What follows belongs to an exercise in optimizing a design on an open flow for small area; a production flow would make more cautious choices.
RTL that was checked went through simulation tests only; none was proved equivalent to the original.
Some runs may be left out. An edit can pass the tests and still lose a function that they never use.
For runs 2 and 4, only the layout was checked, not whether the RTL still works.
No driver is modelled on the clock port, so clocking that relies on it looks cheaper here than on a real chip.

==> design/flow/design.v <==
`timescale 1ns / 1ps
module edge_detector_n(
    input clk, reset_p,
    input cp,
    output p_edge, n_edge);
    reg ff_cur, ff_old;
    always @(posedge clk, posedge reset_p)begin
        if(reset_p)begin
            ff_cur <= 0;
            ff_old <= 0;
        end
        else begin
            ff_old <= ff_cur;
            ff_cur <= cp;
        end
    end
    assign p_edge = ({ff_cur, ff_old} == 2'b10) ? 1 : 0;
    assign n_edge = ({ff_cur, ff_old} == 2'b01) ? 1 : 0;
endmodule
`timescale 1ns / 1ps
module seg_decoder(
    input [3:0] hex_value,
    output reg [7:0] seg);
    always @(hex_value)begin
        case(hex_value)
            4'd0: seg = 8'b1100_0000;    
            4'd1: seg = 8'b1111_1001;    
            4'd2: seg = 8'b1010_0100;    
            4'd3: seg = 8'b1011_0000;    
            4'd4: seg = 8'b1001_1001;    
            4'd5: seg = 8'b1001_0010;    
            4'd6: seg = 8'b1000_0010;    
            4'd7: seg = 8'b1111_1000;    
            4'd8: seg = 8'b1000_0000;    
            4'd9: seg = 8'b1001_0000;    
            4'd10: seg = 8'b1000_1000;    
            4'd11: seg = 8'b1000_0011;    
            4'd12: seg = 8'b1100_0110;    
            4'd13: seg = 8'b1010_0001;    
            4'd14: seg = 8'b1000_0110;    
            4'd15: seg = 8'b1000_1110;    
        endcase
    end
endmodule
module bin_to_dec(
    input [11:0] bin,
    output reg [15:0] bcd);
    integer i;
    always @(bin)begin
        bcd = 0;
        for(i=0;i<12;i=i+1)begin
            if(bcd[3:0] >= 5) bcd[3:0] = bcd[3:0] + 3;
            if(bcd[7:4] >= 5) bcd[7:4] = bcd[7:4] + 3;
            if(bcd[11:8] >= 5) bcd[11:8] = bcd[11:8] + 3;
            if(bcd[15:12] >= 5) bcd[15:12] = bcd[15:12] + 3;
            bcd = {bcd[14:0], bin[11-i]};
        end
    end
endmodule
`timescale 1ns / 1ps
module FND_cntr #(
    parameter DIV_BIT = 16)(
    input clk, reset_p,
    input [15:0] fnd_value,
    output [7:0] seg,
    output reg [3:0] com);
    reg [DIV_BIT:0] clk_div;
    always @(posedge clk, posedge reset_p)begin
        if(reset_p)clk_div <= 0;
        else clk_div <= clk_div + 1;
    end
    wire clk_div_ed;
    edge_detector_n ed_com(.clk(clk), .reset_p(reset_p),
                    .cp(clk_div[DIV_BIT]), .p_edge(clk_div_ed));
    always @(posedge clk or posedge reset_p)begin
        if(reset_p)com <= 4'b1110;
        else if(clk_div_ed)begin
            if(com[0] + com[1] + com[2] + com[3] != 3) com <= 4'b1110;
            else com <= {com[2:0], com[3]};
        end
    end
    reg [3:0] digit_value;
    always @(posedge clk, posedge reset_p)begin
        if(reset_p)digit_value <= 0;
        else begin
            case(com)
                4'b1110: digit_value <= fnd_value[3:0];
                4'b1101: digit_value <= fnd_value[7:4];
                4'b1011: digit_value <= fnd_value[11:8];
                4'b0111: digit_value <= fnd_value[15:12];
            endcase
        end
    end
    seg_decoder dec(.hex_value(digit_value), .seg(seg));
endmodule
module button_cntr #(
    parameter SAMPLE_BIT = 15)(
    input clk, reset_p, btn,
    output btn_pedge, btn_nedge);
    reg [15:0] cnt_sysclk;
    reg debounced_btn;
    always @(posedge clk, posedge reset_p)begin
        if(reset_p)begin
            cnt_sysclk <= 0;
            debounced_btn <= 0;
        end
        else begin
            if(cnt_sysclk[SAMPLE_BIT])begin
                debounced_btn <= btn;
                cnt_sysclk <= 0;
            end
            else cnt_sysclk <= cnt_sysclk + 1;
        end
    end
    edge_detector_n ed(.clk(clk), .reset_p(reset_p),
                       .cp(debounced_btn), .p_edge(btn_pedge), .n_edge(btn_nedge));
endmodule
`timescale 1ns / 1ps
module watch #(
    parameter SEC_TICKS = 100_000_000)(
    input clk, reset_p,
    input [2:0] btn,
    output reg [7:0] sec, min);
    reg set_watch;
    always @(posedge clk, posedge reset_p)begin
        if(reset_p)set_watch <= 0;
        else if(btn[0])set_watch <= ~set_watch;
    end
    integer cnt_sysclk;
    always @(posedge clk, posedge reset_p)begin
        if(reset_p)begin
            cnt_sysclk <= 0;
            sec <= 0;
            min <= 0;
        end
        else begin
            if(set_watch)begin
                if(btn[1])begin
                    if(sec >= 59)sec <= 0;
                    else sec <= sec + 1;
                end
                if(btn[2])begin
                    if(min >= 59)min <= 0;
                    else min <= min + 1;
                end
            end
            else begin
                if(cnt_sysclk >= SEC_TICKS - 1)begin
                    cnt_sysclk <= 0;
                    if(sec >= 59)begin
                        sec <= 0;
                        if(min >= 59)min <= 0;
                        else min <= min + 1;
                    end
                    else sec <= sec + 1;
                end
                else cnt_sysclk <= cnt_sysclk + 1;
            end
        end
    end
endmodule
module cook_timer #(
    parameter SEC_TICKS = 100_000_000)(
    input clk, reset_p,
    input btn_start, inc_sec, inc_min, alarm_off,
    output reg [7:0] sec, min,
    output reg alarm);
    reg [7:0] set_sec, set_min;
    reg dcnt_set;
    always @(posedge clk, posedge reset_p)begin
        if(reset_p)begin
            dcnt_set <= 0;
            alarm <= 0;
            set_sec <= 0;
            set_min <= 0;
        end
        else begin
            if(btn_start && !(sec==0 && min==0))begin
                dcnt_set <= ~dcnt_set;
                set_sec <= sec;
                set_min <= min;
            end
            if(sec == 0 && min == 0 && dcnt_set)begin
                dcnt_set <= 0;
                alarm <= 1;
            end
            if(alarm_off || inc_sec || inc_min)alarm <= 0;
        end
    end
    integer cnt_sysclk;
    always @(posedge clk, posedge reset_p)begin
        if(reset_p)begin
            cnt_sysclk <= 0;
            sec <= 0;
            min <= 0;
        end
        else begin
            if(dcnt_set)begin
                if(cnt_sysclk >= SEC_TICKS - 1)begin
                    cnt_sysclk <= 0;
                    if(sec == 0 && min)begin
                        sec <= 59;
                        min <= min - 1;
                    end
                    else sec <= sec - 1;
                end
                else cnt_sysclk <= cnt_sysclk + 1;
            end
            else if(alarm && (alarm_off || inc_sec || inc_min))begin
                sec <= set_sec;
                min <= set_min;
            end
            else begin
                if(inc_sec)begin
                    if(sec >=59)sec <= 0;
                    else sec <= sec + 1;
                end
                if(inc_min)begin
                    if(min >=59)min <= 0;
                    else min <= min + 1;
                end
            end
        end
    end
endmodule
module stop_watch #(
    parameter CSEC_TICKS = 1_000_000)(
    input clk, reset_p,
    input btn_start, btn_lap, btn_clear,
    output reg [7:0] fnd_sec, fnd_csec,
    output reg start_stop, lap);
    reg btn_start_prev, btn_lap_prev, btn_clear_prev;
    wire btn_start_edge, btn_lap_edge, btn_clear_edge;
    assign btn_start_edge = btn_start && !btn_start_prev;
    assign btn_lap_edge = btn_lap && !btn_lap_prev;
    assign btn_clear_edge = btn_clear && !btn_clear_prev;
    always @(posedge clk or posedge reset_p) begin
        if(reset_p) begin
            btn_start_prev <= 0;
            btn_lap_prev <= 0;
            btn_clear_prev <= 0;
        end
        else begin
            btn_start_prev <= btn_start;
            btn_lap_prev <= btn_lap;
            btn_clear_prev <= btn_clear;
        end
    end
    always @(posedge clk, posedge reset_p)begin
        if(reset_p)begin
            start_stop <= 0;
        end
        else begin
            if(btn_start_edge) start_stop <= ~start_stop;
            else if(btn_clear_edge) start_stop <= 0;
        end
    end
    reg [7:0] sec, csec, lap_sec, lap_csec;
    integer cnt_sysclk;
    always @(posedge clk, posedge reset_p)begin
        if(reset_p)begin
            cnt_sysclk <= 0;
            sec <= 0;
            csec <= 0;
        end
        else begin
            if(btn_clear_edge) begin
                sec <= 0;
                csec <= 0;
                cnt_sysclk <= 0;
            end
            else if(start_stop) begin
                if(cnt_sysclk >= CSEC_TICKS - 1)begin
                    cnt_sysclk <= 0;
                    if(csec >= 99)begin
                        csec <= 0;
                        if(sec >= 59)begin
                            sec <= 0;
                        end
                        else sec <= sec + 1;
                    end
                    else csec <= csec + 1;
                end
                else cnt_sysclk <= cnt_sysclk + 1;
            end
        end
    end
    always @(posedge clk, posedge reset_p)begin
        if(reset_p)begin
            lap_sec <= 0;
            lap_csec <= 0;
            lap <= 0;
        end
        else begin
            if(btn_clear_edge)begin
                lap <= 0;
                lap_sec <= 0;
                lap_csec <= 0;
            end
            else if(btn_lap_edge && start_stop)begin
                lap <= ~lap;
                lap_sec <= sec;
                lap_csec <= csec;
            end
        end
    end
    always @(posedge clk, posedge reset_p)begin
        if(reset_p)begin
            fnd_sec <= 0;
            fnd_csec <= 0;
        end
        else begin
            if(lap)begin
                fnd_sec <= lap_sec;
                fnd_csec <= lap_csec;
            end
            else begin
                fnd_sec <= sec;
                fnd_csec <= csec;
            end
        end
    end
endmodule
`timescale 1ns / 1ps
module multifunction_watch_top(
    input clk, reset_p,
    input [3:0] button,
    input [15:0] slide,
    output [7:0] seg,
    output [3:0] com,
    output [15:0] led,
    output buz);
    localparam WATCH = 3'b001;
    localparam COOK_TIMER = 3'b010;
    localparam STOPWATCH = 3'b100;
    localparam SEC_TICKS = 2000;
    localparam CSEC_TICKS = 20;
    localparam BTN_SAMPLE_BIT = 3;
    localparam FND_DIV_BIT = 4;
    wire [3:0] btn_pedge, btn_nedge;
    button_cntr #(.SAMPLE_BIT(BTN_SAMPLE_BIT)) btncntr0(.clk(clk), .reset_p(reset_p),
        .btn(button[0]), .btn_pedge(btn_pedge[0]), .btn_nedge(btn_nedge[0]));
    button_cntr #(.SAMPLE_BIT(BTN_SAMPLE_BIT)) btncntr1(.clk(clk), .reset_p(reset_p),
        .btn(button[1]), .btn_pedge(btn_pedge[1]), .btn_nedge(btn_nedge[1]));
    button_cntr #(.SAMPLE_BIT(BTN_SAMPLE_BIT)) btncntr2(.clk(clk), .reset_p(reset_p),
        .btn(button[2]), .btn_pedge(btn_pedge[2]), .btn_nedge(btn_nedge[2]));
    button_cntr #(.SAMPLE_BIT(BTN_SAMPLE_BIT)) btncntr3(.clk(clk), .reset_p(reset_p),
        .btn(button[3]), .btn_pedge(btn_pedge[3]), .btn_nedge(btn_nedge[3]));
    reg [2:0] mode, next_mode;
    assign led[7:5] = mode;
    always @(*)begin
        case(mode)
            WATCH: next_mode = COOK_TIMER;
            COOK_TIMER: next_mode = STOPWATCH;
            default: next_mode = WATCH;
        endcase
    end
    always @(posedge clk, posedge reset_p)begin
        if(reset_p)mode <= WATCH;
        else if(btn_pedge[3])begin
            mode <= next_mode;
        end
    end
    reg [2:0] watch_btn, cook_btn, stopwatch_btn;
    always @(*)begin
        case(mode)
            WATCH: begin
                watch_btn = btn_pedge[2:0];
                cook_btn = 0;
                stopwatch_btn = 0;
            end
            COOK_TIMER: begin
                watch_btn = 0;
                cook_btn = btn_pedge[2:0];
                stopwatch_btn = 0;
            end
            STOPWATCH: begin
                watch_btn = 0;
                cook_btn = 0;
                stopwatch_btn = btn_pedge[2:0];
            end
            default: begin
                watch_btn = 0;
                cook_btn = 0;
                stopwatch_btn = 0;
            end
        endcase
    end
    wire [7:0] watch_sec, watch_min;
    watch #(.SEC_TICKS(SEC_TICKS)) watch0(.clk(clk), .reset_p(reset_p),
                 .btn(watch_btn), .sec(watch_sec), .min(watch_min));
    wire [7:0] cook_sec, cook_min;
    wire alarm;
    cook_timer #(.SEC_TICKS(SEC_TICKS)) ctimer(.clk(clk), .reset_p(reset_p),
                      .btn_start(cook_btn[0]), .inc_sec(cook_btn[1]),
                      .inc_min(cook_btn[2]), .alarm_off(slide[0]),
                      .sec(cook_sec), .min(cook_min), .alarm(alarm));
    wire [7:0] stopwatch_sec, stopwatch_csec;
    wire start_stop, lap;
    assign led[0] = start_stop;
    assign led[1] = lap;
    stop_watch #(.CSEC_TICKS(CSEC_TICKS)) sw0(.clk(clk), .reset_p(reset_p),
                   .btn_start(stopwatch_btn[0]), .btn_lap(stopwatch_btn[1]),
                   .btn_clear(stopwatch_btn[2]),
                   .fnd_sec(stopwatch_sec), .fnd_csec(stopwatch_csec),
                   .start_stop(start_stop), .lap(lap));
    wire [15:0] bcd_low, bcd_high;
    wire [7:0] bin_low, bin_high;
    assign bin_low = mode == COOK_TIMER ? cook_sec :
                     mode == STOPWATCH ? stopwatch_csec : watch_sec;
    assign bin_high = mode == COOK_TIMER ? cook_min :
                      mode == STOPWATCH ? stopwatch_sec : watch_min;
    bin_to_dec btd_sec(.bin({4'd0, bin_low}), .bcd(bcd_low));
    bin_to_dec btd_min(.bin({4'd0, bin_high}), .bcd(bcd_high));
    FND_cntr #(.DIV_BIT(FND_DIV_BIT)) fnd(.clk(clk), .reset_p(reset_p),
                .fnd_value({bcd_high[7:0], bcd_low[7:0]}), .seg(seg), .com(com));
    assign buz = alarm;
    assign led[15] = alarm;
    assign led[4:2] = 3'b000;
    assign led[14:8] = 7'b0000000;
endmodule
==> design/flow/run.sh <==
#!/bin/bash
# synth_recipe.tcl (not shown) runs the flow's synth.tcl, then flattens the netlist and writes it again
# the make line also repeats each setting of config.mk as NAME=value (left out here)
make -C /OpenROAD-flow-scripts/flow DESIGN_CONFIG=/design/flow/config.mk WORK_HOME=/design/flow/orfs CLKGATE_MAP_FILE= SYNTH_SCRIPT=/design/flow/synth_recipe.tcl finish
==> design/flow/config.mk <==
export PLATFORM = sky130hd
export DESIGN_NAME = multifunction_watch_top
export DESIGN_NICKNAME = multifunction_watch_top
export VERILOG_FILES = /design/flow/design.v
export SDC_FILE = /design/flow/constraint.sdc
export NUM_CORES = 4
export LEC_CHECK = 0
export CAP_MARGIN = 20
export CORE_MARGIN = 2
export CORE_UTILIZATION = 40
export SLEW_MARGIN = 20
==> design/flow/constraint.sdc <==
create_clock -name core_clock -period 10.0 [get_ports {clk}]
set_input_delay 2.0000 -clock core_clock [delete_from_list [all_inputs] [get_ports {clk}]]
set_output_delay 2.0000 -clock core_clock [all_outputs]
set_load 0.01 [all_outputs]
Figure 1. Cell sizes after repair (run 1).
Bar = 50 um.
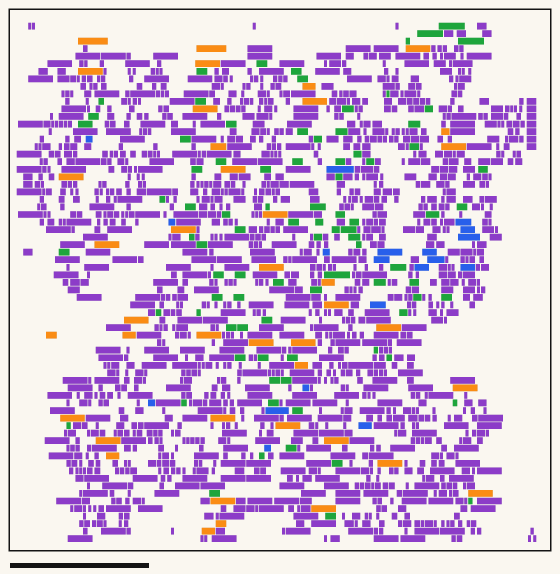
[green] drive 2 | cells: 87 | share: 5.4% | most used: mux2_2
[orange] drive 6 and up | cells: 40 | share: 2.5% | most used: clkbuf_16
[blue] drive 3 to 4 | cells: 19 | share: 1.2% | most used: buf_4
[purple] drive 1 or less | cells: 1479 | share: 91% | most used: dfrtp_1

Figure 2. The whole layout, all layers (run 1).
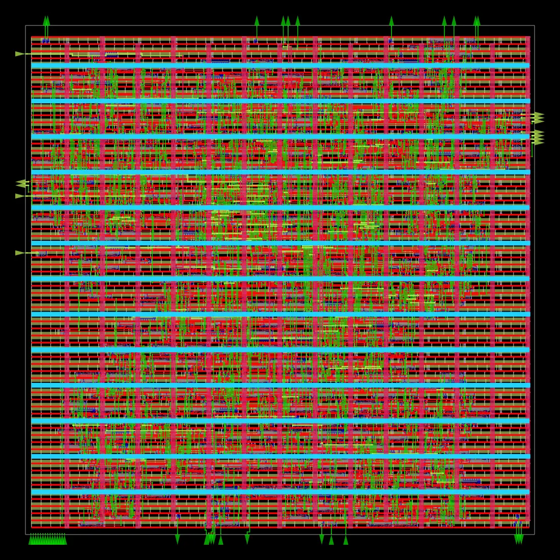
final non-filler cell area: 16080 sq um
wirelength, routed: 32240 um
fin util: 0.4500
Row Count: 69
die height: 194.8 um

==> flow_summary.toml, run 1 <==
[clocking]
cts_max_level = 1
cts_resized = 0
cts_setup_buffers = 0
clock_sinks = 246
cts_tree = "yes"

[grt]
grt_pass1_vias = 11086
antenna_found_initial = 0

[drt]
drtPass1Iterations = 5
drt-initial-drc-count = 737
vias_per_cell = 5.598

[synthesis]
syn_inst = 1605
yosysUniqueCellTypes = 104
synth.avg_cell_area_sq_um = 9.075
synth-edff-count = 0

[sta]
final_max_slew_viol_count = 0
hold_slack_ps = 370.0
finalCriticalPeriod_ps = 7694
period_share = 0.7694
tns_ps = 0

[worst_setup_path]
worstReg2RegEnd = "fnd.digit_value[3]$_DFFE_PP0P_"
cp_max_fo = 26
cpMostUsedCell = "ha_1"
cp.required_ps = 10410
worstReg2RegStart = "mode[2]$_DFFE_PP0N_"
start_kind = "flop"
arrival_ps = 8110

[cells_and_area]
n_antenna_cell = 0
layout-drive-gt1-share = 0.08985
fill_cells = 3457
final_cells = 2086
final-seq-area_sq_um = 6161
largest_registers = "ctimer.cnt_sysclk x32, sw0.cnt_sysclk x32, watch0.cnt_sysclk x32"

[place]
portBuffers = 24
placed_cell_area_sq_um = 15150
place_hpwl_um = 22030
gp_congestion = 0.8481

[die]
core_sq_um = 35740
die_area_sq_um = 37950
dieWidth_um = 194.8
start_util = 0.4075

[run_status]
status = "complete, no violations"

[worst_hold_path]
worstHoldStart = "btncntr2.debounced_btn$_DFFE_PP0P_"
min_path_cells = 0

[flow_run]
drv_cap = 0

[power_and_ir_drop]
Figure 3. Clock distribution (run 1).
Bar = 50 um.
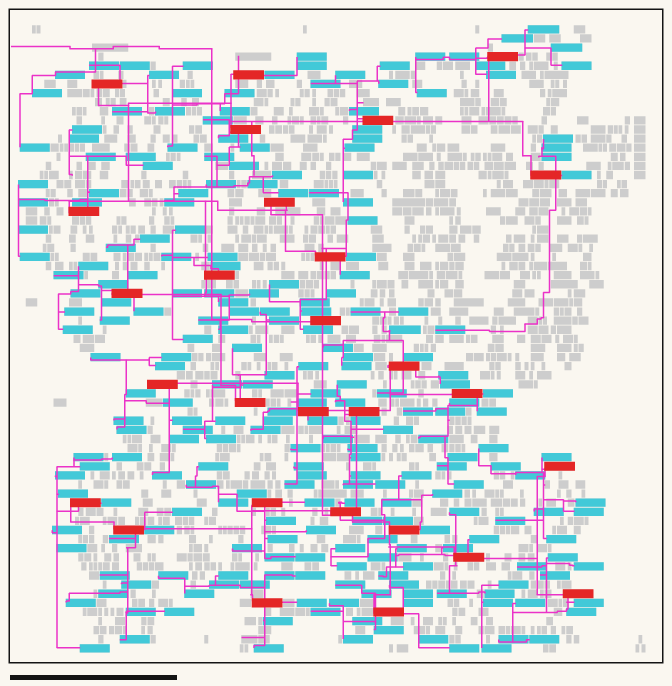
[cyan] flip-flops | count: 246
[red] cells driving clock nets | count: 28
[magenta] clock wires | length: 3490 um
flops lie: all over the die

==> run 1: cell type report <==
cell class,count,share of cell area
clock buffers,40,0.05010
well taps,461,0.03586
flip-flops and latches,246,0.3831
clock inverters,11,0.007468
repair buffers,31,0.01844
multi-input cells,1234,0.4899
inverters,63,0.01517
==> run 1: layout by cell type, fill, tap and decap left out, types with 6 or more instances in the layout <==
master	instances
mux2_2	37
o211ai_1	8
conb_1	11
nand2b_1	21
clkdlybuf4s50_1	24
and3_1	43
dfrtp_1	242
clkbuf_1	6
o2111ai_1	11
nor2_1	151
or3_1	22
nand2_1	178
xor2_1	29
a31o_2	6
xnor2_1	38
ha_1	54
o31ai_1	20
nor3_1	33
nand4_1	20
buf_4	6
a221oi_1	6
and2_1	12
nor2b_1	23
a211oi_1	11
a31oi_1	26
inv_1	60
a21o_1	7
clkbuf_16	28
clkbuf_8	6
mux2i_1	22
clkinv_2	7
nor4_1	19
a21oi_1	99
o21ai_0	121
nand3_1	58
==> run 1: how the worst max path moves through the flow <==
stage | end | slack [ps]
CTS | fnd.digit_value[1]$_DFFE_PP0P_ | 2320
floorplan | btncntr0.cnt_sysclk[0]$_DFF_PP0_ | 1250
global route | fnd.digit_value[3]$_DFFE_PP0P_ | 1480
detailed placement | fnd.digit_value[1]$_DFFE_PP0P_ | 2360
finish | fnd.digit_value[3]$_DFFE_PP0P_ | 2310
global placement | fnd.digit_value[1]$_DFFE_PP0P_ | 2510
==> run 1: stage by stage <==
stage | worst slack, ps | utilization
4_1_cts | 2323 | 0.4498
6_report | 2306 | 0.4500
3_3_place_gp | 2513 | 0.4237
3_5_place_dp | 2358 | 0.4239
2_1_floorplan | 1248 | -
5_1_grt | 1483 | 0.4500
==> run 1: kinds of logic (layout without fill, tap and decap cells) <==
logic type      Yosys count  count (layout)  share of synthesized area
simple gates            633             633                     0.2173
compound gates          403             403                     0.1797
flops                   246             246                     0.4230
buf+inv                 134             145                    0.04098
xor+xnor                 68              68                    0.04141
mux                      64              64                    0.04931
fa+ha+maj                55              55                    0.04776
other cells               2              11                  0.0005156
==> run 1: critical path, delay by kind of cell, from the launching register on <==
kind / cells / cell delay [ps]
adder cells (fa/ha/maj): 6 / 1420
flip-flops: 1 / 930
AND/OR/NAND/NOR: 10 / 1790
buffers and inverters: 5 / 510
multiplexers: 2 / 560
XOR/XNOR: 3 / 950
AO/OA/AOI/OAI: 5 / 1360
==> run 1: synth_stat cells (20+ instances only) <==
cell      instances  area, sq um
dfrtp_1         242         6056
a21oi_1          99        495.5
a31oi_1          26        162.7
inv_1            61        229.0
nor3_1           33        165.2
mux2i_1          22        220.2
nand3_1          58        290.3
xnor2_1          38        332.8
ha_1             54        675.7
nor2_1          153        574.3
nand4_1          20        125.1
nand2_1         178        668.1
nand2b_1         21        131.4
nor2b_1          24        150.1
xor2_1           29        254.0
mux2_2           37        416.7
o31ai_1          20        150.1
or3_1            22        137.6
clkbuf_1         44        165.2
o21ai_0         121        605.6
and3_1           43        269.0
==> run 1: layer usage <==
| layer | up-vias | wire length [um] | global-route usage | share of wire |
|---|---|---|---|---|
| met5 | - | 0 | 0 | 0 |
| met4 | 0 | 716 | 0.04948 | 0.022 |
| met3 | 48 | 1203 | 0.02204 | 0.037 |
| met2 | 206 | 14940 | 0.2781 | 0.46 |
| met1 | 5657 | 15370 | 0.2376 | 0.48 |
| li1 | 5767 | - | - | - |
Figure 4. I/O pins on the die edge (run 1).
Bar = 50 um. Pins as bars across the die edge, other pins in grey.
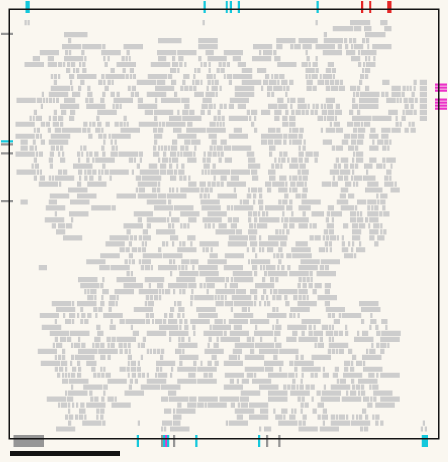

==> run 2: a larger rewrite; changed files in full <==
==> design/flow/design.v <==
`timescale 1ns / 1ps
module multifunction_watch_top(
    input clk, reset_p,
    input [3:0] button,
    input [15:0] slide,
    output [7:0] seg,
    output [3:0] com,
    output [15:0] led,
    output buz);
    localparam [10:0] SEC_LAST = 11'd1999;   
    localparam [4:0] CSEC_LAST = 5'd19;      
    reg [3:0] bc;
    wire bc8 = bc[3];
    wire bc1 = (bc == 4'd1);
    always @(posedge clk, posedge reset_p) begin
        if (reset_p) bc <= 0;
        else if (bc8) bc <= 0;
        else bc <= bc + 1'b1;
    end
    reg [3:0] bd, br;    
    always @(posedge clk, posedge reset_p) begin
        if (reset_p) begin
            bd <= 0;
            br <= 0;
        end
        else if (bc8) begin
            br <= button & ~bd;
            bd <= button;
        end
    end
    wire [3:0] pe = br & {4{bc1}};
    reg [2:0] mode;     
    always @(posedge clk, posedge reset_p) begin
        if (reset_p) mode <= 3'b001;
        else if (pe[3]) mode <= {mode[1], mode[0], mode[2]};
    end
    wire m_w = mode[0], m_c = mode[1], m_s = mode[2];
    wire [2:0] wb = pe[2:0] & {3{m_w}};
    wire [2:0] cb = pe[2:0] & {3{m_c}};
    wire [2:0] sb = pe[2:0] & {3{m_s}};
    reg set_watch;
    reg [10:0] wcnt;                 
    reg [3:0] ws1, wm1;              
    reg [2:0] ws10, wm10;            
    wire wtick = (wcnt & SEC_LAST) == SEC_LAST;    
    wire ws59 = ws10[2] & ws10[0] & ws1[3] & ws1[0];
    wire wm59 = wm10[2] & wm10[0] & wm1[3] & wm1[0];
    wire ws_inc = set_watch ? wb[1] : wtick;
    wire wm_inc = set_watch ? wb[2] : (wtick & ws59);
    always @(posedge clk, posedge reset_p) begin
        if (reset_p) begin
            set_watch <= 0;
            wcnt <= 0;
            ws1 <= 0; ws10 <= 0; wm1 <= 0; wm10 <= 0;
        end
        else begin
            if (wb[0]) set_watch <= ~set_watch;
            if (!set_watch) wcnt <= wtick ? 11'd0 : wcnt + 1'b1;
            if (ws_inc) begin
                if (ws1[3] & ws1[0]) begin
                    ws1 <= 0;
                    ws10 <= ws59 ? 3'd0 : ws10 + 1'b1;
                end
                else ws1 <= ws1 + 1'b1;
            end
            if (wm_inc) begin
                if (wm1[3] & wm1[0]) begin
                    wm1 <= 0;
                    wm10 <= wm59 ? 3'd0 : wm10 + 1'b1;
                end
                else wm1 <= wm1 + 1'b1;
            end
        end
    end
    reg dcnt, alarm;
    reg [10:0] ccnt;
    reg [1:0] cs100;
    reg [3:0] cs10, cs1, cm1;
    reg [2:0] cm10;
    reg [1:0] ss100;                 
    reg [3:0] ss10, ss1, sm1;        
    reg [2:0] sm10;
    wire ctick = (ccnt & SEC_LAST) == SEC_LAST;
    wire cs_zero = (cs100 == 0) & (cs10 == 0) & (cs1 == 0);
    wire cm_zero = (cm10 == 0) & (cm1 == 0);
    wire c_zero = cs_zero & cm_zero;
    wire c_clr = slide[0] | cb[1] | cb[2];
    wire c_start = cb[0] & ~c_zero;
    wire cs_ge59 = (cs100 != 0) | (cs10 > 5) | ((cs10 == 5) & cs1[3] & cs1[0]);
    wire cm59 = cm10[2] & cm10[0] & cm1[3] & cm1[0];
    always @(posedge clk) begin
        if (c_start) begin
            ss100 <= cs100; ss10 <= cs10; ss1 <= cs1;
            sm10 <= cm10; sm1 <= cm1;
        end
    end
    always @(posedge clk, posedge reset_p) begin
        if (reset_p) begin
            dcnt <= 0;
            alarm <= 0;
        end
        else begin
            if (c_zero & dcnt) dcnt <= 0;
            else if (c_start) dcnt <= ~dcnt;
            if (c_clr) alarm <= 0;
            else if (c_zero & dcnt) alarm <= 1;
        end
    end
    always @(posedge clk, posedge reset_p) begin
        if (reset_p) begin
            ccnt <= 0;
            cs100 <= 0; cs10 <= 0; cs1 <= 0;
            cm10 <= 0; cm1 <= 0;
        end
        else if (dcnt) begin
            if (ctick) begin
                ccnt <= 0;
                if (cs_zero) begin
                    cs100 <= cm_zero ? 2'd2 : 2'd0;
                    cs10 <= 4'd5;
                    cs1 <= cm_zero ? 4'd5 : 4'd9;
                    if (!cm_zero) begin
                        if (cm1 == 0) begin
                            cm1 <= 4'd9;
                            cm10 <= cm10 - 1'b1;
                        end
                        else cm1 <= cm1 - 1'b1;
                    end
                end
                else begin
                    if (cs1 == 0) begin
                        cs1 <= 4'd9;
                        if (cs10 == 0) begin
                            cs10 <= 4'd9;
                            cs100 <= cs100 - 1'b1;
                        end
                        else cs10 <= cs10 - 1'b1;
                    end
                    else cs1 <= cs1 - 1'b1;
                end
            end
            else ccnt <= ccnt + 1'b1;
        end
        else if (alarm & c_clr) begin
            cs100 <= ss100; cs10 <= ss10; cs1 <= ss1;
            cm10 <= sm10; cm1 <= sm1;
        end
        else begin
            if (cb[1]) begin
                if (cs_ge59) begin
                    cs100 <= 0; cs10 <= 0; cs1 <= 0;
                end
                else if (cs1[3] & cs1[0]) begin
                    cs1 <= 0;
                    cs10 <= cs10 + 1'b1;
                end
                else cs1 <= cs1 + 1'b1;
            end
            if (cb[2]) begin
                if (cm1[3] & cm1[0]) begin
                    cm1 <= 0;
                    cm10 <= cm59 ? 3'd0 : cm10 + 1'b1;
                end
                else cm1 <= cm1 + 1'b1;
            end
        end
    end
    reg start_stop, lap;
    reg [4:0] scnt;                  
    reg [3:0] s1, c10, c1;
    reg [2:0] s10;
    reg [3:0] ls1, lc10, lc1;        
    reg [2:0] ls10;                  
    wire stick = (scnt & CSEC_LAST) == CSEC_LAST;
    wire c99 = c10[3] & c10[0] & c1[3] & c1[0];
    wire s59 = s10[2] & s10[0] & s1[3] & s1[0];
    always @(posedge clk, posedge reset_p) begin
        if (reset_p) start_stop <= 0;
        else if (sb[0]) start_stop <= ~start_stop;
        else if (sb[2]) start_stop <= 0;
    end
    always @(posedge clk, posedge reset_p) begin
        if (reset_p) begin
            scnt <= 0;
            s1 <= 0; s10 <= 0; c10 <= 0; c1 <= 0;
        end
        else if (sb[2]) begin
            scnt <= 0;
            s1 <= 0; s10 <= 0; c10 <= 0; c1 <= 0;
        end
        else if (start_stop) begin
            if (stick) begin
                scnt <= 0;
                if (c1[3] & c1[0]) begin
                    c1 <= 0;
                    if (c99) begin
                        c10 <= 0;
                        if (s1[3] & s1[0]) begin
                            s1 <= 0;
                            s10 <= s59 ? 3'd0 : s10 + 1'b1;
                        end
                        else s1 <= s1 + 1'b1;
                    end
                    else c10 <= c10 + 1'b1;
                end
                else c1 <= c1 + 1'b1;
            end
            else scnt <= scnt + 1'b1;
        end
    end
    always @(posedge clk, posedge reset_p) begin
        if (reset_p) lap <= 0;
        else if (sb[2]) lap <= 0;
        else if (sb[1] & start_stop) lap <= ~lap;
    end
    always @(posedge clk) begin
        if (sb[1] & start_stop) begin
            ls1 <= s1; ls10 <= s10; lc10 <= c10; lc1 <= c1;
        end
    end
    reg [6:0] fc;
    wire [6:0] fc_n = fc + 1'b1;
    always @(posedge clk, posedge reset_p) begin
        if (reset_p) fc <= 7'd14;
        else fc <= fc_n;
    end
    assign com = ~(4'b0001 << fc[6:5]);
    reg [3:0] sw_dig;
    wire lp = lap;
    always @(posedge clk) begin
        case (fc_n[6:5])
            2'd0: sw_dig <= lp ? lc1 : c1;
            2'd1: sw_dig <= lp ? lc10 : c10;
            2'd2: sw_dig <= lp ? ls1 : s1;
            default: sw_dig <= lp ? {1'b0, ls10} : {1'b0, s10};
        endcase
    end
    reg [3:0] dig_n;
    always @(*) begin
        case (fc[6:5])
            2'd0: dig_n = m_c ? cs1 : ws1;
            2'd1: dig_n = m_c ? cs10 : {1'b0, ws10};
            2'd2: dig_n = m_c ? cm1 : wm1;
            default: dig_n = m_c ? {1'b0, cm10} : {1'b0, wm10};
        endcase
        if (m_s) dig_n = sw_dig;
    end
    reg [3:0] digit;
    always @(posedge clk, posedge reset_p) begin
        if (reset_p) digit <= 0;
        else digit <= dig_n;
    end
    wire A = digit[3], B = digit[2], C = digit[1], D = digit[0];
    wire [6:0] lit;
    assign lit[0] = A | C | (B & D) | (~B & ~D);
    assign lit[1] = ~B | (~C & ~D) | (C & D);
    assign lit[2] = B | ~C | D;
    assign lit[3] = A | (~B & ~D) | (C & ~B) | (B & ~C & D) | (C & ~D);
    assign lit[4] = (~B & ~D) | (C & ~D);
    assign lit[5] = A | (~C & ~D) | (B & ~C) | (B & ~D);
    assign lit[6] = A | (~B & C) | (B & ~C) | (C & ~D);
    wire [6:0] seg7 = ~lit;
    assign seg = {1'b1, seg7};
    assign led = {alarm, 7'd0, mode, 3'd0, lap, start_stop};
    assign buz = alarm;
endmodule
==> design/flow/config.mk <==
export PLATFORM = sky130hd
export DESIGN_NAME = multifunction_watch_top
export DESIGN_NICKNAME = multifunction_watch_top
export VERILOG_FILES = /design/flow/design.v
export SDC_FILE = /design/flow/constraint.sdc
export NUM_CORES = 4
export LEC_CHECK = 0
export CAP_MARGIN = 20
export CORE_MARGIN = 2
export CORE_UTILIZATION = 40
export CTS_BUF_LIST = sky130_fd_sc_hd__clkbuf_8
export SLEW_MARGIN = 20
Figure 5. I/O pins on the die edge (run 2).
Bar = 50 um. Pins as bars across the die edge, other pins in grey.
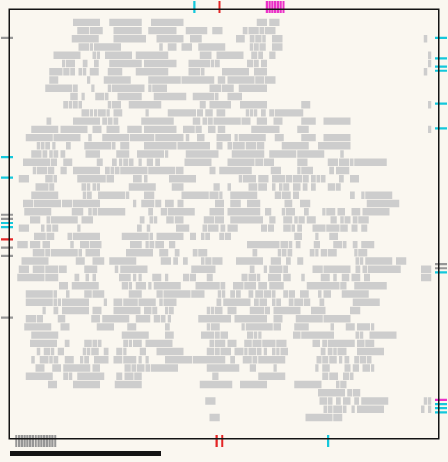
[cyan] `led` | pins: 16 | direction: output | edge: 10 right, 4 left, 1 bottom, 1 top
[magenta] `seg` | pins: 8 | direction: output | edge: 7 top, 1 right
[red] `com` | pins: 4 | direction: output | edge: 2 bottom, 1 left, 1 top
all pins by edge: 18 bottom, 13 right, 11 left, 9 top
Die Wd: 141.5 um
# port buffers: 24
die height: 141.5 um

Figure 6. Clock distribution (run 2).
Bar = 50 um.
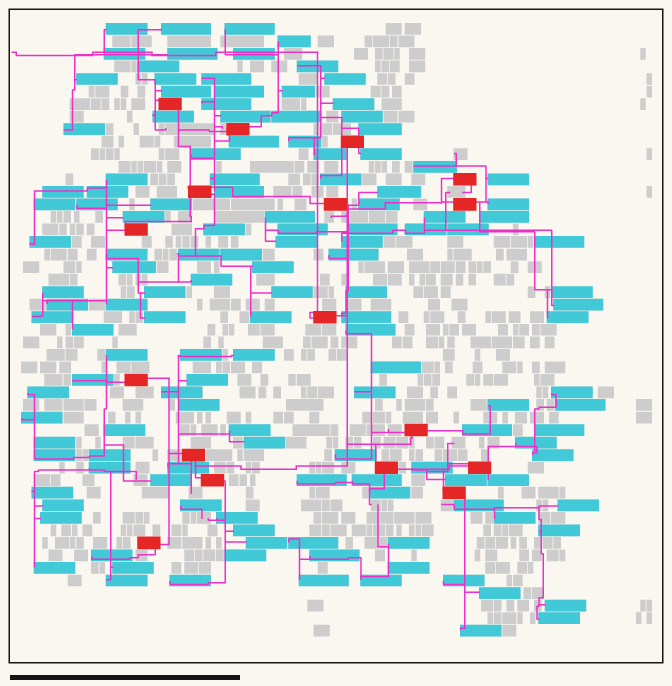
[red] cells driving clock nets | count: 17
[cyan] flip-flops | count: 140
[magenta] clock wires | length: 1810 um
routed clock nets: 18
skew final: 11.35 ps

==> run 2 against run 1 <==
  * Worst setup slack better by 3600 ps
  * Still clean on timing, DRC and antenna
  * First-iteration DRC count is 55% lower
  * Critical path depth is 27 lower
  * Global-route usage is 0.29 points higher
  * Highest routed layer unchanged
  * Die area is 47% lower
  * Routed wire length is 49% lower
  * Core utilization is 0.58 points lower
  * Cell area is 49% lower
  * Area after synthesis is 48% lower
==> flow_summary.toml, run 2 <==
[sta]
hold_slack_ps = 446.6
period_share = 0.4066
finalCriticalPeriod_ps = 4066
final_max_slew_viol_count = 0
tns_ps = 0
setup_slack_ps = 5934

[cells_and_area]
layout-drive-gt1-share = 0.09613
largest_registers = "ccnt x11, wcnt x11, fc x7"
layout_common_cells = "dfrtp_1, nand2_1, nor2_1"
layout_commonest_cell = "dfrtp_1"

[clocking]
cts_tree = "yes"
cts_max_level = 4
clock_sinks = 140
cts_resized = 0

[worst_setup_path]
cp_max_fo = 6
start_kind = "flop"
cp.required_ps = 8000
arrival_ps = 2070
cpLargestDelayFamily = "buffers and inverters"

[die]
die_area_sq_um = 20010
fp-row-count = 50

[synthesis]
synth.avg_cell_area_sq_um = 10.34
synth_commonest_cells = "dfrtp_1, nand2_1, nor2_1"
syn_inst = 731
yosysUniqueCellTypes = 78
synth_area_leaders = "dfrtp_1, edfxtp_1, ha_1"
yosysMostFrequentCell = "dfrtp_1"

[grt]
antenna_found_initial = 0
grt_pass1_vias = 5461

[run_status]
status = "complete, no violations"

[place]
place_ws_ps = 6082
gp_congestion = 0.8291

[drt]
drt_wl_total_um = 16340
drtPass1Iterations = 5
[run 2: worst paths after layout]
| kind | to | depth (start not counted) | start |
|---|---|---|---|
| max in group asynchronous | cs100[0]$_DFFE_PP0P_ | 3 | reset_p |
| hold / removal | digit[0]$_DFF_PP0_ | 2 | sw_dig[0]$_DFF_P_ |
| hold reg to reg | digit[0]$_DFF_PP0_ | 2 | sw_dig[0]$_DFF_P_ |
| min in group asynchronous | wcnt[7]$_DFFE_PP0N_ | 2 | reset_p |
| setup reg to reg | cm10[1]$_DFFE_PP0P_ | 5 | mode[1]$_DFFE_PP0P_ |
| setup / recovery | seg[3] | 4 | digit[1]$_DFF_PP0_ |
[run 2: area by class of cell]
class | count | area [sq um]
Sequential cell | 140 | 3649
Timing Repair Buffer | 26 | 255.2
Clock inverter | 15 | 162.7
Clock buffer | 17 | 234.0
Inverter | 32 | 122.6
Fill cell | 1747 | 10360
Tap cell | 234 | 292.8
Multi-Input combinational cell | 519 | 3565
[run 2: cell families after synthesis]
group           after synthesis  synth area share
other cells                   2         0.0009937
mux                          41           0.07219
compound gates              169            0.1512
simple gates                246            0.1699
fa+ha+maj                    25           0.04139
flops                       140            0.4828
buf+inv                      81           0.05033
xor+xnor                     27           0.03129
[run 2: tightest hold or removal path: stages, from the launching register on]
cell and delay [ps]:
dfxtp_1 310, nand2_1 40, o21ai_0 60
[run 2: metal layers]
| layer | routed length, um | global-route usage |
|---|---|---|
| met5 | 0 | 0 |
| met4 | 177 | 0.05211 |
| met3 | 590 | 0.03409 |
| met2 | 7955 | 0.2895 |
| met1 | 7612 | 0.2297 |
[run 2: stage by stage]
stage	util	cells	cell area [sq um]
4_1_cts	0.4442	983	8280
3_5_place_dp	0.4229	951	7884
2_1_floorplan	-	740	7591
6_report	0.4442	983	8280
5_1_grt	0.4442	983	8280
3_3_place_gp	0.4229	951	7884
==> run 3, diff against run 2 <==
--- a/design/flow/design.v
+++ b/design/flow/design.v
@@ -7,8 +7,6 @@
     output [3:0] com,
     output [15:0] led,
     output buz);
-    localparam [10:0] SEC_LAST = 11'd1999;   
-    localparam [4:0] CSEC_LAST = 5'd19;      
     reg [3:0] bc;
     wire bc8 = bc[3];
     wire bc1 = (bc == 4'd1);
@@ -42,7 +40,7 @@
     reg [10:0] wcnt;                 
     reg [3:0] ws1, wm1;              
     reg [2:0] ws10, wm10;            
-    wire wtick = (wcnt & SEC_LAST) == SEC_LAST;    
+    wire wtick = &{wcnt[10:6], wcnt[3:0]};
     wire ws59 = ws10[2] & ws10[0] & ws1[3] & ws1[0];
     wire wm59 = wm10[2] & wm10[0] & wm1[3] & wm1[0];
     wire ws_inc = set_watch ? wb[1] : wtick;
@@ -80,7 +78,7 @@
     reg [1:0] ss100;                 
     reg [3:0] ss10, ss1, sm1;        
     reg [2:0] sm10;
-    wire ctick = (ccnt & SEC_LAST) == SEC_LAST;
+    wire ctick = &{ccnt[10:6], ccnt[3:0]};
     wire cs_zero = (cs100 == 0) & (cs10 == 0) & (cs1 == 0);
     wire cm_zero = (cm10 == 0) & (cm1 == 0);
     wire c_zero = cs_zero & cm_zero;
@@ -171,7 +169,7 @@
     reg [2:0] s10;
     reg [3:0] ls1, lc10, lc1;        
     reg [2:0] ls10;                  
-    wire stick = (scnt & CSEC_LAST) == CSEC_LAST;
+    wire stick = scnt[4] & scnt[1] & scnt[0];
     wire c99 = c10[3] & c10[0] & c1[3] & c1[0];
     wire s59 = s10[2] & s10[0] & s1[3] & s1[0];
     always @(posedge clk, posedge reset_p) begin
--- a/design/flow/config.mk
+++ b/design/flow/config.mk
@@ -8,5 +8,4 @@
 export CAP_MARGIN = 20
 export CORE_MARGIN = 2
 export CORE_UTILIZATION = 40
-export CTS_BUF_LIST = sky130_fd_sc_hd__clkbuf_8
 export SLEW_MARGIN = 20
Figure 7. Clock distribution (run 3).
Bar = 50 um.
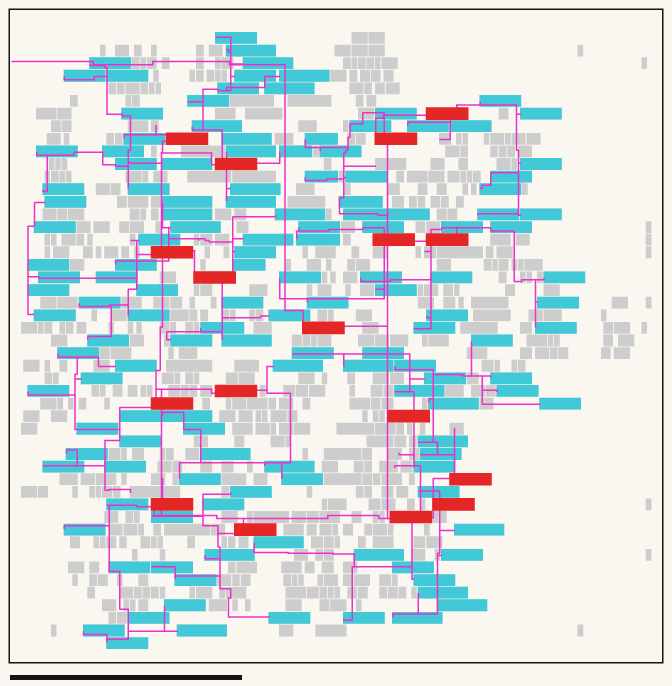
[cyan] flip-flops | count: 140
[magenta] clock wires | length: 1870 um
[red] cells driving clock nets | count: 17
flops lie: all over the die
worst skew pair latency: 420 ps
skew final: 10.59 ps

Figure 8. I/O pins on the die edge (run 3).
Bar = 50 um. Pins as bars across the die edge, other pins in grey.
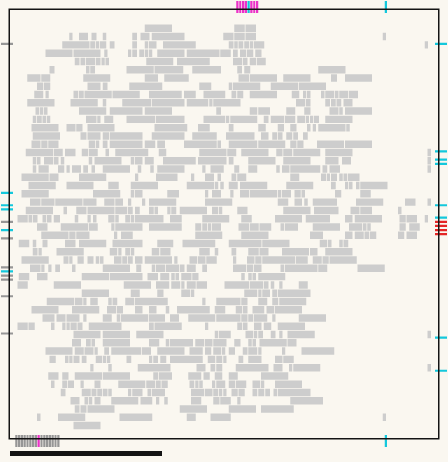
[cyan] `led` | pins: 16 | direction: output | edge: 8 right, 5 left, 2 top, 1 bottom
[magenta] `seg` | pins: 8 | direction: output | edge: 7 top, 1 bottom
[red] `com` | pins: 4 | direction: output | edge: right
die height: 140.7 um
Die Wd: 140.7 um

==> run 3 against run 2 <==
  * Still clean
  * Core utilization rose by 1.9 points
  * Non-clock buffer count increased by 3
  * Register-to-register slack better by 270 ps
  * Area after synthesis decreased by 1.1%
  * Cell area is 1.4% higher
  * Routed wire length shrank 6.8%
==> flow_summary.toml, run 3 <==
[run_status]
status = "complete, no violations"

[cells_and_area]
layout_common_cells = "dfrtp_1, nand2_1, nor2_1"
fin_area_sq_um = 8397
n_antenna_cell = 0
layout_commonest_cell = "dfrtp_1"

[clocking]
cts_resized = 0
cts_max_level = 4
cts_setup_buffers = 0
cts_tree = "yes"

[drt]
drt-initial-drc-count = 305
top_layer = "met4"
drt_wl_total_um = 15220
wl_met3_um = 657
drtPass1Iterations = 5

[sta]
period_share = 0.4058
tns_ps = 0
setup_slack_ps = 5942
hold_slack_ps = 438.5
final_max_slew_viol_count = 0

[worst_setup_path]
cp.required_ps = 8000
arrival_ps = 2060
start_kind = "flop"

[synthesis]
synth_top_cell_area_share = 0.3350
yosysTopAreaCell = "dfrtp_1"
yosysUniqueCellTypes = 77
synth-edff-count = 32
yosysMostFrequentCell = "dfrtp_1"
synth_area_leaders = "dfrtp_1, edfxtp_1, ha_1"
synth.avg_cell_area_sq_um = 10.73
synth_commonest_cells = "dfrtp_1, nand2_1, nor2_1"

[die]
fp-row-count = 49
die_area_sq_um = 19790
start_util = 0.4117

[grt]
antenna_found_initial = 0

[place]
portBuffers = 24
gp_congestion = 0.8399
place_hpwl_um = 10770

[flow_run]
drv_cap = 0
## run 3: cell count changes after synthesis, moves of 5 or more
cell and delta:
clkbuf_1 -12, nor2_1 +9, o21ai_0 -8, a21oi_1 -6, nor3_1 -6, buf_2 +5, or3_1 +5, xnor2_1 +5
## run 3: kinds of logic (layout without fill, tap and decap cells)
logic type,Yosys count,after routing,synth area share
other,2,11,0.001005
adder cells (fa/ha/maj),25,25,0.04187
multiplexers,42,42,0.08323
XOR/XNOR,33,33,0.03869
buffers and inverters,76,96,0.04974
AND/OR/NAND/NOR,241,241,0.1655
AO/OA/AOI/OAI,137,137,0.1316
flip-flops,140,140,0.4884
## run 3: stage by stage
step | util | instances
final | 0.4627 | 954
after CTS | 0.4627 | 954
after global routing | 0.4627 | 954
after floorplan | - | 705
after global placement | 0.4317 | 922
after detailed placement | 0.4317 | 922
## run 3: final timing paths
check | start | end | slack [ps] | cells past startpoint
worst max-delay path | digit[1]$_DFF_PP0_ | seg[3] | 5940 | 4
worst min-delay path | sw_dig[0]$_DFF_P_ | digit[0]$_DFF_PP0_ | 440 | 2
worst max register to register | cs1[0]$_DFFE_PP0P_ | cm1[0]$_DFFE_PP0P_ | 7320 | 7
worst min register to register | sw_dig[0]$_DFF_P_ | digit[0]$_DFF_PP0_ | 440 | 2
max in group asynchronous | reset_p | cm1[3]$_DFFE_PP0P_ | 6800 | 3
min in group asynchronous | reset_p | ccnt[0]$_DFFE_PP0P_ | 1940 | 2
## run 3: per-layer routing
metal	vias up	GRT usage
li1	2528	-
met1	2567	0.2209
met2	111	0.2547
met3	18	0.03736
met4	0	0.06474
met5	-	0
## run 3: final cells by class
cell class | instances | area [sq um]
flip-flops and latches | 140 | 3649
inverters | 35 | 133.9
well taps | 229 | 286.5
fillers | 1653 | 9751
repair buffers | 29 | 277.8
clock inverters | 14 | 133.9
clock buffers | 18 | 429.2
multi-input cells | 489 | 3487
## run 3: worst max-delay path, delay by kind of cell (launching register included)
family	cells	cell delay, ps
compound gates	1	160
buf+inv	1	550
flops	1	430
simple gates	2	500
Figure 9. Cell sizes after repair (run 3).
Bar = 50 um.
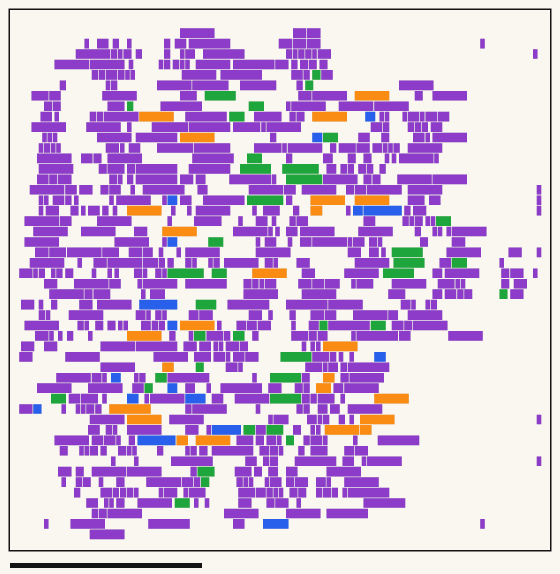

==> run 4, diff against run 3 <==
--- a/design/flow/design.v
+++ b/design/flow/design.v
@@ -7,6 +7,8 @@
     output [3:0] com,
     output [15:0] led,
     output buz);
+    localparam [10:0] SEC_LAST = 11'd1999;   
+    localparam [4:0] CSEC_LAST = 5'd19;      
     reg [3:0] bc;
     wire bc8 = bc[3];
     wire bc1 = (bc == 4'd1);
@@ -40,7 +42,7 @@
     reg [10:0] wcnt;                 
     reg [3:0] ws1, wm1;              
     reg [2:0] ws10, wm10;            
-    wire wtick = &{wcnt[10:6], wcnt[3:0]};
+    wire wtick = (wcnt & SEC_LAST) == SEC_LAST;    
     wire ws59 = ws10[2] & ws10[0] & ws1[3] & ws1[0];
     wire wm59 = wm10[2] & wm10[0] & wm1[3] & wm1[0];
     wire ws_inc = set_watch ? wb[1] : wtick;
@@ -78,7 +80,7 @@
     reg [1:0] ss100;                 
     reg [3:0] ss10, ss1, sm1;        
     reg [2:0] sm10;
-    wire ctick = &{ccnt[10:6], ccnt[3:0]};
+    wire ctick = (ccnt & SEC_LAST) == SEC_LAST;
     wire cs_zero = (cs100 == 0) & (cs10 == 0) & (cs1 == 0);
     wire cm_zero = (cm10 == 0) & (cm1 == 0);
     wire c_zero = cs_zero & cm_zero;
@@ -169,7 +171,7 @@
     reg [2:0] s10;
     reg [3:0] ls1, lc10, lc1;        
     reg [2:0] ls10;                  
-    wire stick = scnt[4] & scnt[1] & scnt[0];
+    wire stick = (scnt & CSEC_LAST) == CSEC_LAST;
     wire c99 = c10[3] & c10[0] & c1[3] & c1[0];
     wire s59 = s10[2] & s10[0] & s1[3] & s1[0];
     always @(posedge clk, posedge reset_p) begin
==> design/flow/flow/run.sh (new file) <==
#!/bin/bash
# Standard ORFS layout, with an area-oriented ABC mapping in synthesis, small
# port buffers and a clock tree without dummy loads.
set -euo pipefail
here=$(pwd)
rm -rf "$here/scripts_area"
cp -r "$FLOW_HOME/scripts" "$here/scripts_area"
cp "$here/flow/abc_area.script" "$here/scripts_area/abc_speed.script"
bash standard.sh "SCRIPTS_DIR=$here/scripts_area" \
  "BUFFER_PORTS_ARGS=-buffer_cell sky130_fd_sc_hd__buf_1" \
  "CTS_ARGS=-sink_clustering_enable -repair_clock_nets -buf_list sky130_fd_sc_hd__clkbuf_8 -dont_use_dummy_load" \
  finish > "$here/make_finish.log" 2>&1
==> design/flow/flow/abc_area.script (new file) <==
strash
&get -n
&deepsyn -T 30
&dch
&nf -R 1000 -p -a
&put
==> design/flow/standard.sh (new file) <==
#!/bin/bash
# synth_recipe.tcl (not shown) runs the flow's synth.tcl, then flattens the netlist and writes it again
# the make line also repeats each setting of config.mk as NAME=value (left out here)
make -C /OpenROAD-flow-scripts/flow DESIGN_CONFIG=/design/flow/config.mk WORK_HOME=/design/flow/orfs CLKGATE_MAP_FILE= SYNTH_SCRIPT=/design/flow/synth_recipe.tcl "${@:-finish}"
removed: design/flow/run.sh
Figure 10. Cell sizes after repair (run 4).
Bar = 50 um.
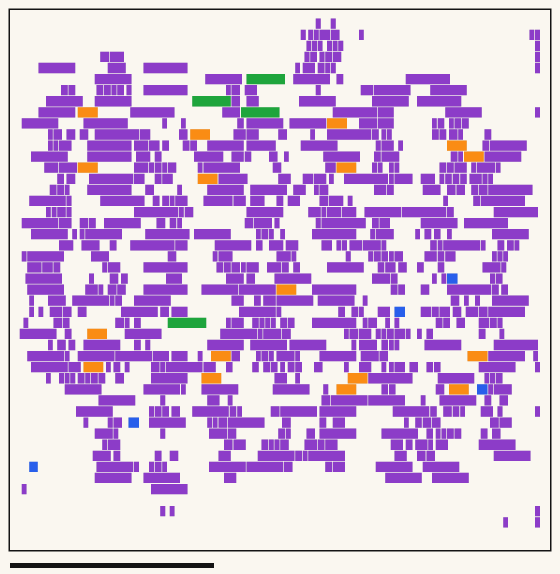
[blue] drive 3 to 4 | cells: 5 | share: 0.74% | most used: buf_4
[purple] drive 1 or less | cells: 646 | share: 96% | most used: dfrtp_1
[orange] drive 6 and up | cells: 17 | share: 2.5% | most used: clkbuf_8
[green] drive 2 | cells: 4 | share: 0.60% | most used: dfstp_2

==> run 4 against run 3 <==
  * Synthesized cell count down 8.8%
  * Core utilization down 2.5 points
  * Critical path depth up 6
  * Routed wire length down 13%
  * Count of clock-buffer cells in the layout down 1
  * Global-route usage down 0.21 points
  * Cell count down 6.5%
  * Worst hold slack better by 8.4 ps
  * Critical endpoint is now cs10[2]$_DFFE_PP0P_
  * Largest cell class unchanged
  * Highest routed layer unchanged
==> flow_summary.toml, run 4 <==
[flow_run]
drv_cap = 0

[cells_and_area]
layout_common_cells = "dfrtp_1, nor2_1, nand2_1"
fill_cells = 1589
layout-drive-gt1-share = 0.03869
largest_registers = "ccnt x11, wcnt x11, fc x7"

[worst_setup_path]
cpLargestDelayFamily = "simple AND/OR/NAND/NOR gates"
cp.required_ps = 10310
arrival_ps = 4260
crit_buf_inv = 1

[sta]
final_max_slew_viol_count = 0
tns_ps = 0
worst_clock_skew_ps = 29.70
hold_slack_ps = 446.9

[synthesis]
synth.avg_cell_area_sq_um = 10.41
synth_area_leaders = "dfrtp_1, edfxtp_1, ha_1"
yosysMostFrequentCell = "dfrtp_1"
synth-edff-count = 32

[clocking]
cts_setup_buffers = 0
insertion_delay_ps = 450
cts_resized = 0

[grt]
grt_pass1_vias = 4668
antenna_found_initial = 0

[run_status]
status = "complete, no violations"

[die]
core_sq_um = 16350
dieWidth_um = 132.6

[place]
place_hpwl_um = 9425

[drt]
drt_wl_total_um = 13240
Figure 11. The whole layout, all layers (run 4).
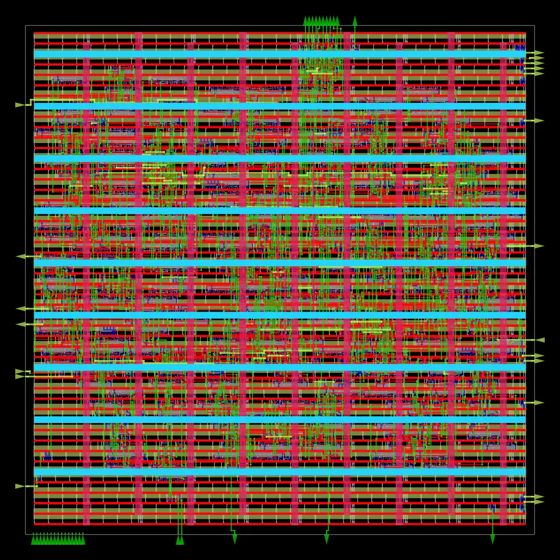
final non-filler cell area: 7149 sq um
die area: 17570 sq um
fin cells: 892
Row Count: 47

[run 4: cell families after synthesis]
group / synth area share
compound gates: 0.1421
xor+xnor: 0.03047
fa+ha+maj: 0.04731
buf+inv: 0.03861
flops: 0.5519
mux: 0.02082
other cells: 0.001136
simple gates: 0.1677
[run 4: metrics by stage]
| step | cell area, sq um | setup WS, ps | instances | util |
|---|---|---|---|---|
| floorplan | 6645 | 6177 | 644 | - |
| global placement | 6915 | 5676 | 875 | 0.4230 |
| detailed placement | 6915 | 5611 | 875 | 0.4230 |
| CTS | 7149 | 6072 | 892 | 0.4373 |
| global route | 7149 | 5870 | 892 | 0.4373 |
| finish | 7149 | 6053 | 892 | 0.4373 |
[run 4: layout make-up]
| class | count | area, sq um | area share |
|---|---|---|---|
| multi-input combinational | 453 | 2741 | 0.3834 |
| timing repair buffer | 28 | 120.1 | 0.01680 |
| inverter | 34 | 130.1 | 0.01820 |
| sequential | 140 | 3649 | 0.5103 |
| tap | 220 | 275.3 | 0.03850 |
| clock buffer | 17 | 234.0 | 0.03273 |
[run 4: worst reg2reg max path, delay by kind of cell (launching register included)]
kind            cells  cell delay, ps
compound gates      1             100
buf+inv             1              80
simple gates       10            2320
flops               1             350
mux                 1             180
fa+ha+maj           1             180
[run 4: per-layer routing]
layer,part of all wire,GRT usage,vias to the layer above
li1,-,-,2335
met1,0.46,0.2077,2320
met2,0.48,0.2642,98
met3,0.041,0.04713,13
met4,0.012,0.04540,0
met5,0,0,-
[run 4: final timing paths]
check / slack (ps) / start / cells after the start / endpoint
worst max register to register: 6670 / bc[1]$_DFF_PP0_ / 14 / cs10[2]$_DFFE_PP0P_
worst max-delay path: 6050 / slide[0] / 10 / cs10[2]$_DFFE_PP0P_
max in group asynchronous: 7170 / reset_p / 3 / cm1[3]$_DFFE_PP0P_
min in group asynchronous: 1530 / reset_p / 2 / mode[2]$_DFFE_PP0P_
worst min register to register: 450 / bd[3]$_DFFE_PP0P_ / 1 / br[3]$_DFFE_PP0P_
worst min-delay path: 450 / bd[3]$_DFFE_PP0P_ / 1 / br[3]$_DFFE_PP0P_
==> run 5, diff against run 4 <==
--- a/design/flow/design.v
+++ b/design/flow/design.v
@@ -7,8 +7,8 @@
     output [3:0] com,
     output [15:0] led,
     output buz);
-    localparam [10:0] SEC_LAST = 11'd1999;   
-    localparam [4:0] CSEC_LAST = 5'd19;      
+    localparam [10:0] SEC_LAST = 11'b10111010011;
+    localparam [4:0] CSEC_LAST = 5'b11101;
     reg [3:0] bc;
     wire bc8 = bc[3];
     wire bc1 = (bc == 4'd1);
@@ -29,12 +29,12 @@
         end
     end
     wire [3:0] pe = br & {4{bc1}};
-    reg [2:0] mode;     
-    always @(posedge clk, posedge reset_p) begin
-        if (reset_p) mode <= 3'b001;
-        else if (pe[3]) mode <= {mode[1], mode[0], mode[2]};
-    end
-    wire m_w = mode[0], m_c = mode[1], m_s = mode[2];
+    reg [1:0] mode;     
+    always @(posedge clk, posedge reset_p) begin
+        if (reset_p) mode <= 2'd0;
+        else if (pe[3]) mode <= {mode[0], ~(mode[0] | mode[1])};
+    end
+    wire m_c = mode[0], m_s = mode[1], m_w = ~(mode[0] | mode[1]);
     wire [2:0] wb = pe[2:0] & {3{m_w}};
     wire [2:0] cb = pe[2:0] & {3{m_c}};
     wire [2:0] sb = pe[2:0] & {3{m_s}};
@@ -42,7 +42,8 @@
     reg [10:0] wcnt;                 
     reg [3:0] ws1, wm1;              
     reg [2:0] ws10, wm10;            
-    wire wtick = (wcnt & SEC_LAST) == SEC_LAST;    
+    wire wtick = wcnt == SEC_LAST;
+    wire [10:0] wcnt_n = {wcnt[9:0], ~(wcnt[10] ^ wcnt[8])};
     wire ws59 = ws10[2] & ws10[0] & ws1[3] & ws1[0];
     wire wm59 = wm10[2] & wm10[0] & wm1[3] & wm1[0];
     wire ws_inc = set_watch ? wb[1] : wtick;
@@ -55,7 +56,7 @@
         end
         else begin
             if (wb[0]) set_watch <= ~set_watch;
-            if (!set_watch) wcnt <= wtick ? 11'd0 : wcnt + 1'b1;
+            if (!set_watch) wcnt <= wtick ? 11'd0 : wcnt_n;
             if (ws_inc) begin
                 if (ws1[3] & ws1[0]) begin
                     ws1 <= 0;
@@ -80,7 +81,8 @@
     reg [1:0] ss100;                 
     reg [3:0] ss10, ss1, sm1;        
     reg [2:0] sm10;
-    wire ctick = (ccnt & SEC_LAST) == SEC_LAST;
+    wire ctick = ccnt == SEC_LAST;
+    wire [10:0] ccnt_n = {ccnt[9:0], ~(ccnt[10] ^ ccnt[8])};
     wire cs_zero = (cs100 == 0) & (cs10 == 0) & (cs1 == 0);
     wire cm_zero = (cm10 == 0) & (cm1 == 0);
     wire c_zero = cs_zero & cm_zero;
@@ -139,7 +141,7 @@
                     else cs1 <= cs1 - 1'b1;
                 end
             end
-            else ccnt <= ccnt + 1'b1;
+            else ccnt <= ccnt_n;
         end
         else if (alarm & c_clr) begin
             cs100 <= ss100; cs10 <= ss10; cs1 <= ss1;
@@ -169,9 +171,10 @@
     reg [4:0] scnt;                  
     reg [3:0] s1, c10, c1;
     reg [2:0] s10;
-    reg [3:0] ls1, lc10, lc1;        
-    reg [2:0] ls10;                  
-    wire stick = (scnt & CSEC_LAST) == CSEC_LAST;
+    reg [3:0] ls1, lc10, lc1;
+    reg [2:0] ls10;
+    wire stick = scnt == CSEC_LAST;
+    wire [4:0] scnt_n = {scnt[3:0], ~(scnt[4] ^ scnt[2])};
     wire c99 = c10[3] & c10[0] & c1[3] & c1[0];
     wire s59 = s10[2] & s10[0] & s1[3] & s1[0];
     always @(posedge clk, posedge reset_p) begin
@@ -205,7 +208,7 @@
                 end
                 else c1 <= c1 + 1'b1;
             end
-            else scnt <= scnt + 1'b1;
+            else scnt <= scnt_n;
         end
     end
     always @(posedge clk, posedge reset_p) begin
@@ -214,36 +217,24 @@
         else if (sb[1] & start_stop) lap <= ~lap;
     end
     always @(posedge clk) begin
-        if (sb[1] & start_stop) begin
+        if (!lap) begin
             ls1 <= s1; ls10 <= s10; lc10 <= c10; lc1 <= c1;
         end
     end
     reg [6:0] fc;
-    wire [6:0] fc_n = fc + 1'b1;
     always @(posedge clk, posedge reset_p) begin
         if (reset_p) fc <= 7'd14;
-        else fc <= fc_n;
+        else fc <= fc + 1'b1;
     end
     assign com = ~(4'b0001 << fc[6:5]);
-    reg [3:0] sw_dig;
-    wire lp = lap;
-    always @(posedge clk) begin
-        case (fc_n[6:5])
-            2'd0: sw_dig <= lp ? lc1 : c1;
-            2'd1: sw_dig <= lp ? lc10 : c10;
-            2'd2: sw_dig <= lp ? ls1 : s1;
-            default: sw_dig <= lp ? {1'b0, ls10} : {1'b0, s10};
-        endcase
-    end
     reg [3:0] dig_n;
     always @(*) begin
         case (fc[6:5])
-            2'd0: dig_n = m_c ? cs1 : ws1;
-            2'd1: dig_n = m_c ? cs10 : {1'b0, ws10};
-            2'd2: dig_n = m_c ? cm1 : wm1;
-            default: dig_n = m_c ? {1'b0, cm10} : {1'b0, wm10};
+            2'd0: dig_n = m_c ? cs1 : m_s ? lc1 : ws1;
+            2'd1: dig_n = m_c ? cs10 : m_s ? lc10 : {1'b0, ws10};
+            2'd2: dig_n = m_c ? cm1 : m_s ? ls1 : wm1;
+            default: dig_n = {1'b0, m_c ? cm10 : m_s ? ls10 : wm10};
         endcase
-        if (m_s) dig_n = sw_dig;
     end
     reg [3:0] digit;
     always @(posedge clk, posedge reset_p) begin
@@ -261,6 +252,6 @@
     assign lit[6] = A | (~B & C) | (B & ~C) | (C & ~D);
     wire [6:0] seg7 = ~lit;
     assign seg = {1'b1, seg7};
-    assign led = {alarm, 7'd0, mode, 3'd0, lap, start_stop};
+    assign led = {alarm, 7'd0, m_s, m_c, m_w, 3'd0, lap, start_stop};
     assign buz = alarm;
 endmodule
Figure 12. Cell sizes after repair (run 5).
Bar = 50 um.
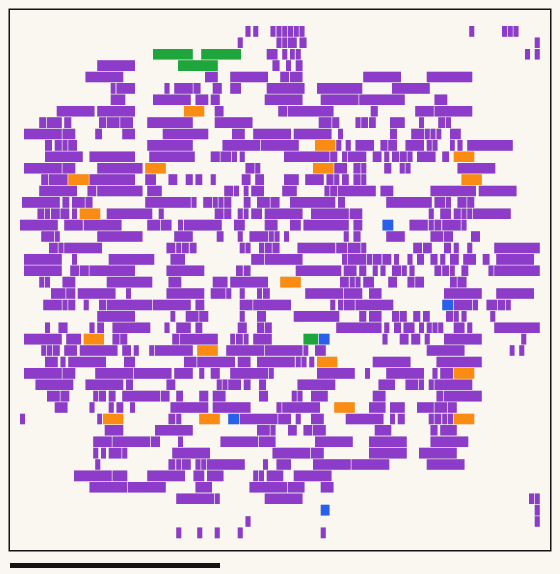
[orange] drive 6 and up | cells: 17 | share: 2.8% | most used: clkbuf_8
[green] drive 2 | cells: 4 | share: 0.65% | most used: dfstp_2
[purple] drive 1 or less | cells: 587 | share: 96% | most used: dfrtp_1
[blue] drive 3 to 4 | cells: 5 | share: 0.82% | most used: buf_4
Buffers, non-clock: 28
final non-filler cell area: 6740 sq um
final worst slack: 5931 ps
Layout area overhead: 8.064%

Figure 13. Cells coloured by class (run 5).
Bar = 50 um. Fill, decap, tap and diode cells in grey.
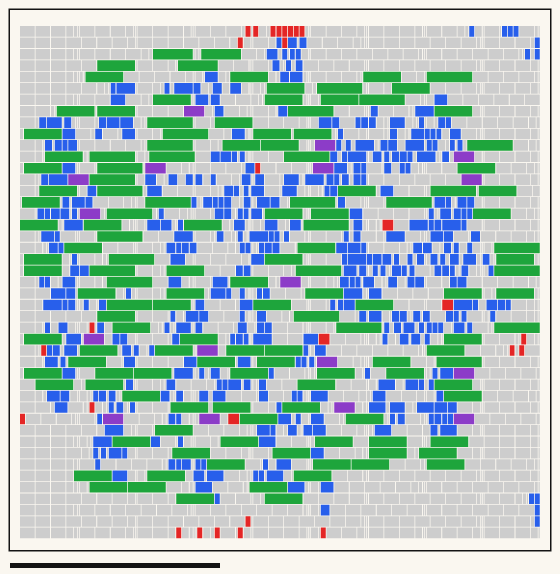
[purple] cells driving clock nets | cells: 17
[blue] all other logic | cells: 433
[green] flip-flops | cells: 135
[red] other buffers and delay cells | cells: 28

==> run 5 against run 4 <==
  * Still clean
  * Sequential share of layout area rose by 1.5 points
  * Cell area fell by 5.7%
  * Via count fell by 8.2%
  * Non-clock buffer count did not move
  * Flip-flop and latch count fell by 5
  * Count of clock-buffer cells in the layout did not move
  * Area after synthesis fell by 5.7%
  * Worst hold slack improved by 8.3 ps
  * Cell count fell by 10%
==> flow_summary.toml, run 5 <==
[run_status]
status = "complete, no violations"

[cells_and_area]
largest_registers = "ccnt x11, wcnt x11, fc x7"
layout_commonest_cell = "dfrtp_1"
n_antenna_cell = 0
final_cells = 801
layout_common_cells = "dfrtp_1, nand2_1, nor2_1"

[die]
core_sq_um = 15200
fp-row-count = 45
die_area_sq_um = 16610

[grt]
grt_busiest_layer = "met2"

[synthesis]
yosysUniqueCellTypes = 49
synth-edff-count = 32
yosysTopAreaCell = "dfrtp_1"
synth_top_family_by_area = "simple AND/OR/NAND/NOR gates"
synth_mux_area_frac = 0.02608
synth_simple_gate_area_frac = 0.1474
syn_inst = 576
yosysMostFrequentCell = "dfrtp_1"

[worst_setup_path]
rrSetupSlack_ps = 6150
worstReg2RegEnd = "s10[2]$_DFFE_PP0P_"
cp_max_fo = 11
arrival_ps = 2070

[sta]
period_share = 0.4069
finalCriticalPeriod_ps = 4069
final_max_slew_viol_count = 0

[drt]
drt-initial-drc-count = 254
vias_per_cell = 5.463

[place]
dp.cells = 784
place_ws_ps = 5734
place_hpwl_um = 8753

[clocking]
clock_sinks = 135
cts_setup_buffers = 0
run 5: kinds of logic after synthesis:
group	count (synthesis)
AOI/OAI and AO/OA	135
xor gates and xnor gates	20
adders and majority gates	23
buffers and inverters	50
DFF	135
muxes	15
other	2
and+or+nand+nor	196
run 5: cell type report:
| type | count | area, sq um | share of cell area |
|---|---|---|---|
| inverter | 33 | 126.4 | 0.01875 |
| timing repair buffer | 28 | 120.1 | 0.01782 |
| clock buffer | 17 | 234.0 | 0.03471 |
| tap | 188 | 235.2 | 0.03490 |
| multi-input combinational | 400 | 2482 | 0.3683 |
| sequential | 135 | 3542 | 0.5255 |
run 5: layer usage:
metal  up-vias  part of all wire  wire length [um]
met5         -                 0                 0
met1      2142              0.47              5830
met2        87              0.47              5887
met4         0             0.017               212
li1       2131                 -                 -
met3        16             0.044               549
run 5: worst min path at each step:
stage	to	from
6_report	br[1]$_DFFE_PP0P_	bd[1]$_DFFE_PP0P_
5_1_grt	fc[0]$_DFF_PP0_	fc[0]$_DFF_PP0_
4_1_cts	br[1]$_DFFE_PP0P_	bd[1]$_DFFE_PP0P_
3_5_place_dp	br[3]$_DFFE_PP0P_	bd[3]$_DFFE_PP0P_
3_3_place_gp	br[3]$_DFFE_PP0P_	bd[3]$_DFFE_PP0P_
2_1_floorplan	lc10[3]$_DFFE_PN_	c10[3]$_DFFE_PP0P_
run 5: metrics by stage:
stage,area (sq um),hold WS (ps)
global route,6740,492.7
CTS,6740,459.8
finish,6740,455.2
detailed placement,6506,453.1
floorplan,6271,439.0
global placement,6506,452.6
run 5: critical path: cells and delay by family, from the launching register on:
family | cells | cell delay [ps]
and+or+nand+nor | 1 | 650
buffers and inverters | 2 | 560
DFF | 1 | 420
Figure 14. I/O pins on the die edge (run 5).
Bar = 50 um. Pins as bars across the die edge, other pins in grey.
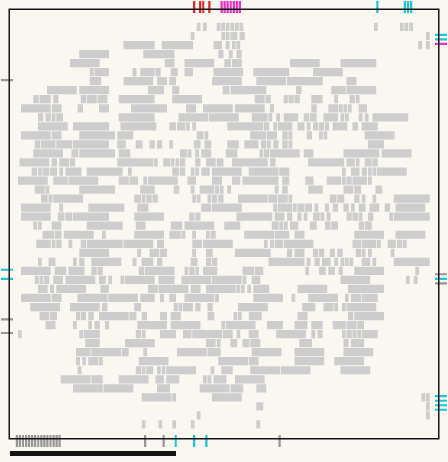

==> run 6, diff against run 5 <==
==> design/flow/flow/run.sh (replaced) <==
#!/bin/bash
# Standard ORFS layout with three changes, all in a private copy of the ORFS
# scripts: synthesis maps adders through ABC with an area-oriented ABC script,
# ports get the smallest buffer, and the clock tree is built from small
# clock buffers without dummy loads, then leaf buffers are upsized only where
# the clock slew needs it; constant outputs share one tie cell.
set -euo pipefail
here=$(pwd)
rm -rf "$here/scripts_area"
cp -r "$FLOW_HOME/scripts" "$here/scripts_area"
cp "$here/flow/abc_area.script" "$here/scripts_area/abc_speed.script"
cp "$here/flow/upsize_clk.tcl" "$here/scripts_area/upsize_clk.tcl"
sed -i 's|^log_cmd clock_tree_synthesis {\*}\$cts_args$|&\nsource $::env(SCRIPTS_DIR)/upsize_clk.tcl\nupsize_clock_buffers 0.10|' "$here/scripts_area/cts.tcl"
grep -q upsize_clock_buffers "$here/scripts_area/cts.tcl"
bash standard.sh "SCRIPTS_DIR=$here/scripts_area" "ADDER_MAP_FILE=" "SKIP_REPAIR_TIE_FANOUT=1" \
  "BUFFER_PORTS_ARGS=-buffer_cell sky130_fd_sc_hd__buf_1" \
  "CTS_ARGS=-sink_clustering_enable -repair_clock_nets -buf_list sky130_fd_sc_hd__clkbuf_2 -dont_use_dummy_load" \
  finish > "$here/make_finish.log" 2>&1
==> design/flow/flow/abc_area.script (replaced) <==
strash
&get -n
&deepsyn -T 30
&dch -f
&nf -R 1000 -p -a
&st
&dch -f
&nf -R 1000 -p -a
&put
==> design/flow/flow/upsize_clk.tcl (new file) <==
# Upsize clock buffers whose output slew is over a limit (placement estimate).
proc upsize_clock_buffers { limit } {
  set order {sky130_fd_sc_hd__clkbuf_1 sky130_fd_sc_hd__clkbuf_2 sky130_fd_sc_hd__clkbuf_4 sky130_fd_sc_hd__clkbuf_8 sky130_fd_sc_hd__clkbuf_16}
  for {set pass 0} {$pass < 6} {incr pass} {
    estimate_parasitics -placement
    set changed 0
    foreach inst [get_cells *] {
      set m [get_property $inst ref_name]
      set i [lsearch $order $m]
      if {$i < 0 || $i >= [llength $order] - 1} { continue }
      set worst 0
      foreach p [get_pins -of_objects [get_nets -of_objects [get_pins -of_objects $inst -filter "direction == output"]]] {
        set s [get_property $p slew_max]
        if {$s > $worst} { set worst $s }
      }
      if {$worst > $limit} {
        replace_cell $inst [lindex $order [expr {$i + 1}]]
        incr changed
      }
    }
    puts "upsize_clock_buffers: pass $pass upsized $changed"
    if {$changed == 0} { break }
  }
}
Figure 15. I/O pins on the die edge (run 6).
Bar = 50 um. Pins as bars across the die edge, other pins in grey.
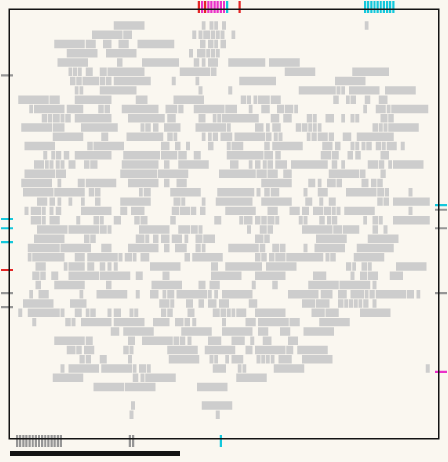
[magenta] `seg` | pins: 8 | direction: output | edge: 7 top, 1 right
[cyan] `led` | pins: 16 | direction: output | edge: 11 top, 3 left, 1 right, 1 bottom
[red] `com` | pins: 4 | direction: output | edge: 3 top, 1 left
Die Wd: 125.6 um
die height: 125.6 um

Figure 16. The whole layout, all layers (run 6).
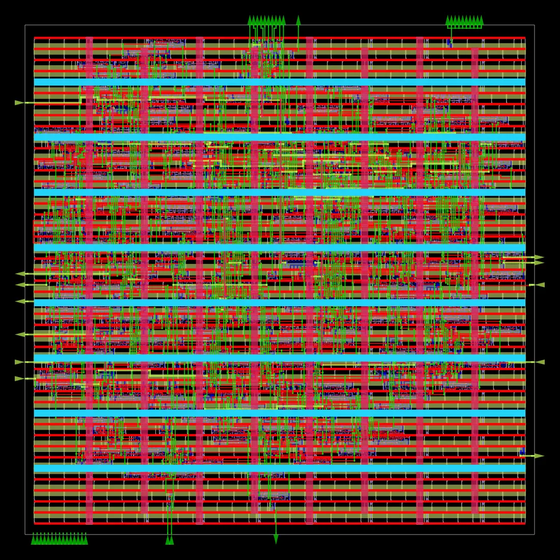
wirelength, routed: 12230 um
final non-filler cell area: 6350 sq um
fin cells: 768

==> run 6 against run 5 <==
  * Still clean on timing, DRC and antenna
  * Critical path depth up 10
  * Area after synthesis shrank 5.2%
  * Critical endpoint is now cm10[2]$_DFFE_PP0P_
  * Global-route usage about the same
  * Core utilization fell by 0.48 points
  * Register-to-register slack got worse by 770 ps
==> flow_summary.toml, run 6 <==
[place]
portBuffers = 24
place_hpwl_um = 8229
dp.cells = 751
placed_cell_area_sq_um = 6148

[clocking]
cts_tree = "yes"
insertion_delay_ps = 370
clock_sinks = 135

[sta]
tns_ps = 0
finalCriticalPeriod_ps = 4849
final_max_slew_viol_count = 0
worst_clock_skew_ps = 21.73
period_share = 0.4849

[worst_setup_path]
cpLargestDelayFamily = "compound AO/OA/AOI/OAI gates"
cp.required_ps = 10310
arrival_ps = 5160
cp_max_fo = 6
crit_buf_inv = 1

[cells_and_area]
area_growth_pct = 7.385
largest_registers = "ccnt x11, wcnt x11, fc x7"
layout_common_cells = "dfrtp_1, nand2_1, nor2_1"
post-route-util = 0.4386
layout-drive-gt1-share = 0.04795

[synthesis]
synth_area_leaders = "dfrtp_1, edfxtp_1, nand2_1"
yosysUniqueCellTypes = 49
yosysTopAreaCell = "dfrtp_1"
yosysMostFrequentCell = "dfrtp_1"
synth_top_cell_area_share = 0.4232

[drt]
drt-initial-drc-count = 383
drtPass1Iterations = 6
vias_per_cell = 5.522

[grt]
grt_pass1_vias = 4119
antenna_found_initial = 0

[flow_run]
drv_cap = 0

[die]
start_util = 0.4084
core_sq_um = 14480

[run_status]
status = "complete, no violations"
run 6: cell count changes in the layout (fill, tap and decap cells not counted), sizes merged, moves of 6 or more:
cell	previous run	this run
ha	23	0
xnor2	9	16
xor2	11	5
conb	11	2
a21oi	30	49
and3	8	14
clkinv	32	24
run 6: logic make-up (layout without fill, tap and decap cells):
| logic type | count (synthesis) | count (layout) | synth area share |
|---|---|---|---|
| AOI/OAI and AO/OA | 140 | 140 | 0.1505 |
| xor gates and xnor gates | 21 | 21 | 0.03110 |
| buffers and inverters | 42 | 71 | 0.03745 |
| DFF | 135 | 135 | 0.5990 |
| muxes | 10 | 10 | 0.01904 |
| other | 2 | 2 | 0.001270 |
| and+or+nand+nor | 205 | 205 | 0.1617 |
run 6: worst register-to-register path, stage by stage (launching register included):
cell	delay, ps
dfrtp_1	540
nor4b_1	400
buf_4	210
and2_0	250
nand2_1	140
nand2_1	110
and2_0	240
or2_0	390
a21oi_1	80
nor4b_1	650
o21ai_0	390
a211o_1	410
a211oi_1	410
a21oi_1	130
a21oi_1	140
a21o_1	100
run 6: worst paths after layout:
kind / start / endpoint / slack, ps / depth (start not counted)
worst max register to register: bc[3]$_DFF_PP0_ / cm10[2]$_DFFE_PP0P_ / 5380 / 15
min in group asynchronous: reset_p / ccnt[5]$_DFFE_PP0P_ / 1580 / 2
worst min-delay path: sm10[2]$_DFFE_PP_ / cm10[2]$_DFFE_PP0P_ / 440 / 1
worst max-delay path: slide[0] / cm10[2]$_DFFE_PP0P_ / 5150 / 13
worst min register to register: sm10[2]$_DFFE_PP_ / cm10[2]$_DFFE_PP0P_ / 440 / 1
max in group asynchronous: reset_p / lap$_DFFE_PP0P_ / 7400 / 3
run 6: area by class of cell:
class / count / area [sq um]
Clock buffer: 17 / 195.2
Fill cell: 1390 / 8129
Inverter: 25 / 96.34
Multi-Input combinational cell: 378 / 2155
Sequential cell: 135 / 3542
Tap cell: 184 / 230.2
Timing Repair Buffer: 29 / 131.4
run 6: metrics by stage:
stage	hold slack [ps]	setup slack [ps]
after CTS	433.3	5236
after global routing	460.3	4798
final	438.7	5151
after detailed placement	437.3	4853
after floorplan	425.6	5593
after global placement	432.2	4943
run 6: metal layers:
| metal | routed length [um] | vias up | global-route usage |
|---|---|---|---|
| met5 | 0 | - | 0 |
| met4 | 170 | 0 | 0.05686 |
| met3 | 553 | 18 | 0.04579 |
| met2 | 5874 | 89 | 0.2579 |
| met1 | 5634 | 2098 | 0.2127 |
| li1 | - | 2036 | - |
==> run 7, diff against run 6 <==
--- a/design/flow/flow/run.sh
+++ b/design/flow/flow/run.sh
@@ -10,7 +10,7 @@
 cp -r "$FLOW_HOME/scripts" "$here/scripts_area"
 cp "$here/flow/abc_area.script" "$here/scripts_area/abc_speed.script"
 cp "$here/flow/upsize_clk.tcl" "$here/scripts_area/upsize_clk.tcl"
-sed -i 's|^log_cmd clock_tree_synthesis {\*}\$cts_args$|&\nsource $::env(SCRIPTS_DIR)/upsize_clk.tcl\nupsize_clock_buffers 0.10|' "$here/scripts_area/cts.tcl"
+sed -i 's|^log_cmd clock_tree_synthesis {\*}\$cts_args$|&\nsource $::env(SCRIPTS_DIR)/upsize_clk.tcl\nupsize_clock_buffers 0.12|' "$here/scripts_area/cts.tcl"
 grep -q upsize_clock_buffers "$here/scripts_area/cts.tcl"
 bash standard.sh "SCRIPTS_DIR=$here/scripts_area" "ADDER_MAP_FILE=" "SKIP_REPAIR_TIE_FANOUT=1" \
   "BUFFER_PORTS_ARGS=-buffer_cell sky130_fd_sc_hd__buf_1" \
Figure 17. Cells coloured by class (run 7).
Bar = 50 um. Fill, decap, tap and diode cells in grey.
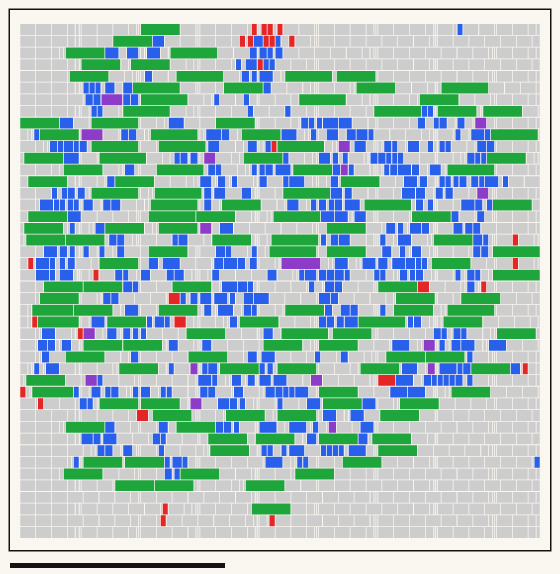
[purple] cells driving clock nets | cells: 17
[red] other buffers and delay cells | cells: 29
[green] flip-flops | cells: 135
[blue] all other logic | cells: 403
fin util: 0.4353
core area: 14480 sq um
sequential share of cell area: 0.5620
final non-filler cell area: 6302 sq um

Figure 18. Clock distribution (run 7).
Bar = 50 um.
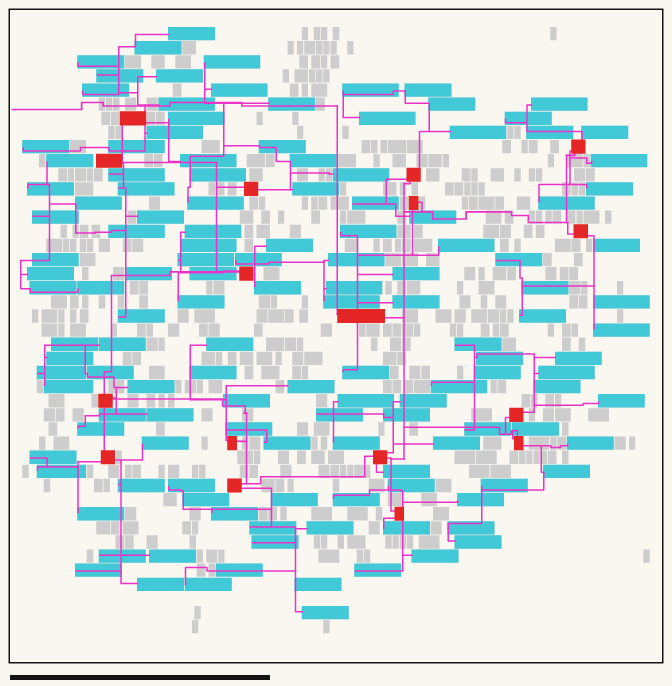
[red] cells driving clock nets | count: 17
[magenta] clock wires | length: 1630 um
[cyan] flip-flops | count: 135
routed clock nets: 18
worst skew pair latency: 380 ps
skew final: 36.13 ps

==> run 7 against run 6 <==
  * Flip-flop and latch count did not move
  * Fmax fell by 0.27%
  * Routed wire length increased by 0.16%
  * Area after synthesis stayed put
  * Worst hold slack gained 10 ps
  * Sequential share of layout area rose by 0.42 points
  * Core utilization is 0.33 points lower
  * First-iteration DRC count is 4.7% lower
  * Critical path depth unchanged
==> flow_summary.toml, run 7 <==
[run_status]
status = "complete, no violations"

[worst_hold_path]
min_path_cells = 1
worstHoldStart = "bd[3]$_DFFE_PP0P_"
whs_endpoint = "br[3]$_DFFE_PP0P_"

[clocking]
cts_tree = "yes"
cts_resized = 0
cts_setup_buffers = 0
clock_sinks = 135

[worst_setup_path]
reg2regPathDepth = 15
cp_max_fo = 6
rrSetupSlack_ps = 5330
start_kind = "input pin"
worstReg2RegStart = "bc[3]$_DFF_PP0_"
arrival_ps = 5170
cpMostUsedCell = "a21oi_1"

[synthesis]
synth_top_cell_area_share = 0.4232
syn_inst = 555
synth_simple_gate_area_frac = 0.1617
synth-compound-area-share = 0.1504
synth_area_leaders = "dfrtp_1, edfxtp_1, nand2_1"
synth_top_family_by_area = "simple AND/OR/NAND/NOR gates"
synth.avg_cell_area_sq_um = 10.65

[sta]
setup_slack_ps = 5137
period_share = 0.4863
finalCriticalPeriod_ps = 4863

[grt]
grt_pass1_vias = 4139

[drt]
drtPass1Iterations = 6

[place]
portBuffers = 24
dp.cells = 751

[flow_run]
drv_cap = 0

[die]
fp-row-count = 44

[cells_and_area]
layout-drive-gt1-share = 0.04795
run 7: final cells by class:
class                      instances  area, sq um  share of cell area
clock buffer                      17        147.6             0.02343
inverter                          25        96.34             0.01529
multi-input combinational        378         2155              0.3419
sequential                       135         3542              0.5620
tap                              184        230.2             0.03653
timing repair buffer              29        131.4             0.02085
run 7: cells by family (layout without fill, tap and decap cells):
family,after synthesis,after routing
xor gates and xnor gates,21,21
AOI/OAI and AO/OA,140,140
other,2,2
muxes,10,10
DFF,135,135
buffers and inverters,42,71
and+or+nand+nor,205,205
run 7: worst max-delay path by stage:
| stage | to | cells past startpoint | slack (ps) |
|---|---|---|---|
| 2_1_floorplan | cm10[2]$_DFFE_PP0P_ | 12 | 5590 |
| 3_3_place_gp | cm10[2]$_DFFE_PP0P_ | 13 | 4940 |
| 3_5_place_dp | cm10[2]$_DFFE_PP0P_ | 13 | 4850 |
| 4_1_cts | cm10[2]$_DFFE_PP0P_ | 13 | 5210 |
| 5_1_grt | cm10[2]$_DFFE_PP0P_ | 13 | 4760 |
| 6_report | cm10[2]$_DFFE_PP0P_ | 13 | 5140 |
run 7: stage by stage:
step                  util  hold WS (ps)
finish              0.4353         449.2
global placement    0.4246         432.2
floorplan                -         425.6
detailed placement  0.4246         437.3
global route        0.4353         481.8
CTS                 0.4348         453.7
run 7: layer usage:
| metal | part of all wire | GRT usage | wire (um) | vias up |
|---|---|---|---|---|
| met5 | 0 | 0 | 0 | - |
| met4 | 0.012 | 0.06144 | 146 | 0 |
| li1 | - | - | - | 2038 |
| met1 | 0.46 | 0.2137 | 5635 | 2102 |
| met2 | 0.48 | 0.2585 | 5883 | 94 |
| met3 | 0.048 | 0.04065 | 586 | 16 |
==> run 8, diff against run 7 <==
==> design/flow/flow/run.sh (replaced) <==
#!/bin/bash
# Standard ORFS layout with three changes, all in a private copy of the ORFS
# scripts: synthesis maps adders through ABC with an area-oriented ABC script,
# ports get the smallest buffer, and the clock tree is built from small
# clock buffers without dummy loads, then leaf buffers are upsized only where
# the clock slew needs it.
set -euo pipefail
here=$(pwd)
rm -rf "$here/scripts_area"
cp -r "$FLOW_HOME/scripts" "$here/scripts_area"
cp "$here/flow/abc_area.script" "$here/scripts_area/abc_speed.script"
cp "$here/flow/upsize_clk.tcl" "$here/scripts_area/upsize_clk.tcl"
sed -i 's|^log_cmd clock_tree_synthesis {\*}\$cts_args$|&\nsource $::env(SCRIPTS_DIR)/upsize_clk.tcl\nupsize_clock_buffers 0.10|' "$here/scripts_area/cts.tcl"
grep -q upsize_clock_buffers "$here/scripts_area/cts.tcl"
bash standard.sh "SCRIPTS_DIR=$here/scripts_area" "ADDER_MAP_FILE=" \
  "BUFFER_PORTS_ARGS=-buffer_cell sky130_fd_sc_hd__buf_1" \
  "CTS_ARGS=-sink_clustering_enable -repair_clock_nets -buf_list sky130_fd_sc_hd__clkbuf_2 -dont_use_dummy_load" \
  finish > "$here/make_finish.log" 2>&1
==> run 8 against run 7 <==
  * Clock skew decreased by 6.3 ps
  * Fmax increased by 14%
  * Core utilization increased by 0.39 points
  * Via count decreased by 0.54%
  * Die area decreased by 0.21%
  * Cell area increased by 0.89%
  * Worst setup slack improved by 580 ps
  * Area after synthesis decreased by 0.21%
==> flow_summary.toml, run 8 <==
[worst_hold_path]
worstHoldStart = "bd[0]$_DFFE_PP0P_"
min_path_cells = 1

[place]
gp_congestion = 0.8219
place_hpwl_um = 8376
portBuffers = 24
dp.cells = 760

[die]
start_util = 0.4075
fp-row-count = 44
core_sq_um = 14480
die_area_sq_um = 15740

[cells_and_area]
layout_commonest_cell = "dfrtp_1"
layout-drive-gt1-share = 0.04890
n_antenna_cell = 0
final_cells = 777
multi_input_area_sq_um = 2167
area_growth_pct = 7.761
largest_registers = "ccnt x11, wcnt x11, fc x7"
layout_common_cells = "dfrtp_1, nand2_1, a21oi_1"

[grt]
antenna_found_initial = 0
grt_pass1_vias = 4085

[worst_setup_path]
rrSetupSlack_ps = 6320
cpMostUsedCell = "a21oi_1"
arrival_ps = 4550
crit_buf_inv = 2
worstReg2RegEnd = "cs10[1]$_DFFE_PP0P_"
worstReg2RegStart = "bc[3]$_DFF_PP0_"

[synthesis]
yosysMostFrequentCell = "dfrtp_1"
synth-edff-count = 32
yosysUniqueCellTypes = 49
synth_area_leaders = "dfrtp_1, edfxtp_1, nand2_1"
yosysTopAreaCell = "dfrtp_1"
synth.avg_cell_area_sq_um = 10.65
syn_inst = 554

[flow_run]
drv_cap = 0

[run_status]
status = "complete, no violations"

[drt]
drt_wl_total_um = 12250
vias_per_cell = 5.440
## run 8: cell count changes in the layout (fill, tap and decap cells not counted), moves of 5 or more
cell / delta
conb_1: +9
nand2_1: +5
nand2b_1: +5
nand3_1: -7
nor2_1: -13
nor2b_1: +6
## run 8: logic make-up after synthesis
| kind of cell | Yosys count | synth area share |
|---|---|---|
| other | 2 | 0.001273 |
| buffers and inverters | 45 | 0.03944 |
| AO/OA/AOI/OAI | 142 | 0.1508 |
| flip-flops | 135 | 0.6003 |
| XOR/XNOR | 19 | 0.02820 |
| AND/OR/NAND/NOR | 202 | 0.1629 |
| multiplexers | 9 | 0.01718 |
## run 8: cell type report
cell class,count,area share
Clock buffer,17,0.02774
Inverter,28,0.01692
Multi-Input combinational cell,383,0.3408
Sequential cell,135,0.5571
Tap cell,184,0.03621
Timing Repair Buffer,30,0.02125
## run 8: how the worst max path moves through the flow
stage | startpoint | to | slack [ps] | depth (start not counted)
2_1_floorplan | slide[0] | cm10[2]$_DFFE_PP0P_ | 5500 | 10
3_3_place_gp | slide[0] | cs10[1]$_DFFE_PP0P_ | 5520 | 12
3_5_place_dp | slide[0] | cs10[1]$_DFFE_PP0P_ | 5500 | 12
4_1_cts | slide[0] | cs10[1]$_DFFE_PP0P_ | 5860 | 12
5_1_grt | slide[0] | cs10[1]$_DFFE_PP0P_ | 5550 | 12
6_report | slide[0] | cs10[1]$_DFFE_PP0P_ | 5720 | 12
## run 8: worst reg2reg max path: cells and delay by family (launching register included)
| kind | cells | cell delay, ps |
|---|---|---|
| flip-flops | 1 | 620 |
| AO/OA/AOI/OAI | 7 | 1500 |
| AND/OR/NAND/NOR | 5 | 1070 |
| buffers and inverters | 2 | 400 |
## run 8: metal layers
layer | up-vias | share of wire | global-route usage
li1 | 2048 | - | -
met1 | 2066 | 0.47 | 0.2201
met2 | 100 | 0.47 | 0.2547
met3 | 13 | 0.051 | 0.05263
met4 | 0 | 0.013 | 0.05098
met5 | - | 0 | 0
## run 8: through the flow
| stage | area, sq um | hold slack, ps |
|---|---|---|
| floorplan | 5934 | 430.5 |
| global placement | 6182 | 444.9 |
| detailed placement | 6182 | 451.2 |
| CTS | 6359 | 460.8 |
| global route | 6359 | 485.1 |
| finish | 6359 | 458.4 |
Figure 19. The whole layout, all layers (run 8).
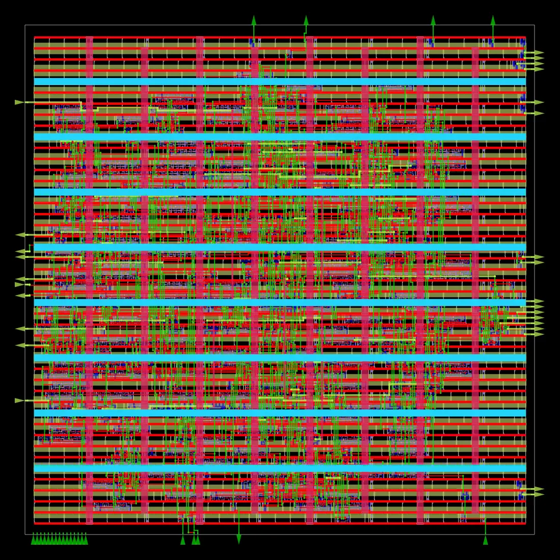
fin util: 0.4392
final non-filler cell area: 6359 sq um
IO Pins: 51

Figure 20. Clock distribution (run 8).
Bar = 50 um.
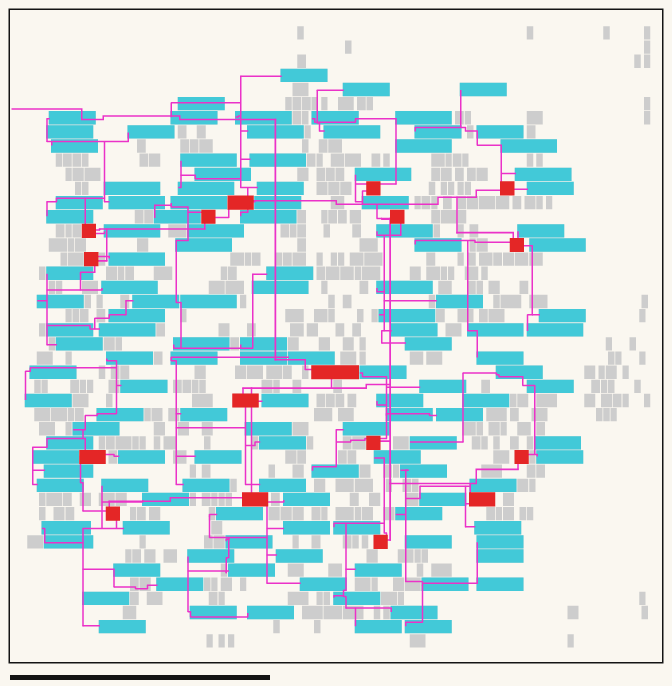
[magenta] clock wires | length: 1550 um
[cyan] flip-flops | count: 135
[red] cells driving clock nets | count: 17
routed clock nets: 18
flops lie: all over the die
skew final: 29.86 ps
worst skew pair latency: 370 ps

Figure 21. I/O pins on the die edge (run 8).
Bar = 50 um. Pins as bars across the die edge, other pins in grey.
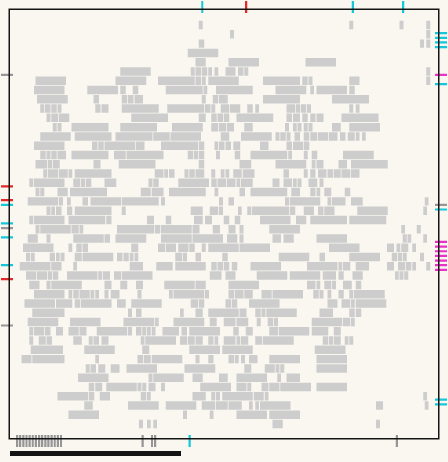

==> run 9, diff against run 8 <==
--- a/design/flow/design.v
+++ b/design/flow/design.v
@@ -75,24 +75,24 @@
     end
     reg dcnt, alarm;
     reg [10:0] ccnt;
-    reg [1:0] cs100;
-    reg [3:0] cs10, cs1, cm1;
+    reg [4:0] cst;
+    reg [3:0] cs1, cm1;
     reg [2:0] cm10;
-    reg [1:0] ss100;                 
-    reg [3:0] ss10, ss1, sm1;        
+    reg [4:0] sst;                   
+    reg [3:0] ss1, sm1;              
     reg [2:0] sm10;
     wire ctick = ccnt == SEC_LAST;
     wire [10:0] ccnt_n = {ccnt[9:0], ~(ccnt[10] ^ ccnt[8])};
-    wire cs_zero = (cs100 == 0) & (cs10 == 0) & (cs1 == 0);
+    wire cs_zero = (cst == 0) & (cs1 == 0);
     wire cm_zero = (cm10 == 0) & (cm1 == 0);
     wire c_zero = cs_zero & cm_zero;
     wire c_clr = slide[0] | cb[1] | cb[2];
     wire c_start = cb[0] & ~c_zero;
-    wire cs_ge59 = (cs100 != 0) | (cs10 > 5) | ((cs10 == 5) & cs1[3] & cs1[0]);
+    wire cs_ge59 = (cst > 5) | ((cst == 5) & cs1[3] & cs1[0]);
     wire cm59 = cm10[2] & cm10[0] & cm1[3] & cm1[0];
     always @(posedge clk) begin
         if (c_start) begin
-            ss100 <= cs100; ss10 <= cs10; ss1 <= cs1;
+            sst <= cst; ss1 <= cs1;
             sm10 <= cm10; sm1 <= cm1;
         end
     end
@@ -111,15 +111,14 @@
     always @(posedge clk, posedge reset_p) begin
         if (reset_p) begin
             ccnt <= 0;
-            cs100 <= 0; cs10 <= 0; cs1 <= 0;
+            cst <= 0; cs1 <= 0;
             cm10 <= 0; cm1 <= 0;
         end
         else if (dcnt) begin
             if (ctick) begin
                 ccnt <= 0;
                 if (cs_zero) begin
-                    cs100 <= cm_zero ? 2'd2 : 2'd0;
-                    cs10 <= 4'd5;
+                    cst <= cm_zero ? 5'd25 : 5'd5;
                     cs1 <= cm_zero ? 4'd5 : 4'd9;
                     if (!cm_zero) begin
                         if (cm1 == 0) begin
@@ -132,11 +131,7 @@
                 else begin
                     if (cs1 == 0) begin
                         cs1 <= 4'd9;
-                        if (cs10 == 0) begin
-                            cs10 <= 4'd9;
-                            cs100 <= cs100 - 1'b1;
-                        end
-                        else cs10 <= cs10 - 1'b1;
+                        cst <= cst - 1'b1;
                     end
                     else cs1 <= cs1 - 1'b1;
                 end
@@ -144,17 +139,17 @@
             else ccnt <= ccnt_n;
         end
         else if (alarm & c_clr) begin
-            cs100 <= ss100; cs10 <= ss10; cs1 <= ss1;
+            cst <= sst; cs1 <= ss1;
             cm10 <= sm10; cm1 <= sm1;
         end
         else begin
             if (cb[1]) begin
                 if (cs_ge59) begin
-                    cs100 <= 0; cs10 <= 0; cs1 <= 0;
+                    cst <= 0; cs1 <= 0;
                 end
                 else if (cs1[3] & cs1[0]) begin
                     cs1 <= 0;
-                    cs10 <= cs10 + 1'b1;
+                    cst <= cst + 1'b1;
                 end
                 else cs1 <= cs1 + 1'b1;
             end
@@ -227,6 +222,7 @@
         else fc <= fc + 1'b1;
     end
     assign com = ~(4'b0001 << fc[6:5]);
+    wire [3:0] cs10 = (cst >= 20) ? cst - 5'd20 : (cst >= 10) ? cst - 5'd10 : cst;
     reg [3:0] dig_n;
     always @(*) begin
         case (fc[6:5])
==> design/flow/flow/run.sh (replaced) <==
#!/bin/bash
# Standard ORFS layout with three changes, all in a private copy of the ORFS
# scripts: synthesis maps adders through ABC with an area-oriented ABC script,
# ports get the smallest buffer, and the clock tree is built from small
# clock buffers without dummy loads, then leaf buffers are upsized only where
# the clock slew needs it; constant outputs share one tie cell.
set -euo pipefail
here=$(pwd)
rm -rf "$here/scripts_area"
cp -r "$FLOW_HOME/scripts" "$here/scripts_area"
cp "$here/flow/abc_area.script" "$here/scripts_area/abc_speed.script"
cp "$here/flow/upsize_clk.tcl" "$here/scripts_area/upsize_clk.tcl"
sed -i 's|^log_cmd clock_tree_synthesis {\*}\$cts_args$|&\nsource $::env(SCRIPTS_DIR)/upsize_clk.tcl\nupsize_clock_buffers 0.11|' "$here/scripts_area/cts.tcl"
grep -q upsize_clock_buffers "$here/scripts_area/cts.tcl"
bash standard.sh "SCRIPTS_DIR=$here/scripts_area" "ADDER_MAP_FILE=" "SKIP_REPAIR_TIE_FANOUT=1" \
  "BUFFER_PORTS_ARGS=-buffer_cell sky130_fd_sc_hd__buf_1" \
  "CTS_ARGS=-sink_clustering_enable -repair_clock_nets -buf_list sky130_fd_sc_hd__clkbuf_2 -dont_use_dummy_load" \
  finish > "$here/make_finish.log" 2>&1
--- a/design/flow/config.mk
+++ b/design/flow/config.mk
@@ -7,5 +7,6 @@
 export LEC_CHECK = 0
 export CAP_MARGIN = 20
 export CORE_MARGIN = 2
-export CORE_UTILIZATION = 40
+export CORE_UTILIZATION = 65
+export PLACE_DENSITY = 0.75
 export SLEW_MARGIN = 20
Figure 22. I/O pins on the die edge (run 9).
Bar = 20 um. Pins as bars across the die edge, other pins in grey.
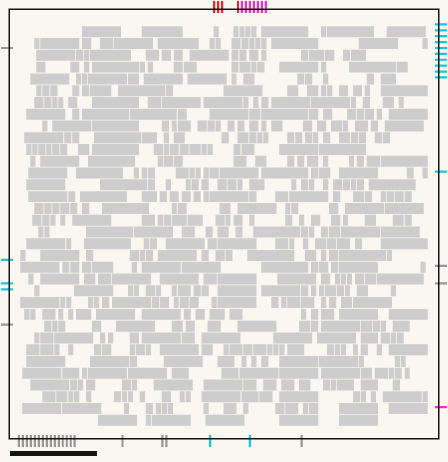
[magenta] `seg` | pins: 8 | direction: output | edge: 7 top, 1 right
[red] `com` | pins: 4 | direction: output | edge: top
[cyan] `led` | pins: 16 | direction: output | edge: 11 right, 3 left, 2 bottom
all pins by edge: 21 bottom, 14 right, 11 top, 5 left
Die Wd: 98.88 um
die height: 98.88 um

Figure 23. Cell sizes after repair (run 9).
Bar = 20 um.
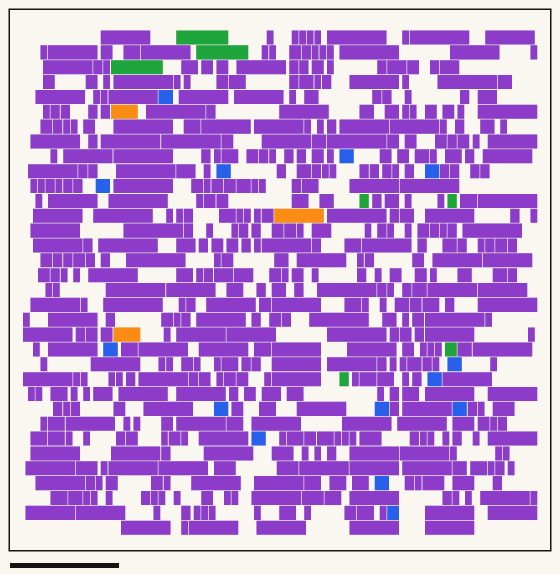
[orange] drive 6 and up | cells: 3 | share: 0.52% | most used: clkbuf_8
[purple] drive 1 or less | cells: 554 | share: 96% | most used: dfrtp_1
[green] drive 2 | cells: 7 | share: 1.2%
[blue] drive 3 to 4 | cells: 14 | share: 2.4% | most used: clkbuf_4
Layout area overhead: 4.577%
final non-filler cell area: 6118 sq um
final worst slack: 6143 ps
Buffers, non-clock: 26

==> run 9 against run 8 <==
  * Fmax up 11%
  * Flip-flop and latch count down 2
  * Synthesized cell count down 0.36%
  * Largest cell class unchanged
  * Count of clock-buffer cells in the layout unchanged
  * Global-route usage up 8.3 points
  * Cell count down 12%
  * Worst hold slack better by 4.3 ps
  * Critical path depth down 1
  * Area after synthesis down 0.85%
  * Register-to-register slack better by 180 ps
  * Clock skew up 19 ps
  * Critical path type unchanged
==> flow_summary.toml, run 9 <==
[synthesis]
synth_xor_area_frac = 0.02545
synth_simple_gate_area_frac = 0.1612
synth-compound-area-share = 0.1598
synth_top_cell_area_share = 0.4234
synth_mux_area_frac = 0.01903
synth_commonest_cells = "dfrtp_1, nand2_1, nor2_1"
yosysUniqueCellTypes = 51
synth-edff-count = 31
synth_fa_ha_area_frac = 0
yosysMostFrequentCell = "dfrtp_1"
synth_top_family_by_area = "simple AND/OR/NAND/NOR gates"
syn_inst = 552
yosysTopAreaCell = "dfrtp_1"
synth_area_leaders = "dfrtp_1, edfxtp_1, nand2_1"
syn_area_sq_um = 5851

[worst_setup_path]
start_kind = "input pin"
cp_max_fo = 6
crit_path_end_kind = "flop"
rrSetupSlack_ps = 6500

[place]
dp.cells = 669
portBuffers = 24
placed_cell_area_sq_um = 5968
gp_congestion = 0.8600

[grt]
antenna_found_initial = 0

[run_status]
status = "complete, no violations"

[cells_and_area]
layout-drive-gt1-share = 0.04152
final_cells = 686
largest_registers = "ccnt x11, wcnt x11, fc x7"
n_antenna_cell = 0
layout_common_cells = "dfrtp_1, nand2_1, nor2_1"

[sta]
period_share = 0.3857
finalCriticalPeriod_ps = 3857
hold_slack_ps = 462.7
tns_ps = 0
worst_clock_skew_ps = 49.30
final_max_slew_viol_count = 0

[clocking]
cts_tree = "yes"
cts_setup_buffers = 0
insertion_delay_ps = 360

[die]
fp-row-count = 34
core_sq_um = 8721
ios = 51
start_util = 0.6709
die_area_sq_um = 9776

[drt]
drt_wl_total_um = 11200
vias = 4181
drt-initial-drc-count = 216
antenna_left = 0

[flow_run]
drv_cap = 0
-- run 9: worst max-delay path, delay by kind of cell --
family          cells  cell delay, ps
buf+inv             1              80
simple gates        5             590
compound gates      5            1400
-- run 9: kinds of logic after synthesis --
kind of cell / after synthesis
muxes: 10
buffers and inverters: 41
other: 2
and+or+nand+nor: 202
AOI/OAI and AO/OA: 147
DFF: 133
xor gates and xnor gates: 17
-- run 9: final timing paths --
path | cells after the start | start | endpoint
worst max-delay path | 11 | slide[0] | cst[1]$_DFFE_PP0P_
worst min-delay path | 1 | bd[3]$_DFFE_PP0P_ | br[3]$_DFFE_PP0P_
worst max register to register | 14 | bc[3]$_DFF_PP0_ | cst[1]$_DFFE_PP0P_
worst min register to register | 1 | bd[3]$_DFFE_PP0P_ | br[3]$_DFFE_PP0P_
max in group asynchronous | 3 | reset_p | fc[6]$_DFF_PP0_
min in group asynchronous | 2 | reset_p | ccnt[4]$_DFFE_PP0P_
-- run 9: layout make-up --
type                    count  area, sq um
repair buffers             26        105.1
multi-input cells         378         2148
well taps                 108        135.1
fillers                   676         2603
flip-flops and latches    133         3487
clock buffers              17        150.1
inverters                  24        92.59
-- run 9: through the flow --
step / utilization / setup WS, ps
after floorplan: - / 6267
after global placement: 0.6841 / 5857
after detailed placement: 0.6844 / 5836
after CTS: 0.7016 / 6180
after global routing: 0.7016 / 5946
final: 0.7016 / 6143
-- run 9: routing by layer --
layer  vias to the layer above  share of wire  wire (um)  GRT usage
li1                       2030              -          -          -
met1                      2036           0.45       4987     0.3238
met2                        97           0.49       5475     0.4018
met3                        18          0.046        512    0.06312
met4                         0          0.020        221    0.09062
met5                         -              0          0          0
==> run 10, diff against run 9 <==
--- a/design/flow/config.mk
+++ b/design/flow/config.mk
@@ -7,6 +7,5 @@
 export LEC_CHECK = 0
 export CAP_MARGIN = 20
 export CORE_MARGIN = 2
-export CORE_UTILIZATION = 65
-export PLACE_DENSITY = 0.75
+export CORE_UTILIZATION = 40
 export SLEW_MARGIN = 20
Figure 24. I/O pins on the die edge (run 10).
Bar = 20 um. Pins as bars across the die edge, other pins in grey.
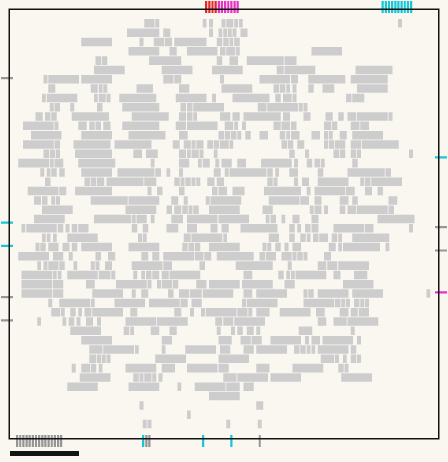
[cyan] `led` | pins: 16 | direction: output | edge: 10 top, 3 bottom, 2 left, 1 right
[magenta] `seg` | pins: 8 | direction: output | edge: 7 top, 1 right
[red] `com` | pins: 4 | direction: output | edge: top
all pins by edge: 21 bottom, 21 top, 5 left, 4 right

Figure 25. The whole layout, all layers (run 10).
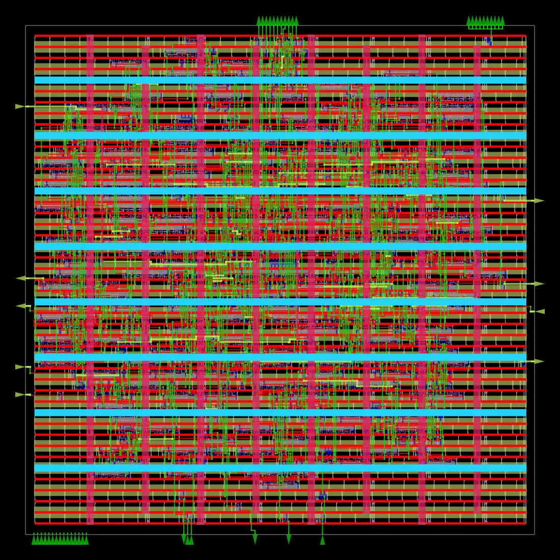
die height: 124.9 um
die area: 15610 sq um

==> run 10 against run 9 <==
  * Still clean on timing, DRC and antenna
  * Fmax rose by 0.50%
  * Routed wire length rose by 4.7%
  * Core utilization fell by 27 points
  * Clock skew fell by 21 ps
  * Synthesized cell count did not move
  * Sequential share of layout area fell by 0.92 points
  * Non-clock buffer count did not move
  * Worst hold slack got worse by 2.5 ps
  * Flip-flop and latch count did not move
  * Cell count rose by 11%
  * Highest routed layer unchanged
==> flow_summary.toml, run 10 <==
[run_status]
status = "complete, no violations"

[worst_setup_path]
cp_max_fo = 6
start_kind = "input pin"
crit_path_end_kind = "flop"
cp.required_ps = 10250
arrival_ps = 4090

[cells_and_area]
n_antenna_cell = 0
fill_cells = 1433
layout_commonest_cell = "dfrtp_1"
layout_common_cells = "dfrtp_1, nand2_1, nor2_1"
fin_area_sq_um = 6218
largest_registers = "ccnt x11, wcnt x11, fc x7"
post-route-util = 0.4311
layout-drive-gt1-share = 0.04152

[synthesis]
synth_fa_ha_area_frac = 0
synth-edff-count = 31
synth-compound-area-share = 0.1598
synth_xor_area_frac = 0.02545
yosysUniqueCellTypes = 51
syn_inst = 552
yosysMostFrequentCell = "dfrtp_1"
synth_mux_area_frac = 0.01903
synth_top_family_by_area = "simple AND/OR/NAND/NOR gates"
yosysTopAreaCell = "dfrtp_1"
synth_area_leaders = "dfrtp_1, edfxtp_1, nand2_1"
syn_area_sq_um = 5851
synth_top_cell_area_share = 0.4234
synth.avg_cell_area_sq_um = 10.60

[die]
ios = 51
fp-row-count = 44
start_util = 0.4056
core_sq_um = 14420

[flow_run]
drv_cap = 0

[drt]
vias = 4147
antenna_left = 0
drtPass1Iterations = 6
drt_wl_total_um = 11730
vias_per_cell = 5.442
drt-initial-drc-count = 317

[sta]
tns_ps = 0
worst_clock_skew_ps = 28.48
finalCriticalPeriod_ps = 3838
period_share = 0.3838

[grt]
antenna_found_initial = 0
grt_pass1_vias = 4060
grt_usage = 0.1589

[clocking]
cts_tree = "yes"
cts_setup_buffers = 0
cts_resized = 0
clock_sinks = 133
insertion_delay_ps = 360

[place]
place_ws_ps = 5820
gp_congestion = 0.8434
placed_cell_area_sq_um = 6063
portBuffers = 24
==> run 10: cell types whose count changed in the layout (fill, tap and decap cells not counted) <==
cell	previous run	this run
buf_6	0	1
buf_4	2	1
clkbuf_2	3	0
clkbuf_4	11	15
clkbuf_8	2	1
==> run 10: worst paths after layout <==
kind                                   start  slack, ps             endpoint  cells past startpoint
max in group asynchronous            reset_p       7390   digit[1]$_DFF_PP0_                      3
min                        bd[3]$_DFFE_PP0P_        460    br[3]$_DFFE_PP0P_                      1
min in group asynchronous            reset_p       1570  wcnt[2]$_DFFE_PP0N_                      2
min reg2reg                bd[3]$_DFFE_PP0P_        460    br[3]$_DFFE_PP0P_                      1
max                                 slide[0]       6160   cst[1]$_DFFE_PP0P_                     11
max reg2reg                  bc[3]$_DFF_PP0_       6530   cst[1]$_DFFE_PP0P_                     13
==> run 10: per-layer routing <==
layer | GRT usage | part of all wire | up-vias | wire length, um
li1 | - | - | 2018 | -
met1 | 0.2101 | 0.47 | 2043 | 5461
met2 | 0.2562 | 0.49 | 79 | 5720
met3 | 0.04407 | 0.038 | 7 | 451
met4 | 0.05163 | 0.0078 | 0 | 91
met5 | 0 | 0 | - | 0
==> run 10: cell families (layout without fill, tap and decap cells) <==
| logic type | after synthesis | in the layout |
|---|---|---|
| compound gates | 147 | 147 |
| xor+xnor | 17 | 17 |
| buf+inv | 41 | 67 |
| flops | 133 | 133 |
| mux | 10 | 10 |
| other cells | 2 | 2 |
| simple gates | 202 | 202 |
==> run 10: metrics by stage <==
stage	hold slack (ps)	instances
global placement	437.0	745
global route	478.5	762
detailed placement	448.8	745
finish	460.3	762
floorplan	426.0	552
CTS	462.2	762
==> run 10: final cells by class <==
cell class	instances	area, sq um	share of cell area
sequential	133	3487	0.5608
inverter	24	92.59	0.01489
multi-input combinational	378	2148	0.3455
tap	184	230.2	0.03702
clock buffer	17	151.4	0.02435
timing repair buffer	26	108.9	0.01750
==> run 10: worst max-delay path: cells and delay by family <==
kind                   cells  cell delay (ps)
and+or+nand+nor            5              610
buffers and inverters      1               90
AOI/OAI and AO/OA          5             1390
==> run 11, diff against run 10 <==
==> design/flow/run.sh (new file) <==
#!/bin/bash
# synth_recipe.tcl (not shown) runs the flow's synth.tcl, then flattens the netlist and writes it again
# the make line also repeats each setting of config.mk as NAME=value (left out here)
make -C /OpenROAD-flow-scripts/flow DESIGN_CONFIG=/design/flow/config.mk WORK_HOME=/design/flow/orfs CLKGATE_MAP_FILE= SYNTH_SCRIPT=/design/flow/synth_recipe.tcl finish
--- a/design/flow/config.mk
+++ b/design/flow/config.mk
@@ -8,4 +8,5 @@
 export CAP_MARGIN = 20
 export CORE_MARGIN = 2
 export CORE_UTILIZATION = 40
+export CTS_BUF_LIST = sky130_fd_sc_hd__clkbuf_8
 export SLEW_MARGIN = 20
removed: design/flow/flow/run.sh
removed: design/flow/flow/abc_area.script
removed: design/flow/flow/upsize_clk.tcl
removed: design/flow/standard.sh
Figure 26. Cells coloured by class (run 11).
Bar = 50 um. Fill, decap, tap and diode cells in grey.
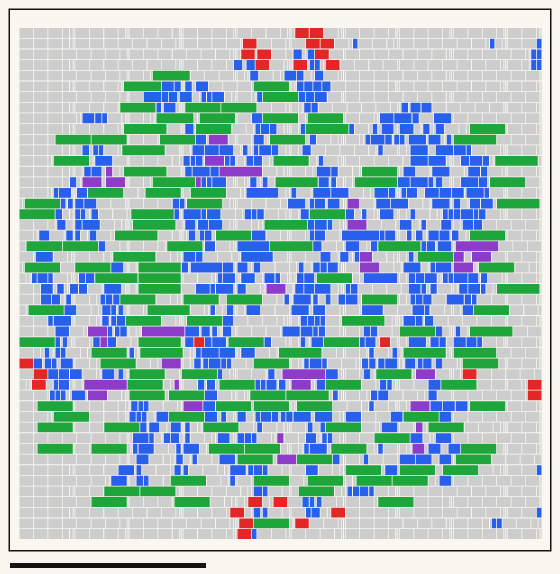
[blue] all other logic | cells: 521
[green] flip-flops | cells: 133
[red] other buffers and delay cells | cells: 26
[purple] clock drivers and dummy loads | cells: 32
core area: 17420 sq um
sequential share of cell area: 0.4413
Row Count: 48
final non-filler cell area: 7901 sq um
fin util: 0.4537

==> run 11 against run 10 <==
  * Still clean on timing, DRC and antenna
  * Routed wire length grew 28%
  * Critical path type is now reg -> out
  * Critical endpoint is now led[5]
  * Area after synthesis grew 22%
  * Fmax shrank 10%
==> flow_summary.toml, run 11 <==
[run_status]
status = "complete, no violations"

[cells_and_area]
layout-drive-gt1-share = 0.09691
fill_cells = 1637
multi_input_area_sq_um = 3283
n_antenna_cell = 0

[clocking]
cts_tree = "yes"
cts_resized = 0
clock_sinks = 133
cts_max_level = 4
insertion_delay_ps = 450

[synthesis]
syn_area_sq_um = 7161
synth_top_family_by_area = "compound AO/OA/AOI/OAI gates"
yosysMostFrequentCell = "dfrtp_1"
synth_area_leaders = "dfrtp_1, edfxtp_1, ha_1"
synth_mux_area_frac = 0.05225
yosysUniqueCellTypes = 85
synth-compound-area-share = 0.1587
synth_xor_area_frac = 0.03302
synth.avg_cell_area_sq_um = 10.33
synth_simple_gate_area_frac = 0.1525
yosysTopAreaCell = "dfrtp_1"
syn_inst = 693

[place]
gp_congestion = 0.8388
place_hpwl_um = 10580
portBuffers = 24

[grt]
antenna_found_initial = 0

[drt]
vias_per_cell = 5.465
wl_met3_um = 505

[worst_setup_path]
start_kind = "flop"
crit_path_end_kind = "output port"
reg2regPathDepth = 5
worstReg2RegStart = "mode[0]$_DFFE_PP0P_"

[die]
die_area_sq_um = 18990
dieWidth_um = 137.8
die_height_um = 137.8

[worst_hold_path]
whs_endpoint = "cm10[0]$_DFFE_PP0P_"

[sta]
worst_clock_skew_ps = 12.26
final_max_slew_viol_count = 0
Figure 27. Cell sizes after repair (run 11).
Bar = 50 um.
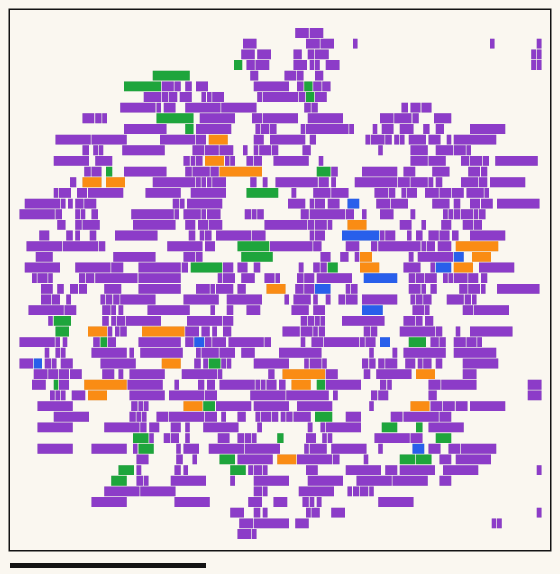
[blue] drive 3 to 4 | cells: 11 | share: 1.5%
[purple] drive 1 or less | cells: 643 | share: 90% | most used: dfrtp_1
[green] drive 2 | cells: 35 | share: 4.9% | most used: mux2_2
[orange] drive 6 and up | cells: 23 | share: 3.2% | most used: clkbuf_8
final worst slack: 5722 ps
Layout area overhead: 10.34%

run 11: per-layer routing:
layer,vias to the layer above,global-route usage
li1,2472,-
met3,14,0.04636
met5,-,0
met4,0,0.04592
met1,2529,0.2244
met2,106,0.2955
run 11: layout make-up:
type	count	area share
flip-flops and latches	133	0.4413
multi-input cells	482	0.4155
well taps	225	0.03563
repair buffers	26	0.03230
clock buffers	17	0.02961
clock inverters	15	0.02676
inverters	39	0.01884
run 11: through the flow:
stage | setup slack [ps] | instance area (sq um) | std cells | hold WS [ps]
finish | 5722 | 7901 | 937 | 464.5
global route | 5585 | 7901 | 937 | 492.1
CTS | 5704 | 7901 | 937 | 462.2
detailed placement | 6068 | 7456 | 905 | 447.1
global placement | 6098 | 7456 | 905 | 435.8
floorplan | 5329 | 7194 | 702 | 419.6
run 11: logic make-up after synthesis:
kind of cell,Yosys count
other,2
adders and majority gates,32
DFF,133
muxes,31
buffers and inverters,87
xor gates and xnor gates,27
AOI/OAI and AO/OA,171
and+or+nand+nor,210
run 11: worst max-delay path, delay by kind of cell (launching register included):
| family | cells | cell delay (ps) |
|---|---|---|
| flops | 1 | 1020 |
| simple gates | 1 | 260 |
| buf+inv | 1 | 560 |
run 11: how the worst max path moves through the flow:
stage          cells past startpoint            endpoint                start  slack [ps]
3_3_place_gp                       6  cst[4]$_DFFE_PP0P_             slide[0]        6100
4_1_cts                            2              led[5]  mode[0]$_DFFE_PP0P_        5700
3_5_place_dp                       6  cst[4]$_DFFE_PP0P_             slide[0]        6070
2_1_floorplan                      1   alarm$_DFFE_PP0P_              reset_p        5330
6_report                           2              led[5]  mode[0]$_DFFE_PP0P_        5720
5_1_grt                            2              led[5]  mode[0]$_DFFE_PP0P_        5580

## Gallery

Cell sizes after repair.
Plate I
Bar = 20 um.
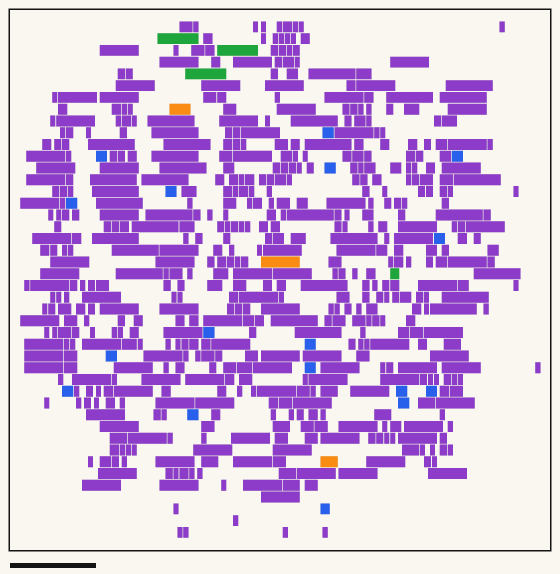
Plate II
Bar = 50 um.
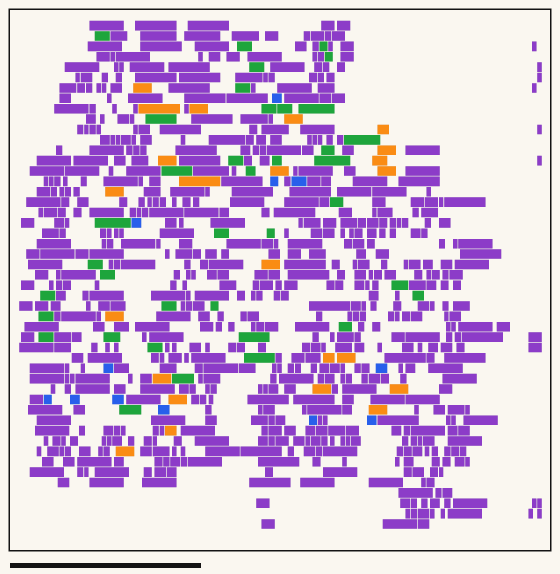
Plate III
Bar = 50 um.
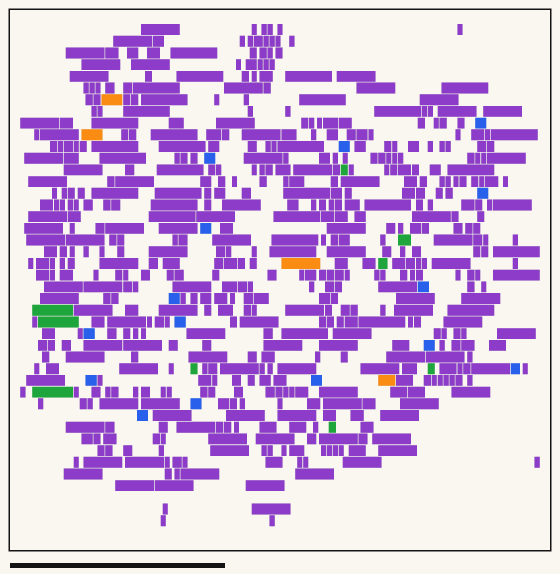
Plate IV
Bar = 50 um.
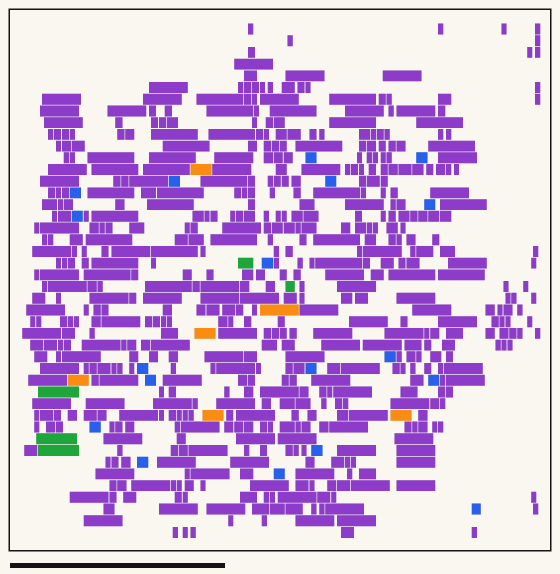
run 8: Plate IV
run 7: Plate III
run 10: Plate I
run 2: Plate II
- most cells: Plate II
- largest die: Plate II

Key to Plate I:
[blue] drive 3 to 4 | cells: 17 | share: 2.9% | most used: clkbuf_4
[orange] drive 6 and up | cells: 3 | share: 0.52%
[green] drive 2 | cells: 4 | share: 0.69% | most used: dfstp_2
[purple] drive 1 or less | cells: 554 | share: 96% | most used: dfrtp_1


==> screenshots <==
Clock distribution.
shot_01.png
Bar = 50 um.
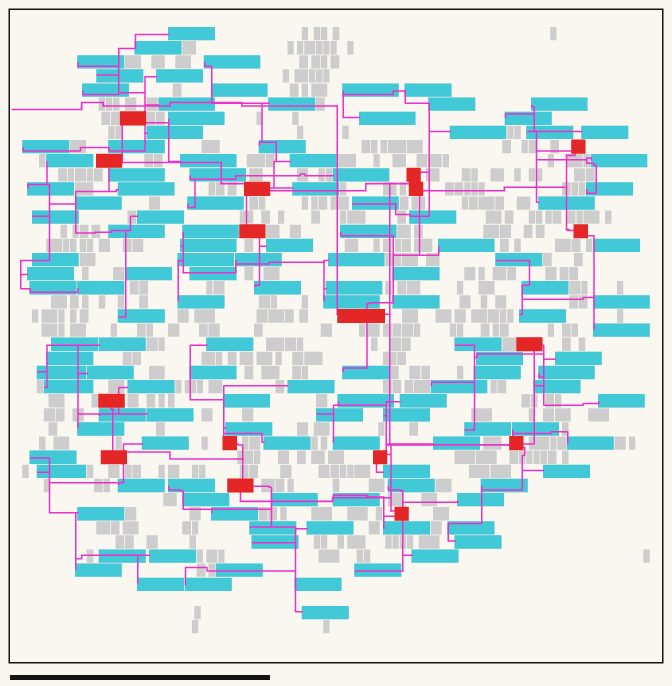
shot_02.png
Bar = 20 um.
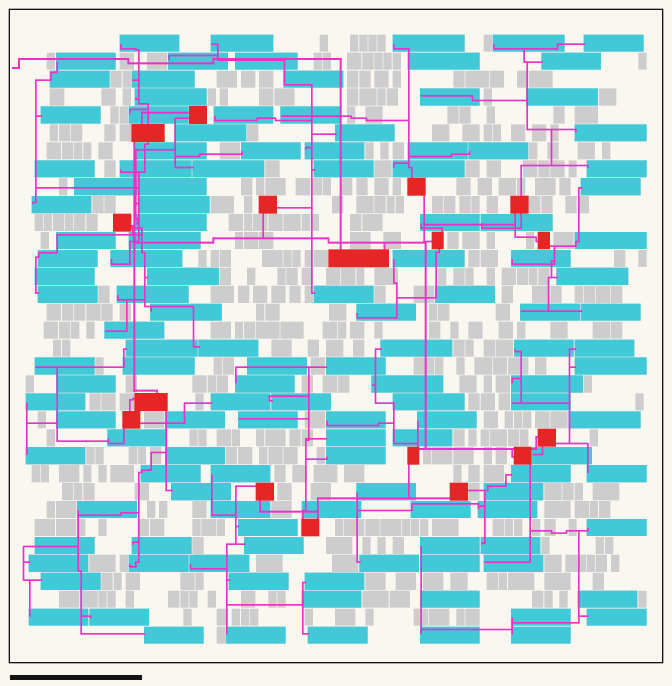
shot_03.png
Bar = 50 um.
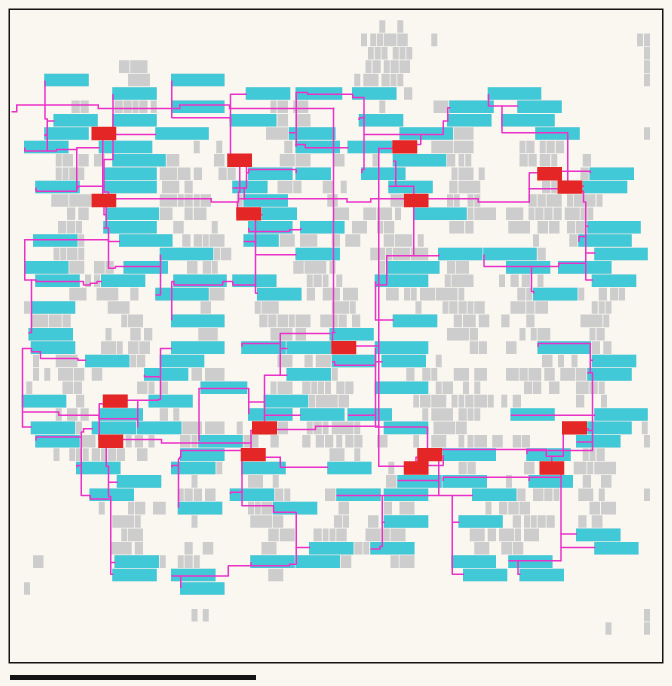
shot_04.png
Bar = 50 um.
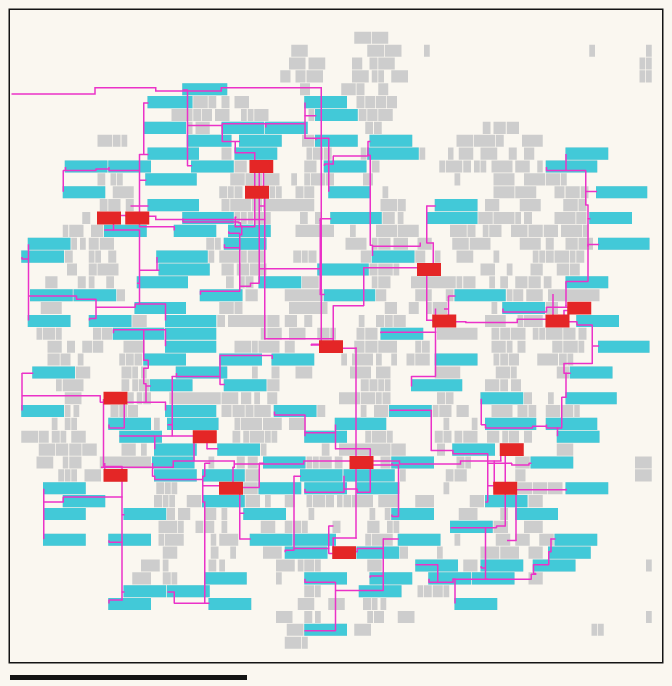
run 6 -> shot_01.png
run 9 -> shot_02.png
run 4 -> shot_03.png
run 11 -> shot_04.png
The one with the smallest die is shot_02.png.

Key to shot_04.png:
[cyan] flip-flops | count: 133
[red] cells driving clock nets | count: 17
[magenta] clock wires | length: 1760 um
flops lie: all over the die

static timing again, ports no longer ideal:
Ports are ideal in the flow. The routed layouts listed here were re-timed in OpenROAD.
Step 1 (the two cells are an assumption about what drives the block):
set clk [get_ports {clk}]
set_driving_cell -lib_cell sky130_fd_sc_hd__clkbuf_16 $clk
set_driving_cell -lib_cell sky130_fd_sc_hd__buf_2 [delete_from_list [all_inputs] $clk]
Step 2 moves the port delays by t, midway between the first and last clock arrival at a register: inputs arrive t later, outputs are due t later. That takes back most of the time a late clock gives input paths.
a / b / c = ideal / step 1 / step 2; a / b = the first two.
run | shift t [ns] | setup slack, ns | worst setup path at the end | clock arrival spread, ns
run 1 | 0.602 | 2.306 / 2.306 / 2.306 | register to register | 0.012 / 0.012
run 2 | 0.493 | 5.934 / 5.894 / 6.036 | input to register | 0.012 / 0.012
run 3 | 0.458 | 5.942 / 5.900 / 5.957 | input to register | 0.011 / 0.011
run 4 | 0.471 | 6.053 / 6.066 / 5.595 | input to register | 0.030 / 0.030
run 5 | 0.467 | 5.931 / 5.896 / 5.738 | input to register | 0.025 / 0.025
run 6 | 0.398 | 5.151 / 5.162 / 4.764 | input to register | 0.022 / 0.022
run 7 | 0.408 | 5.137 / 5.149 / 4.741 | input to register | 0.036 / 0.036
run 8 | 0.395 | 5.718 / 5.735 / 5.340 | input to register | 0.030 / 0.030
run 9 | 0.368 | 6.143 / 6.134 / 5.786 | input to register | 0.050 / 0.049
run 10 | 0.385 | 6.162 / 6.161 / 5.790 | input to register | 0.029 / 0.029
run 11 | 0.483 | 5.722 / 5.683 / 6.004 | input to register | 0.013 / 0.013
After both steps every run listed still meets setup and hold. For run 4, which loses most, drivers alone change the setup slack by +0.013 ns; drivers and shift together by -0.458 ns.
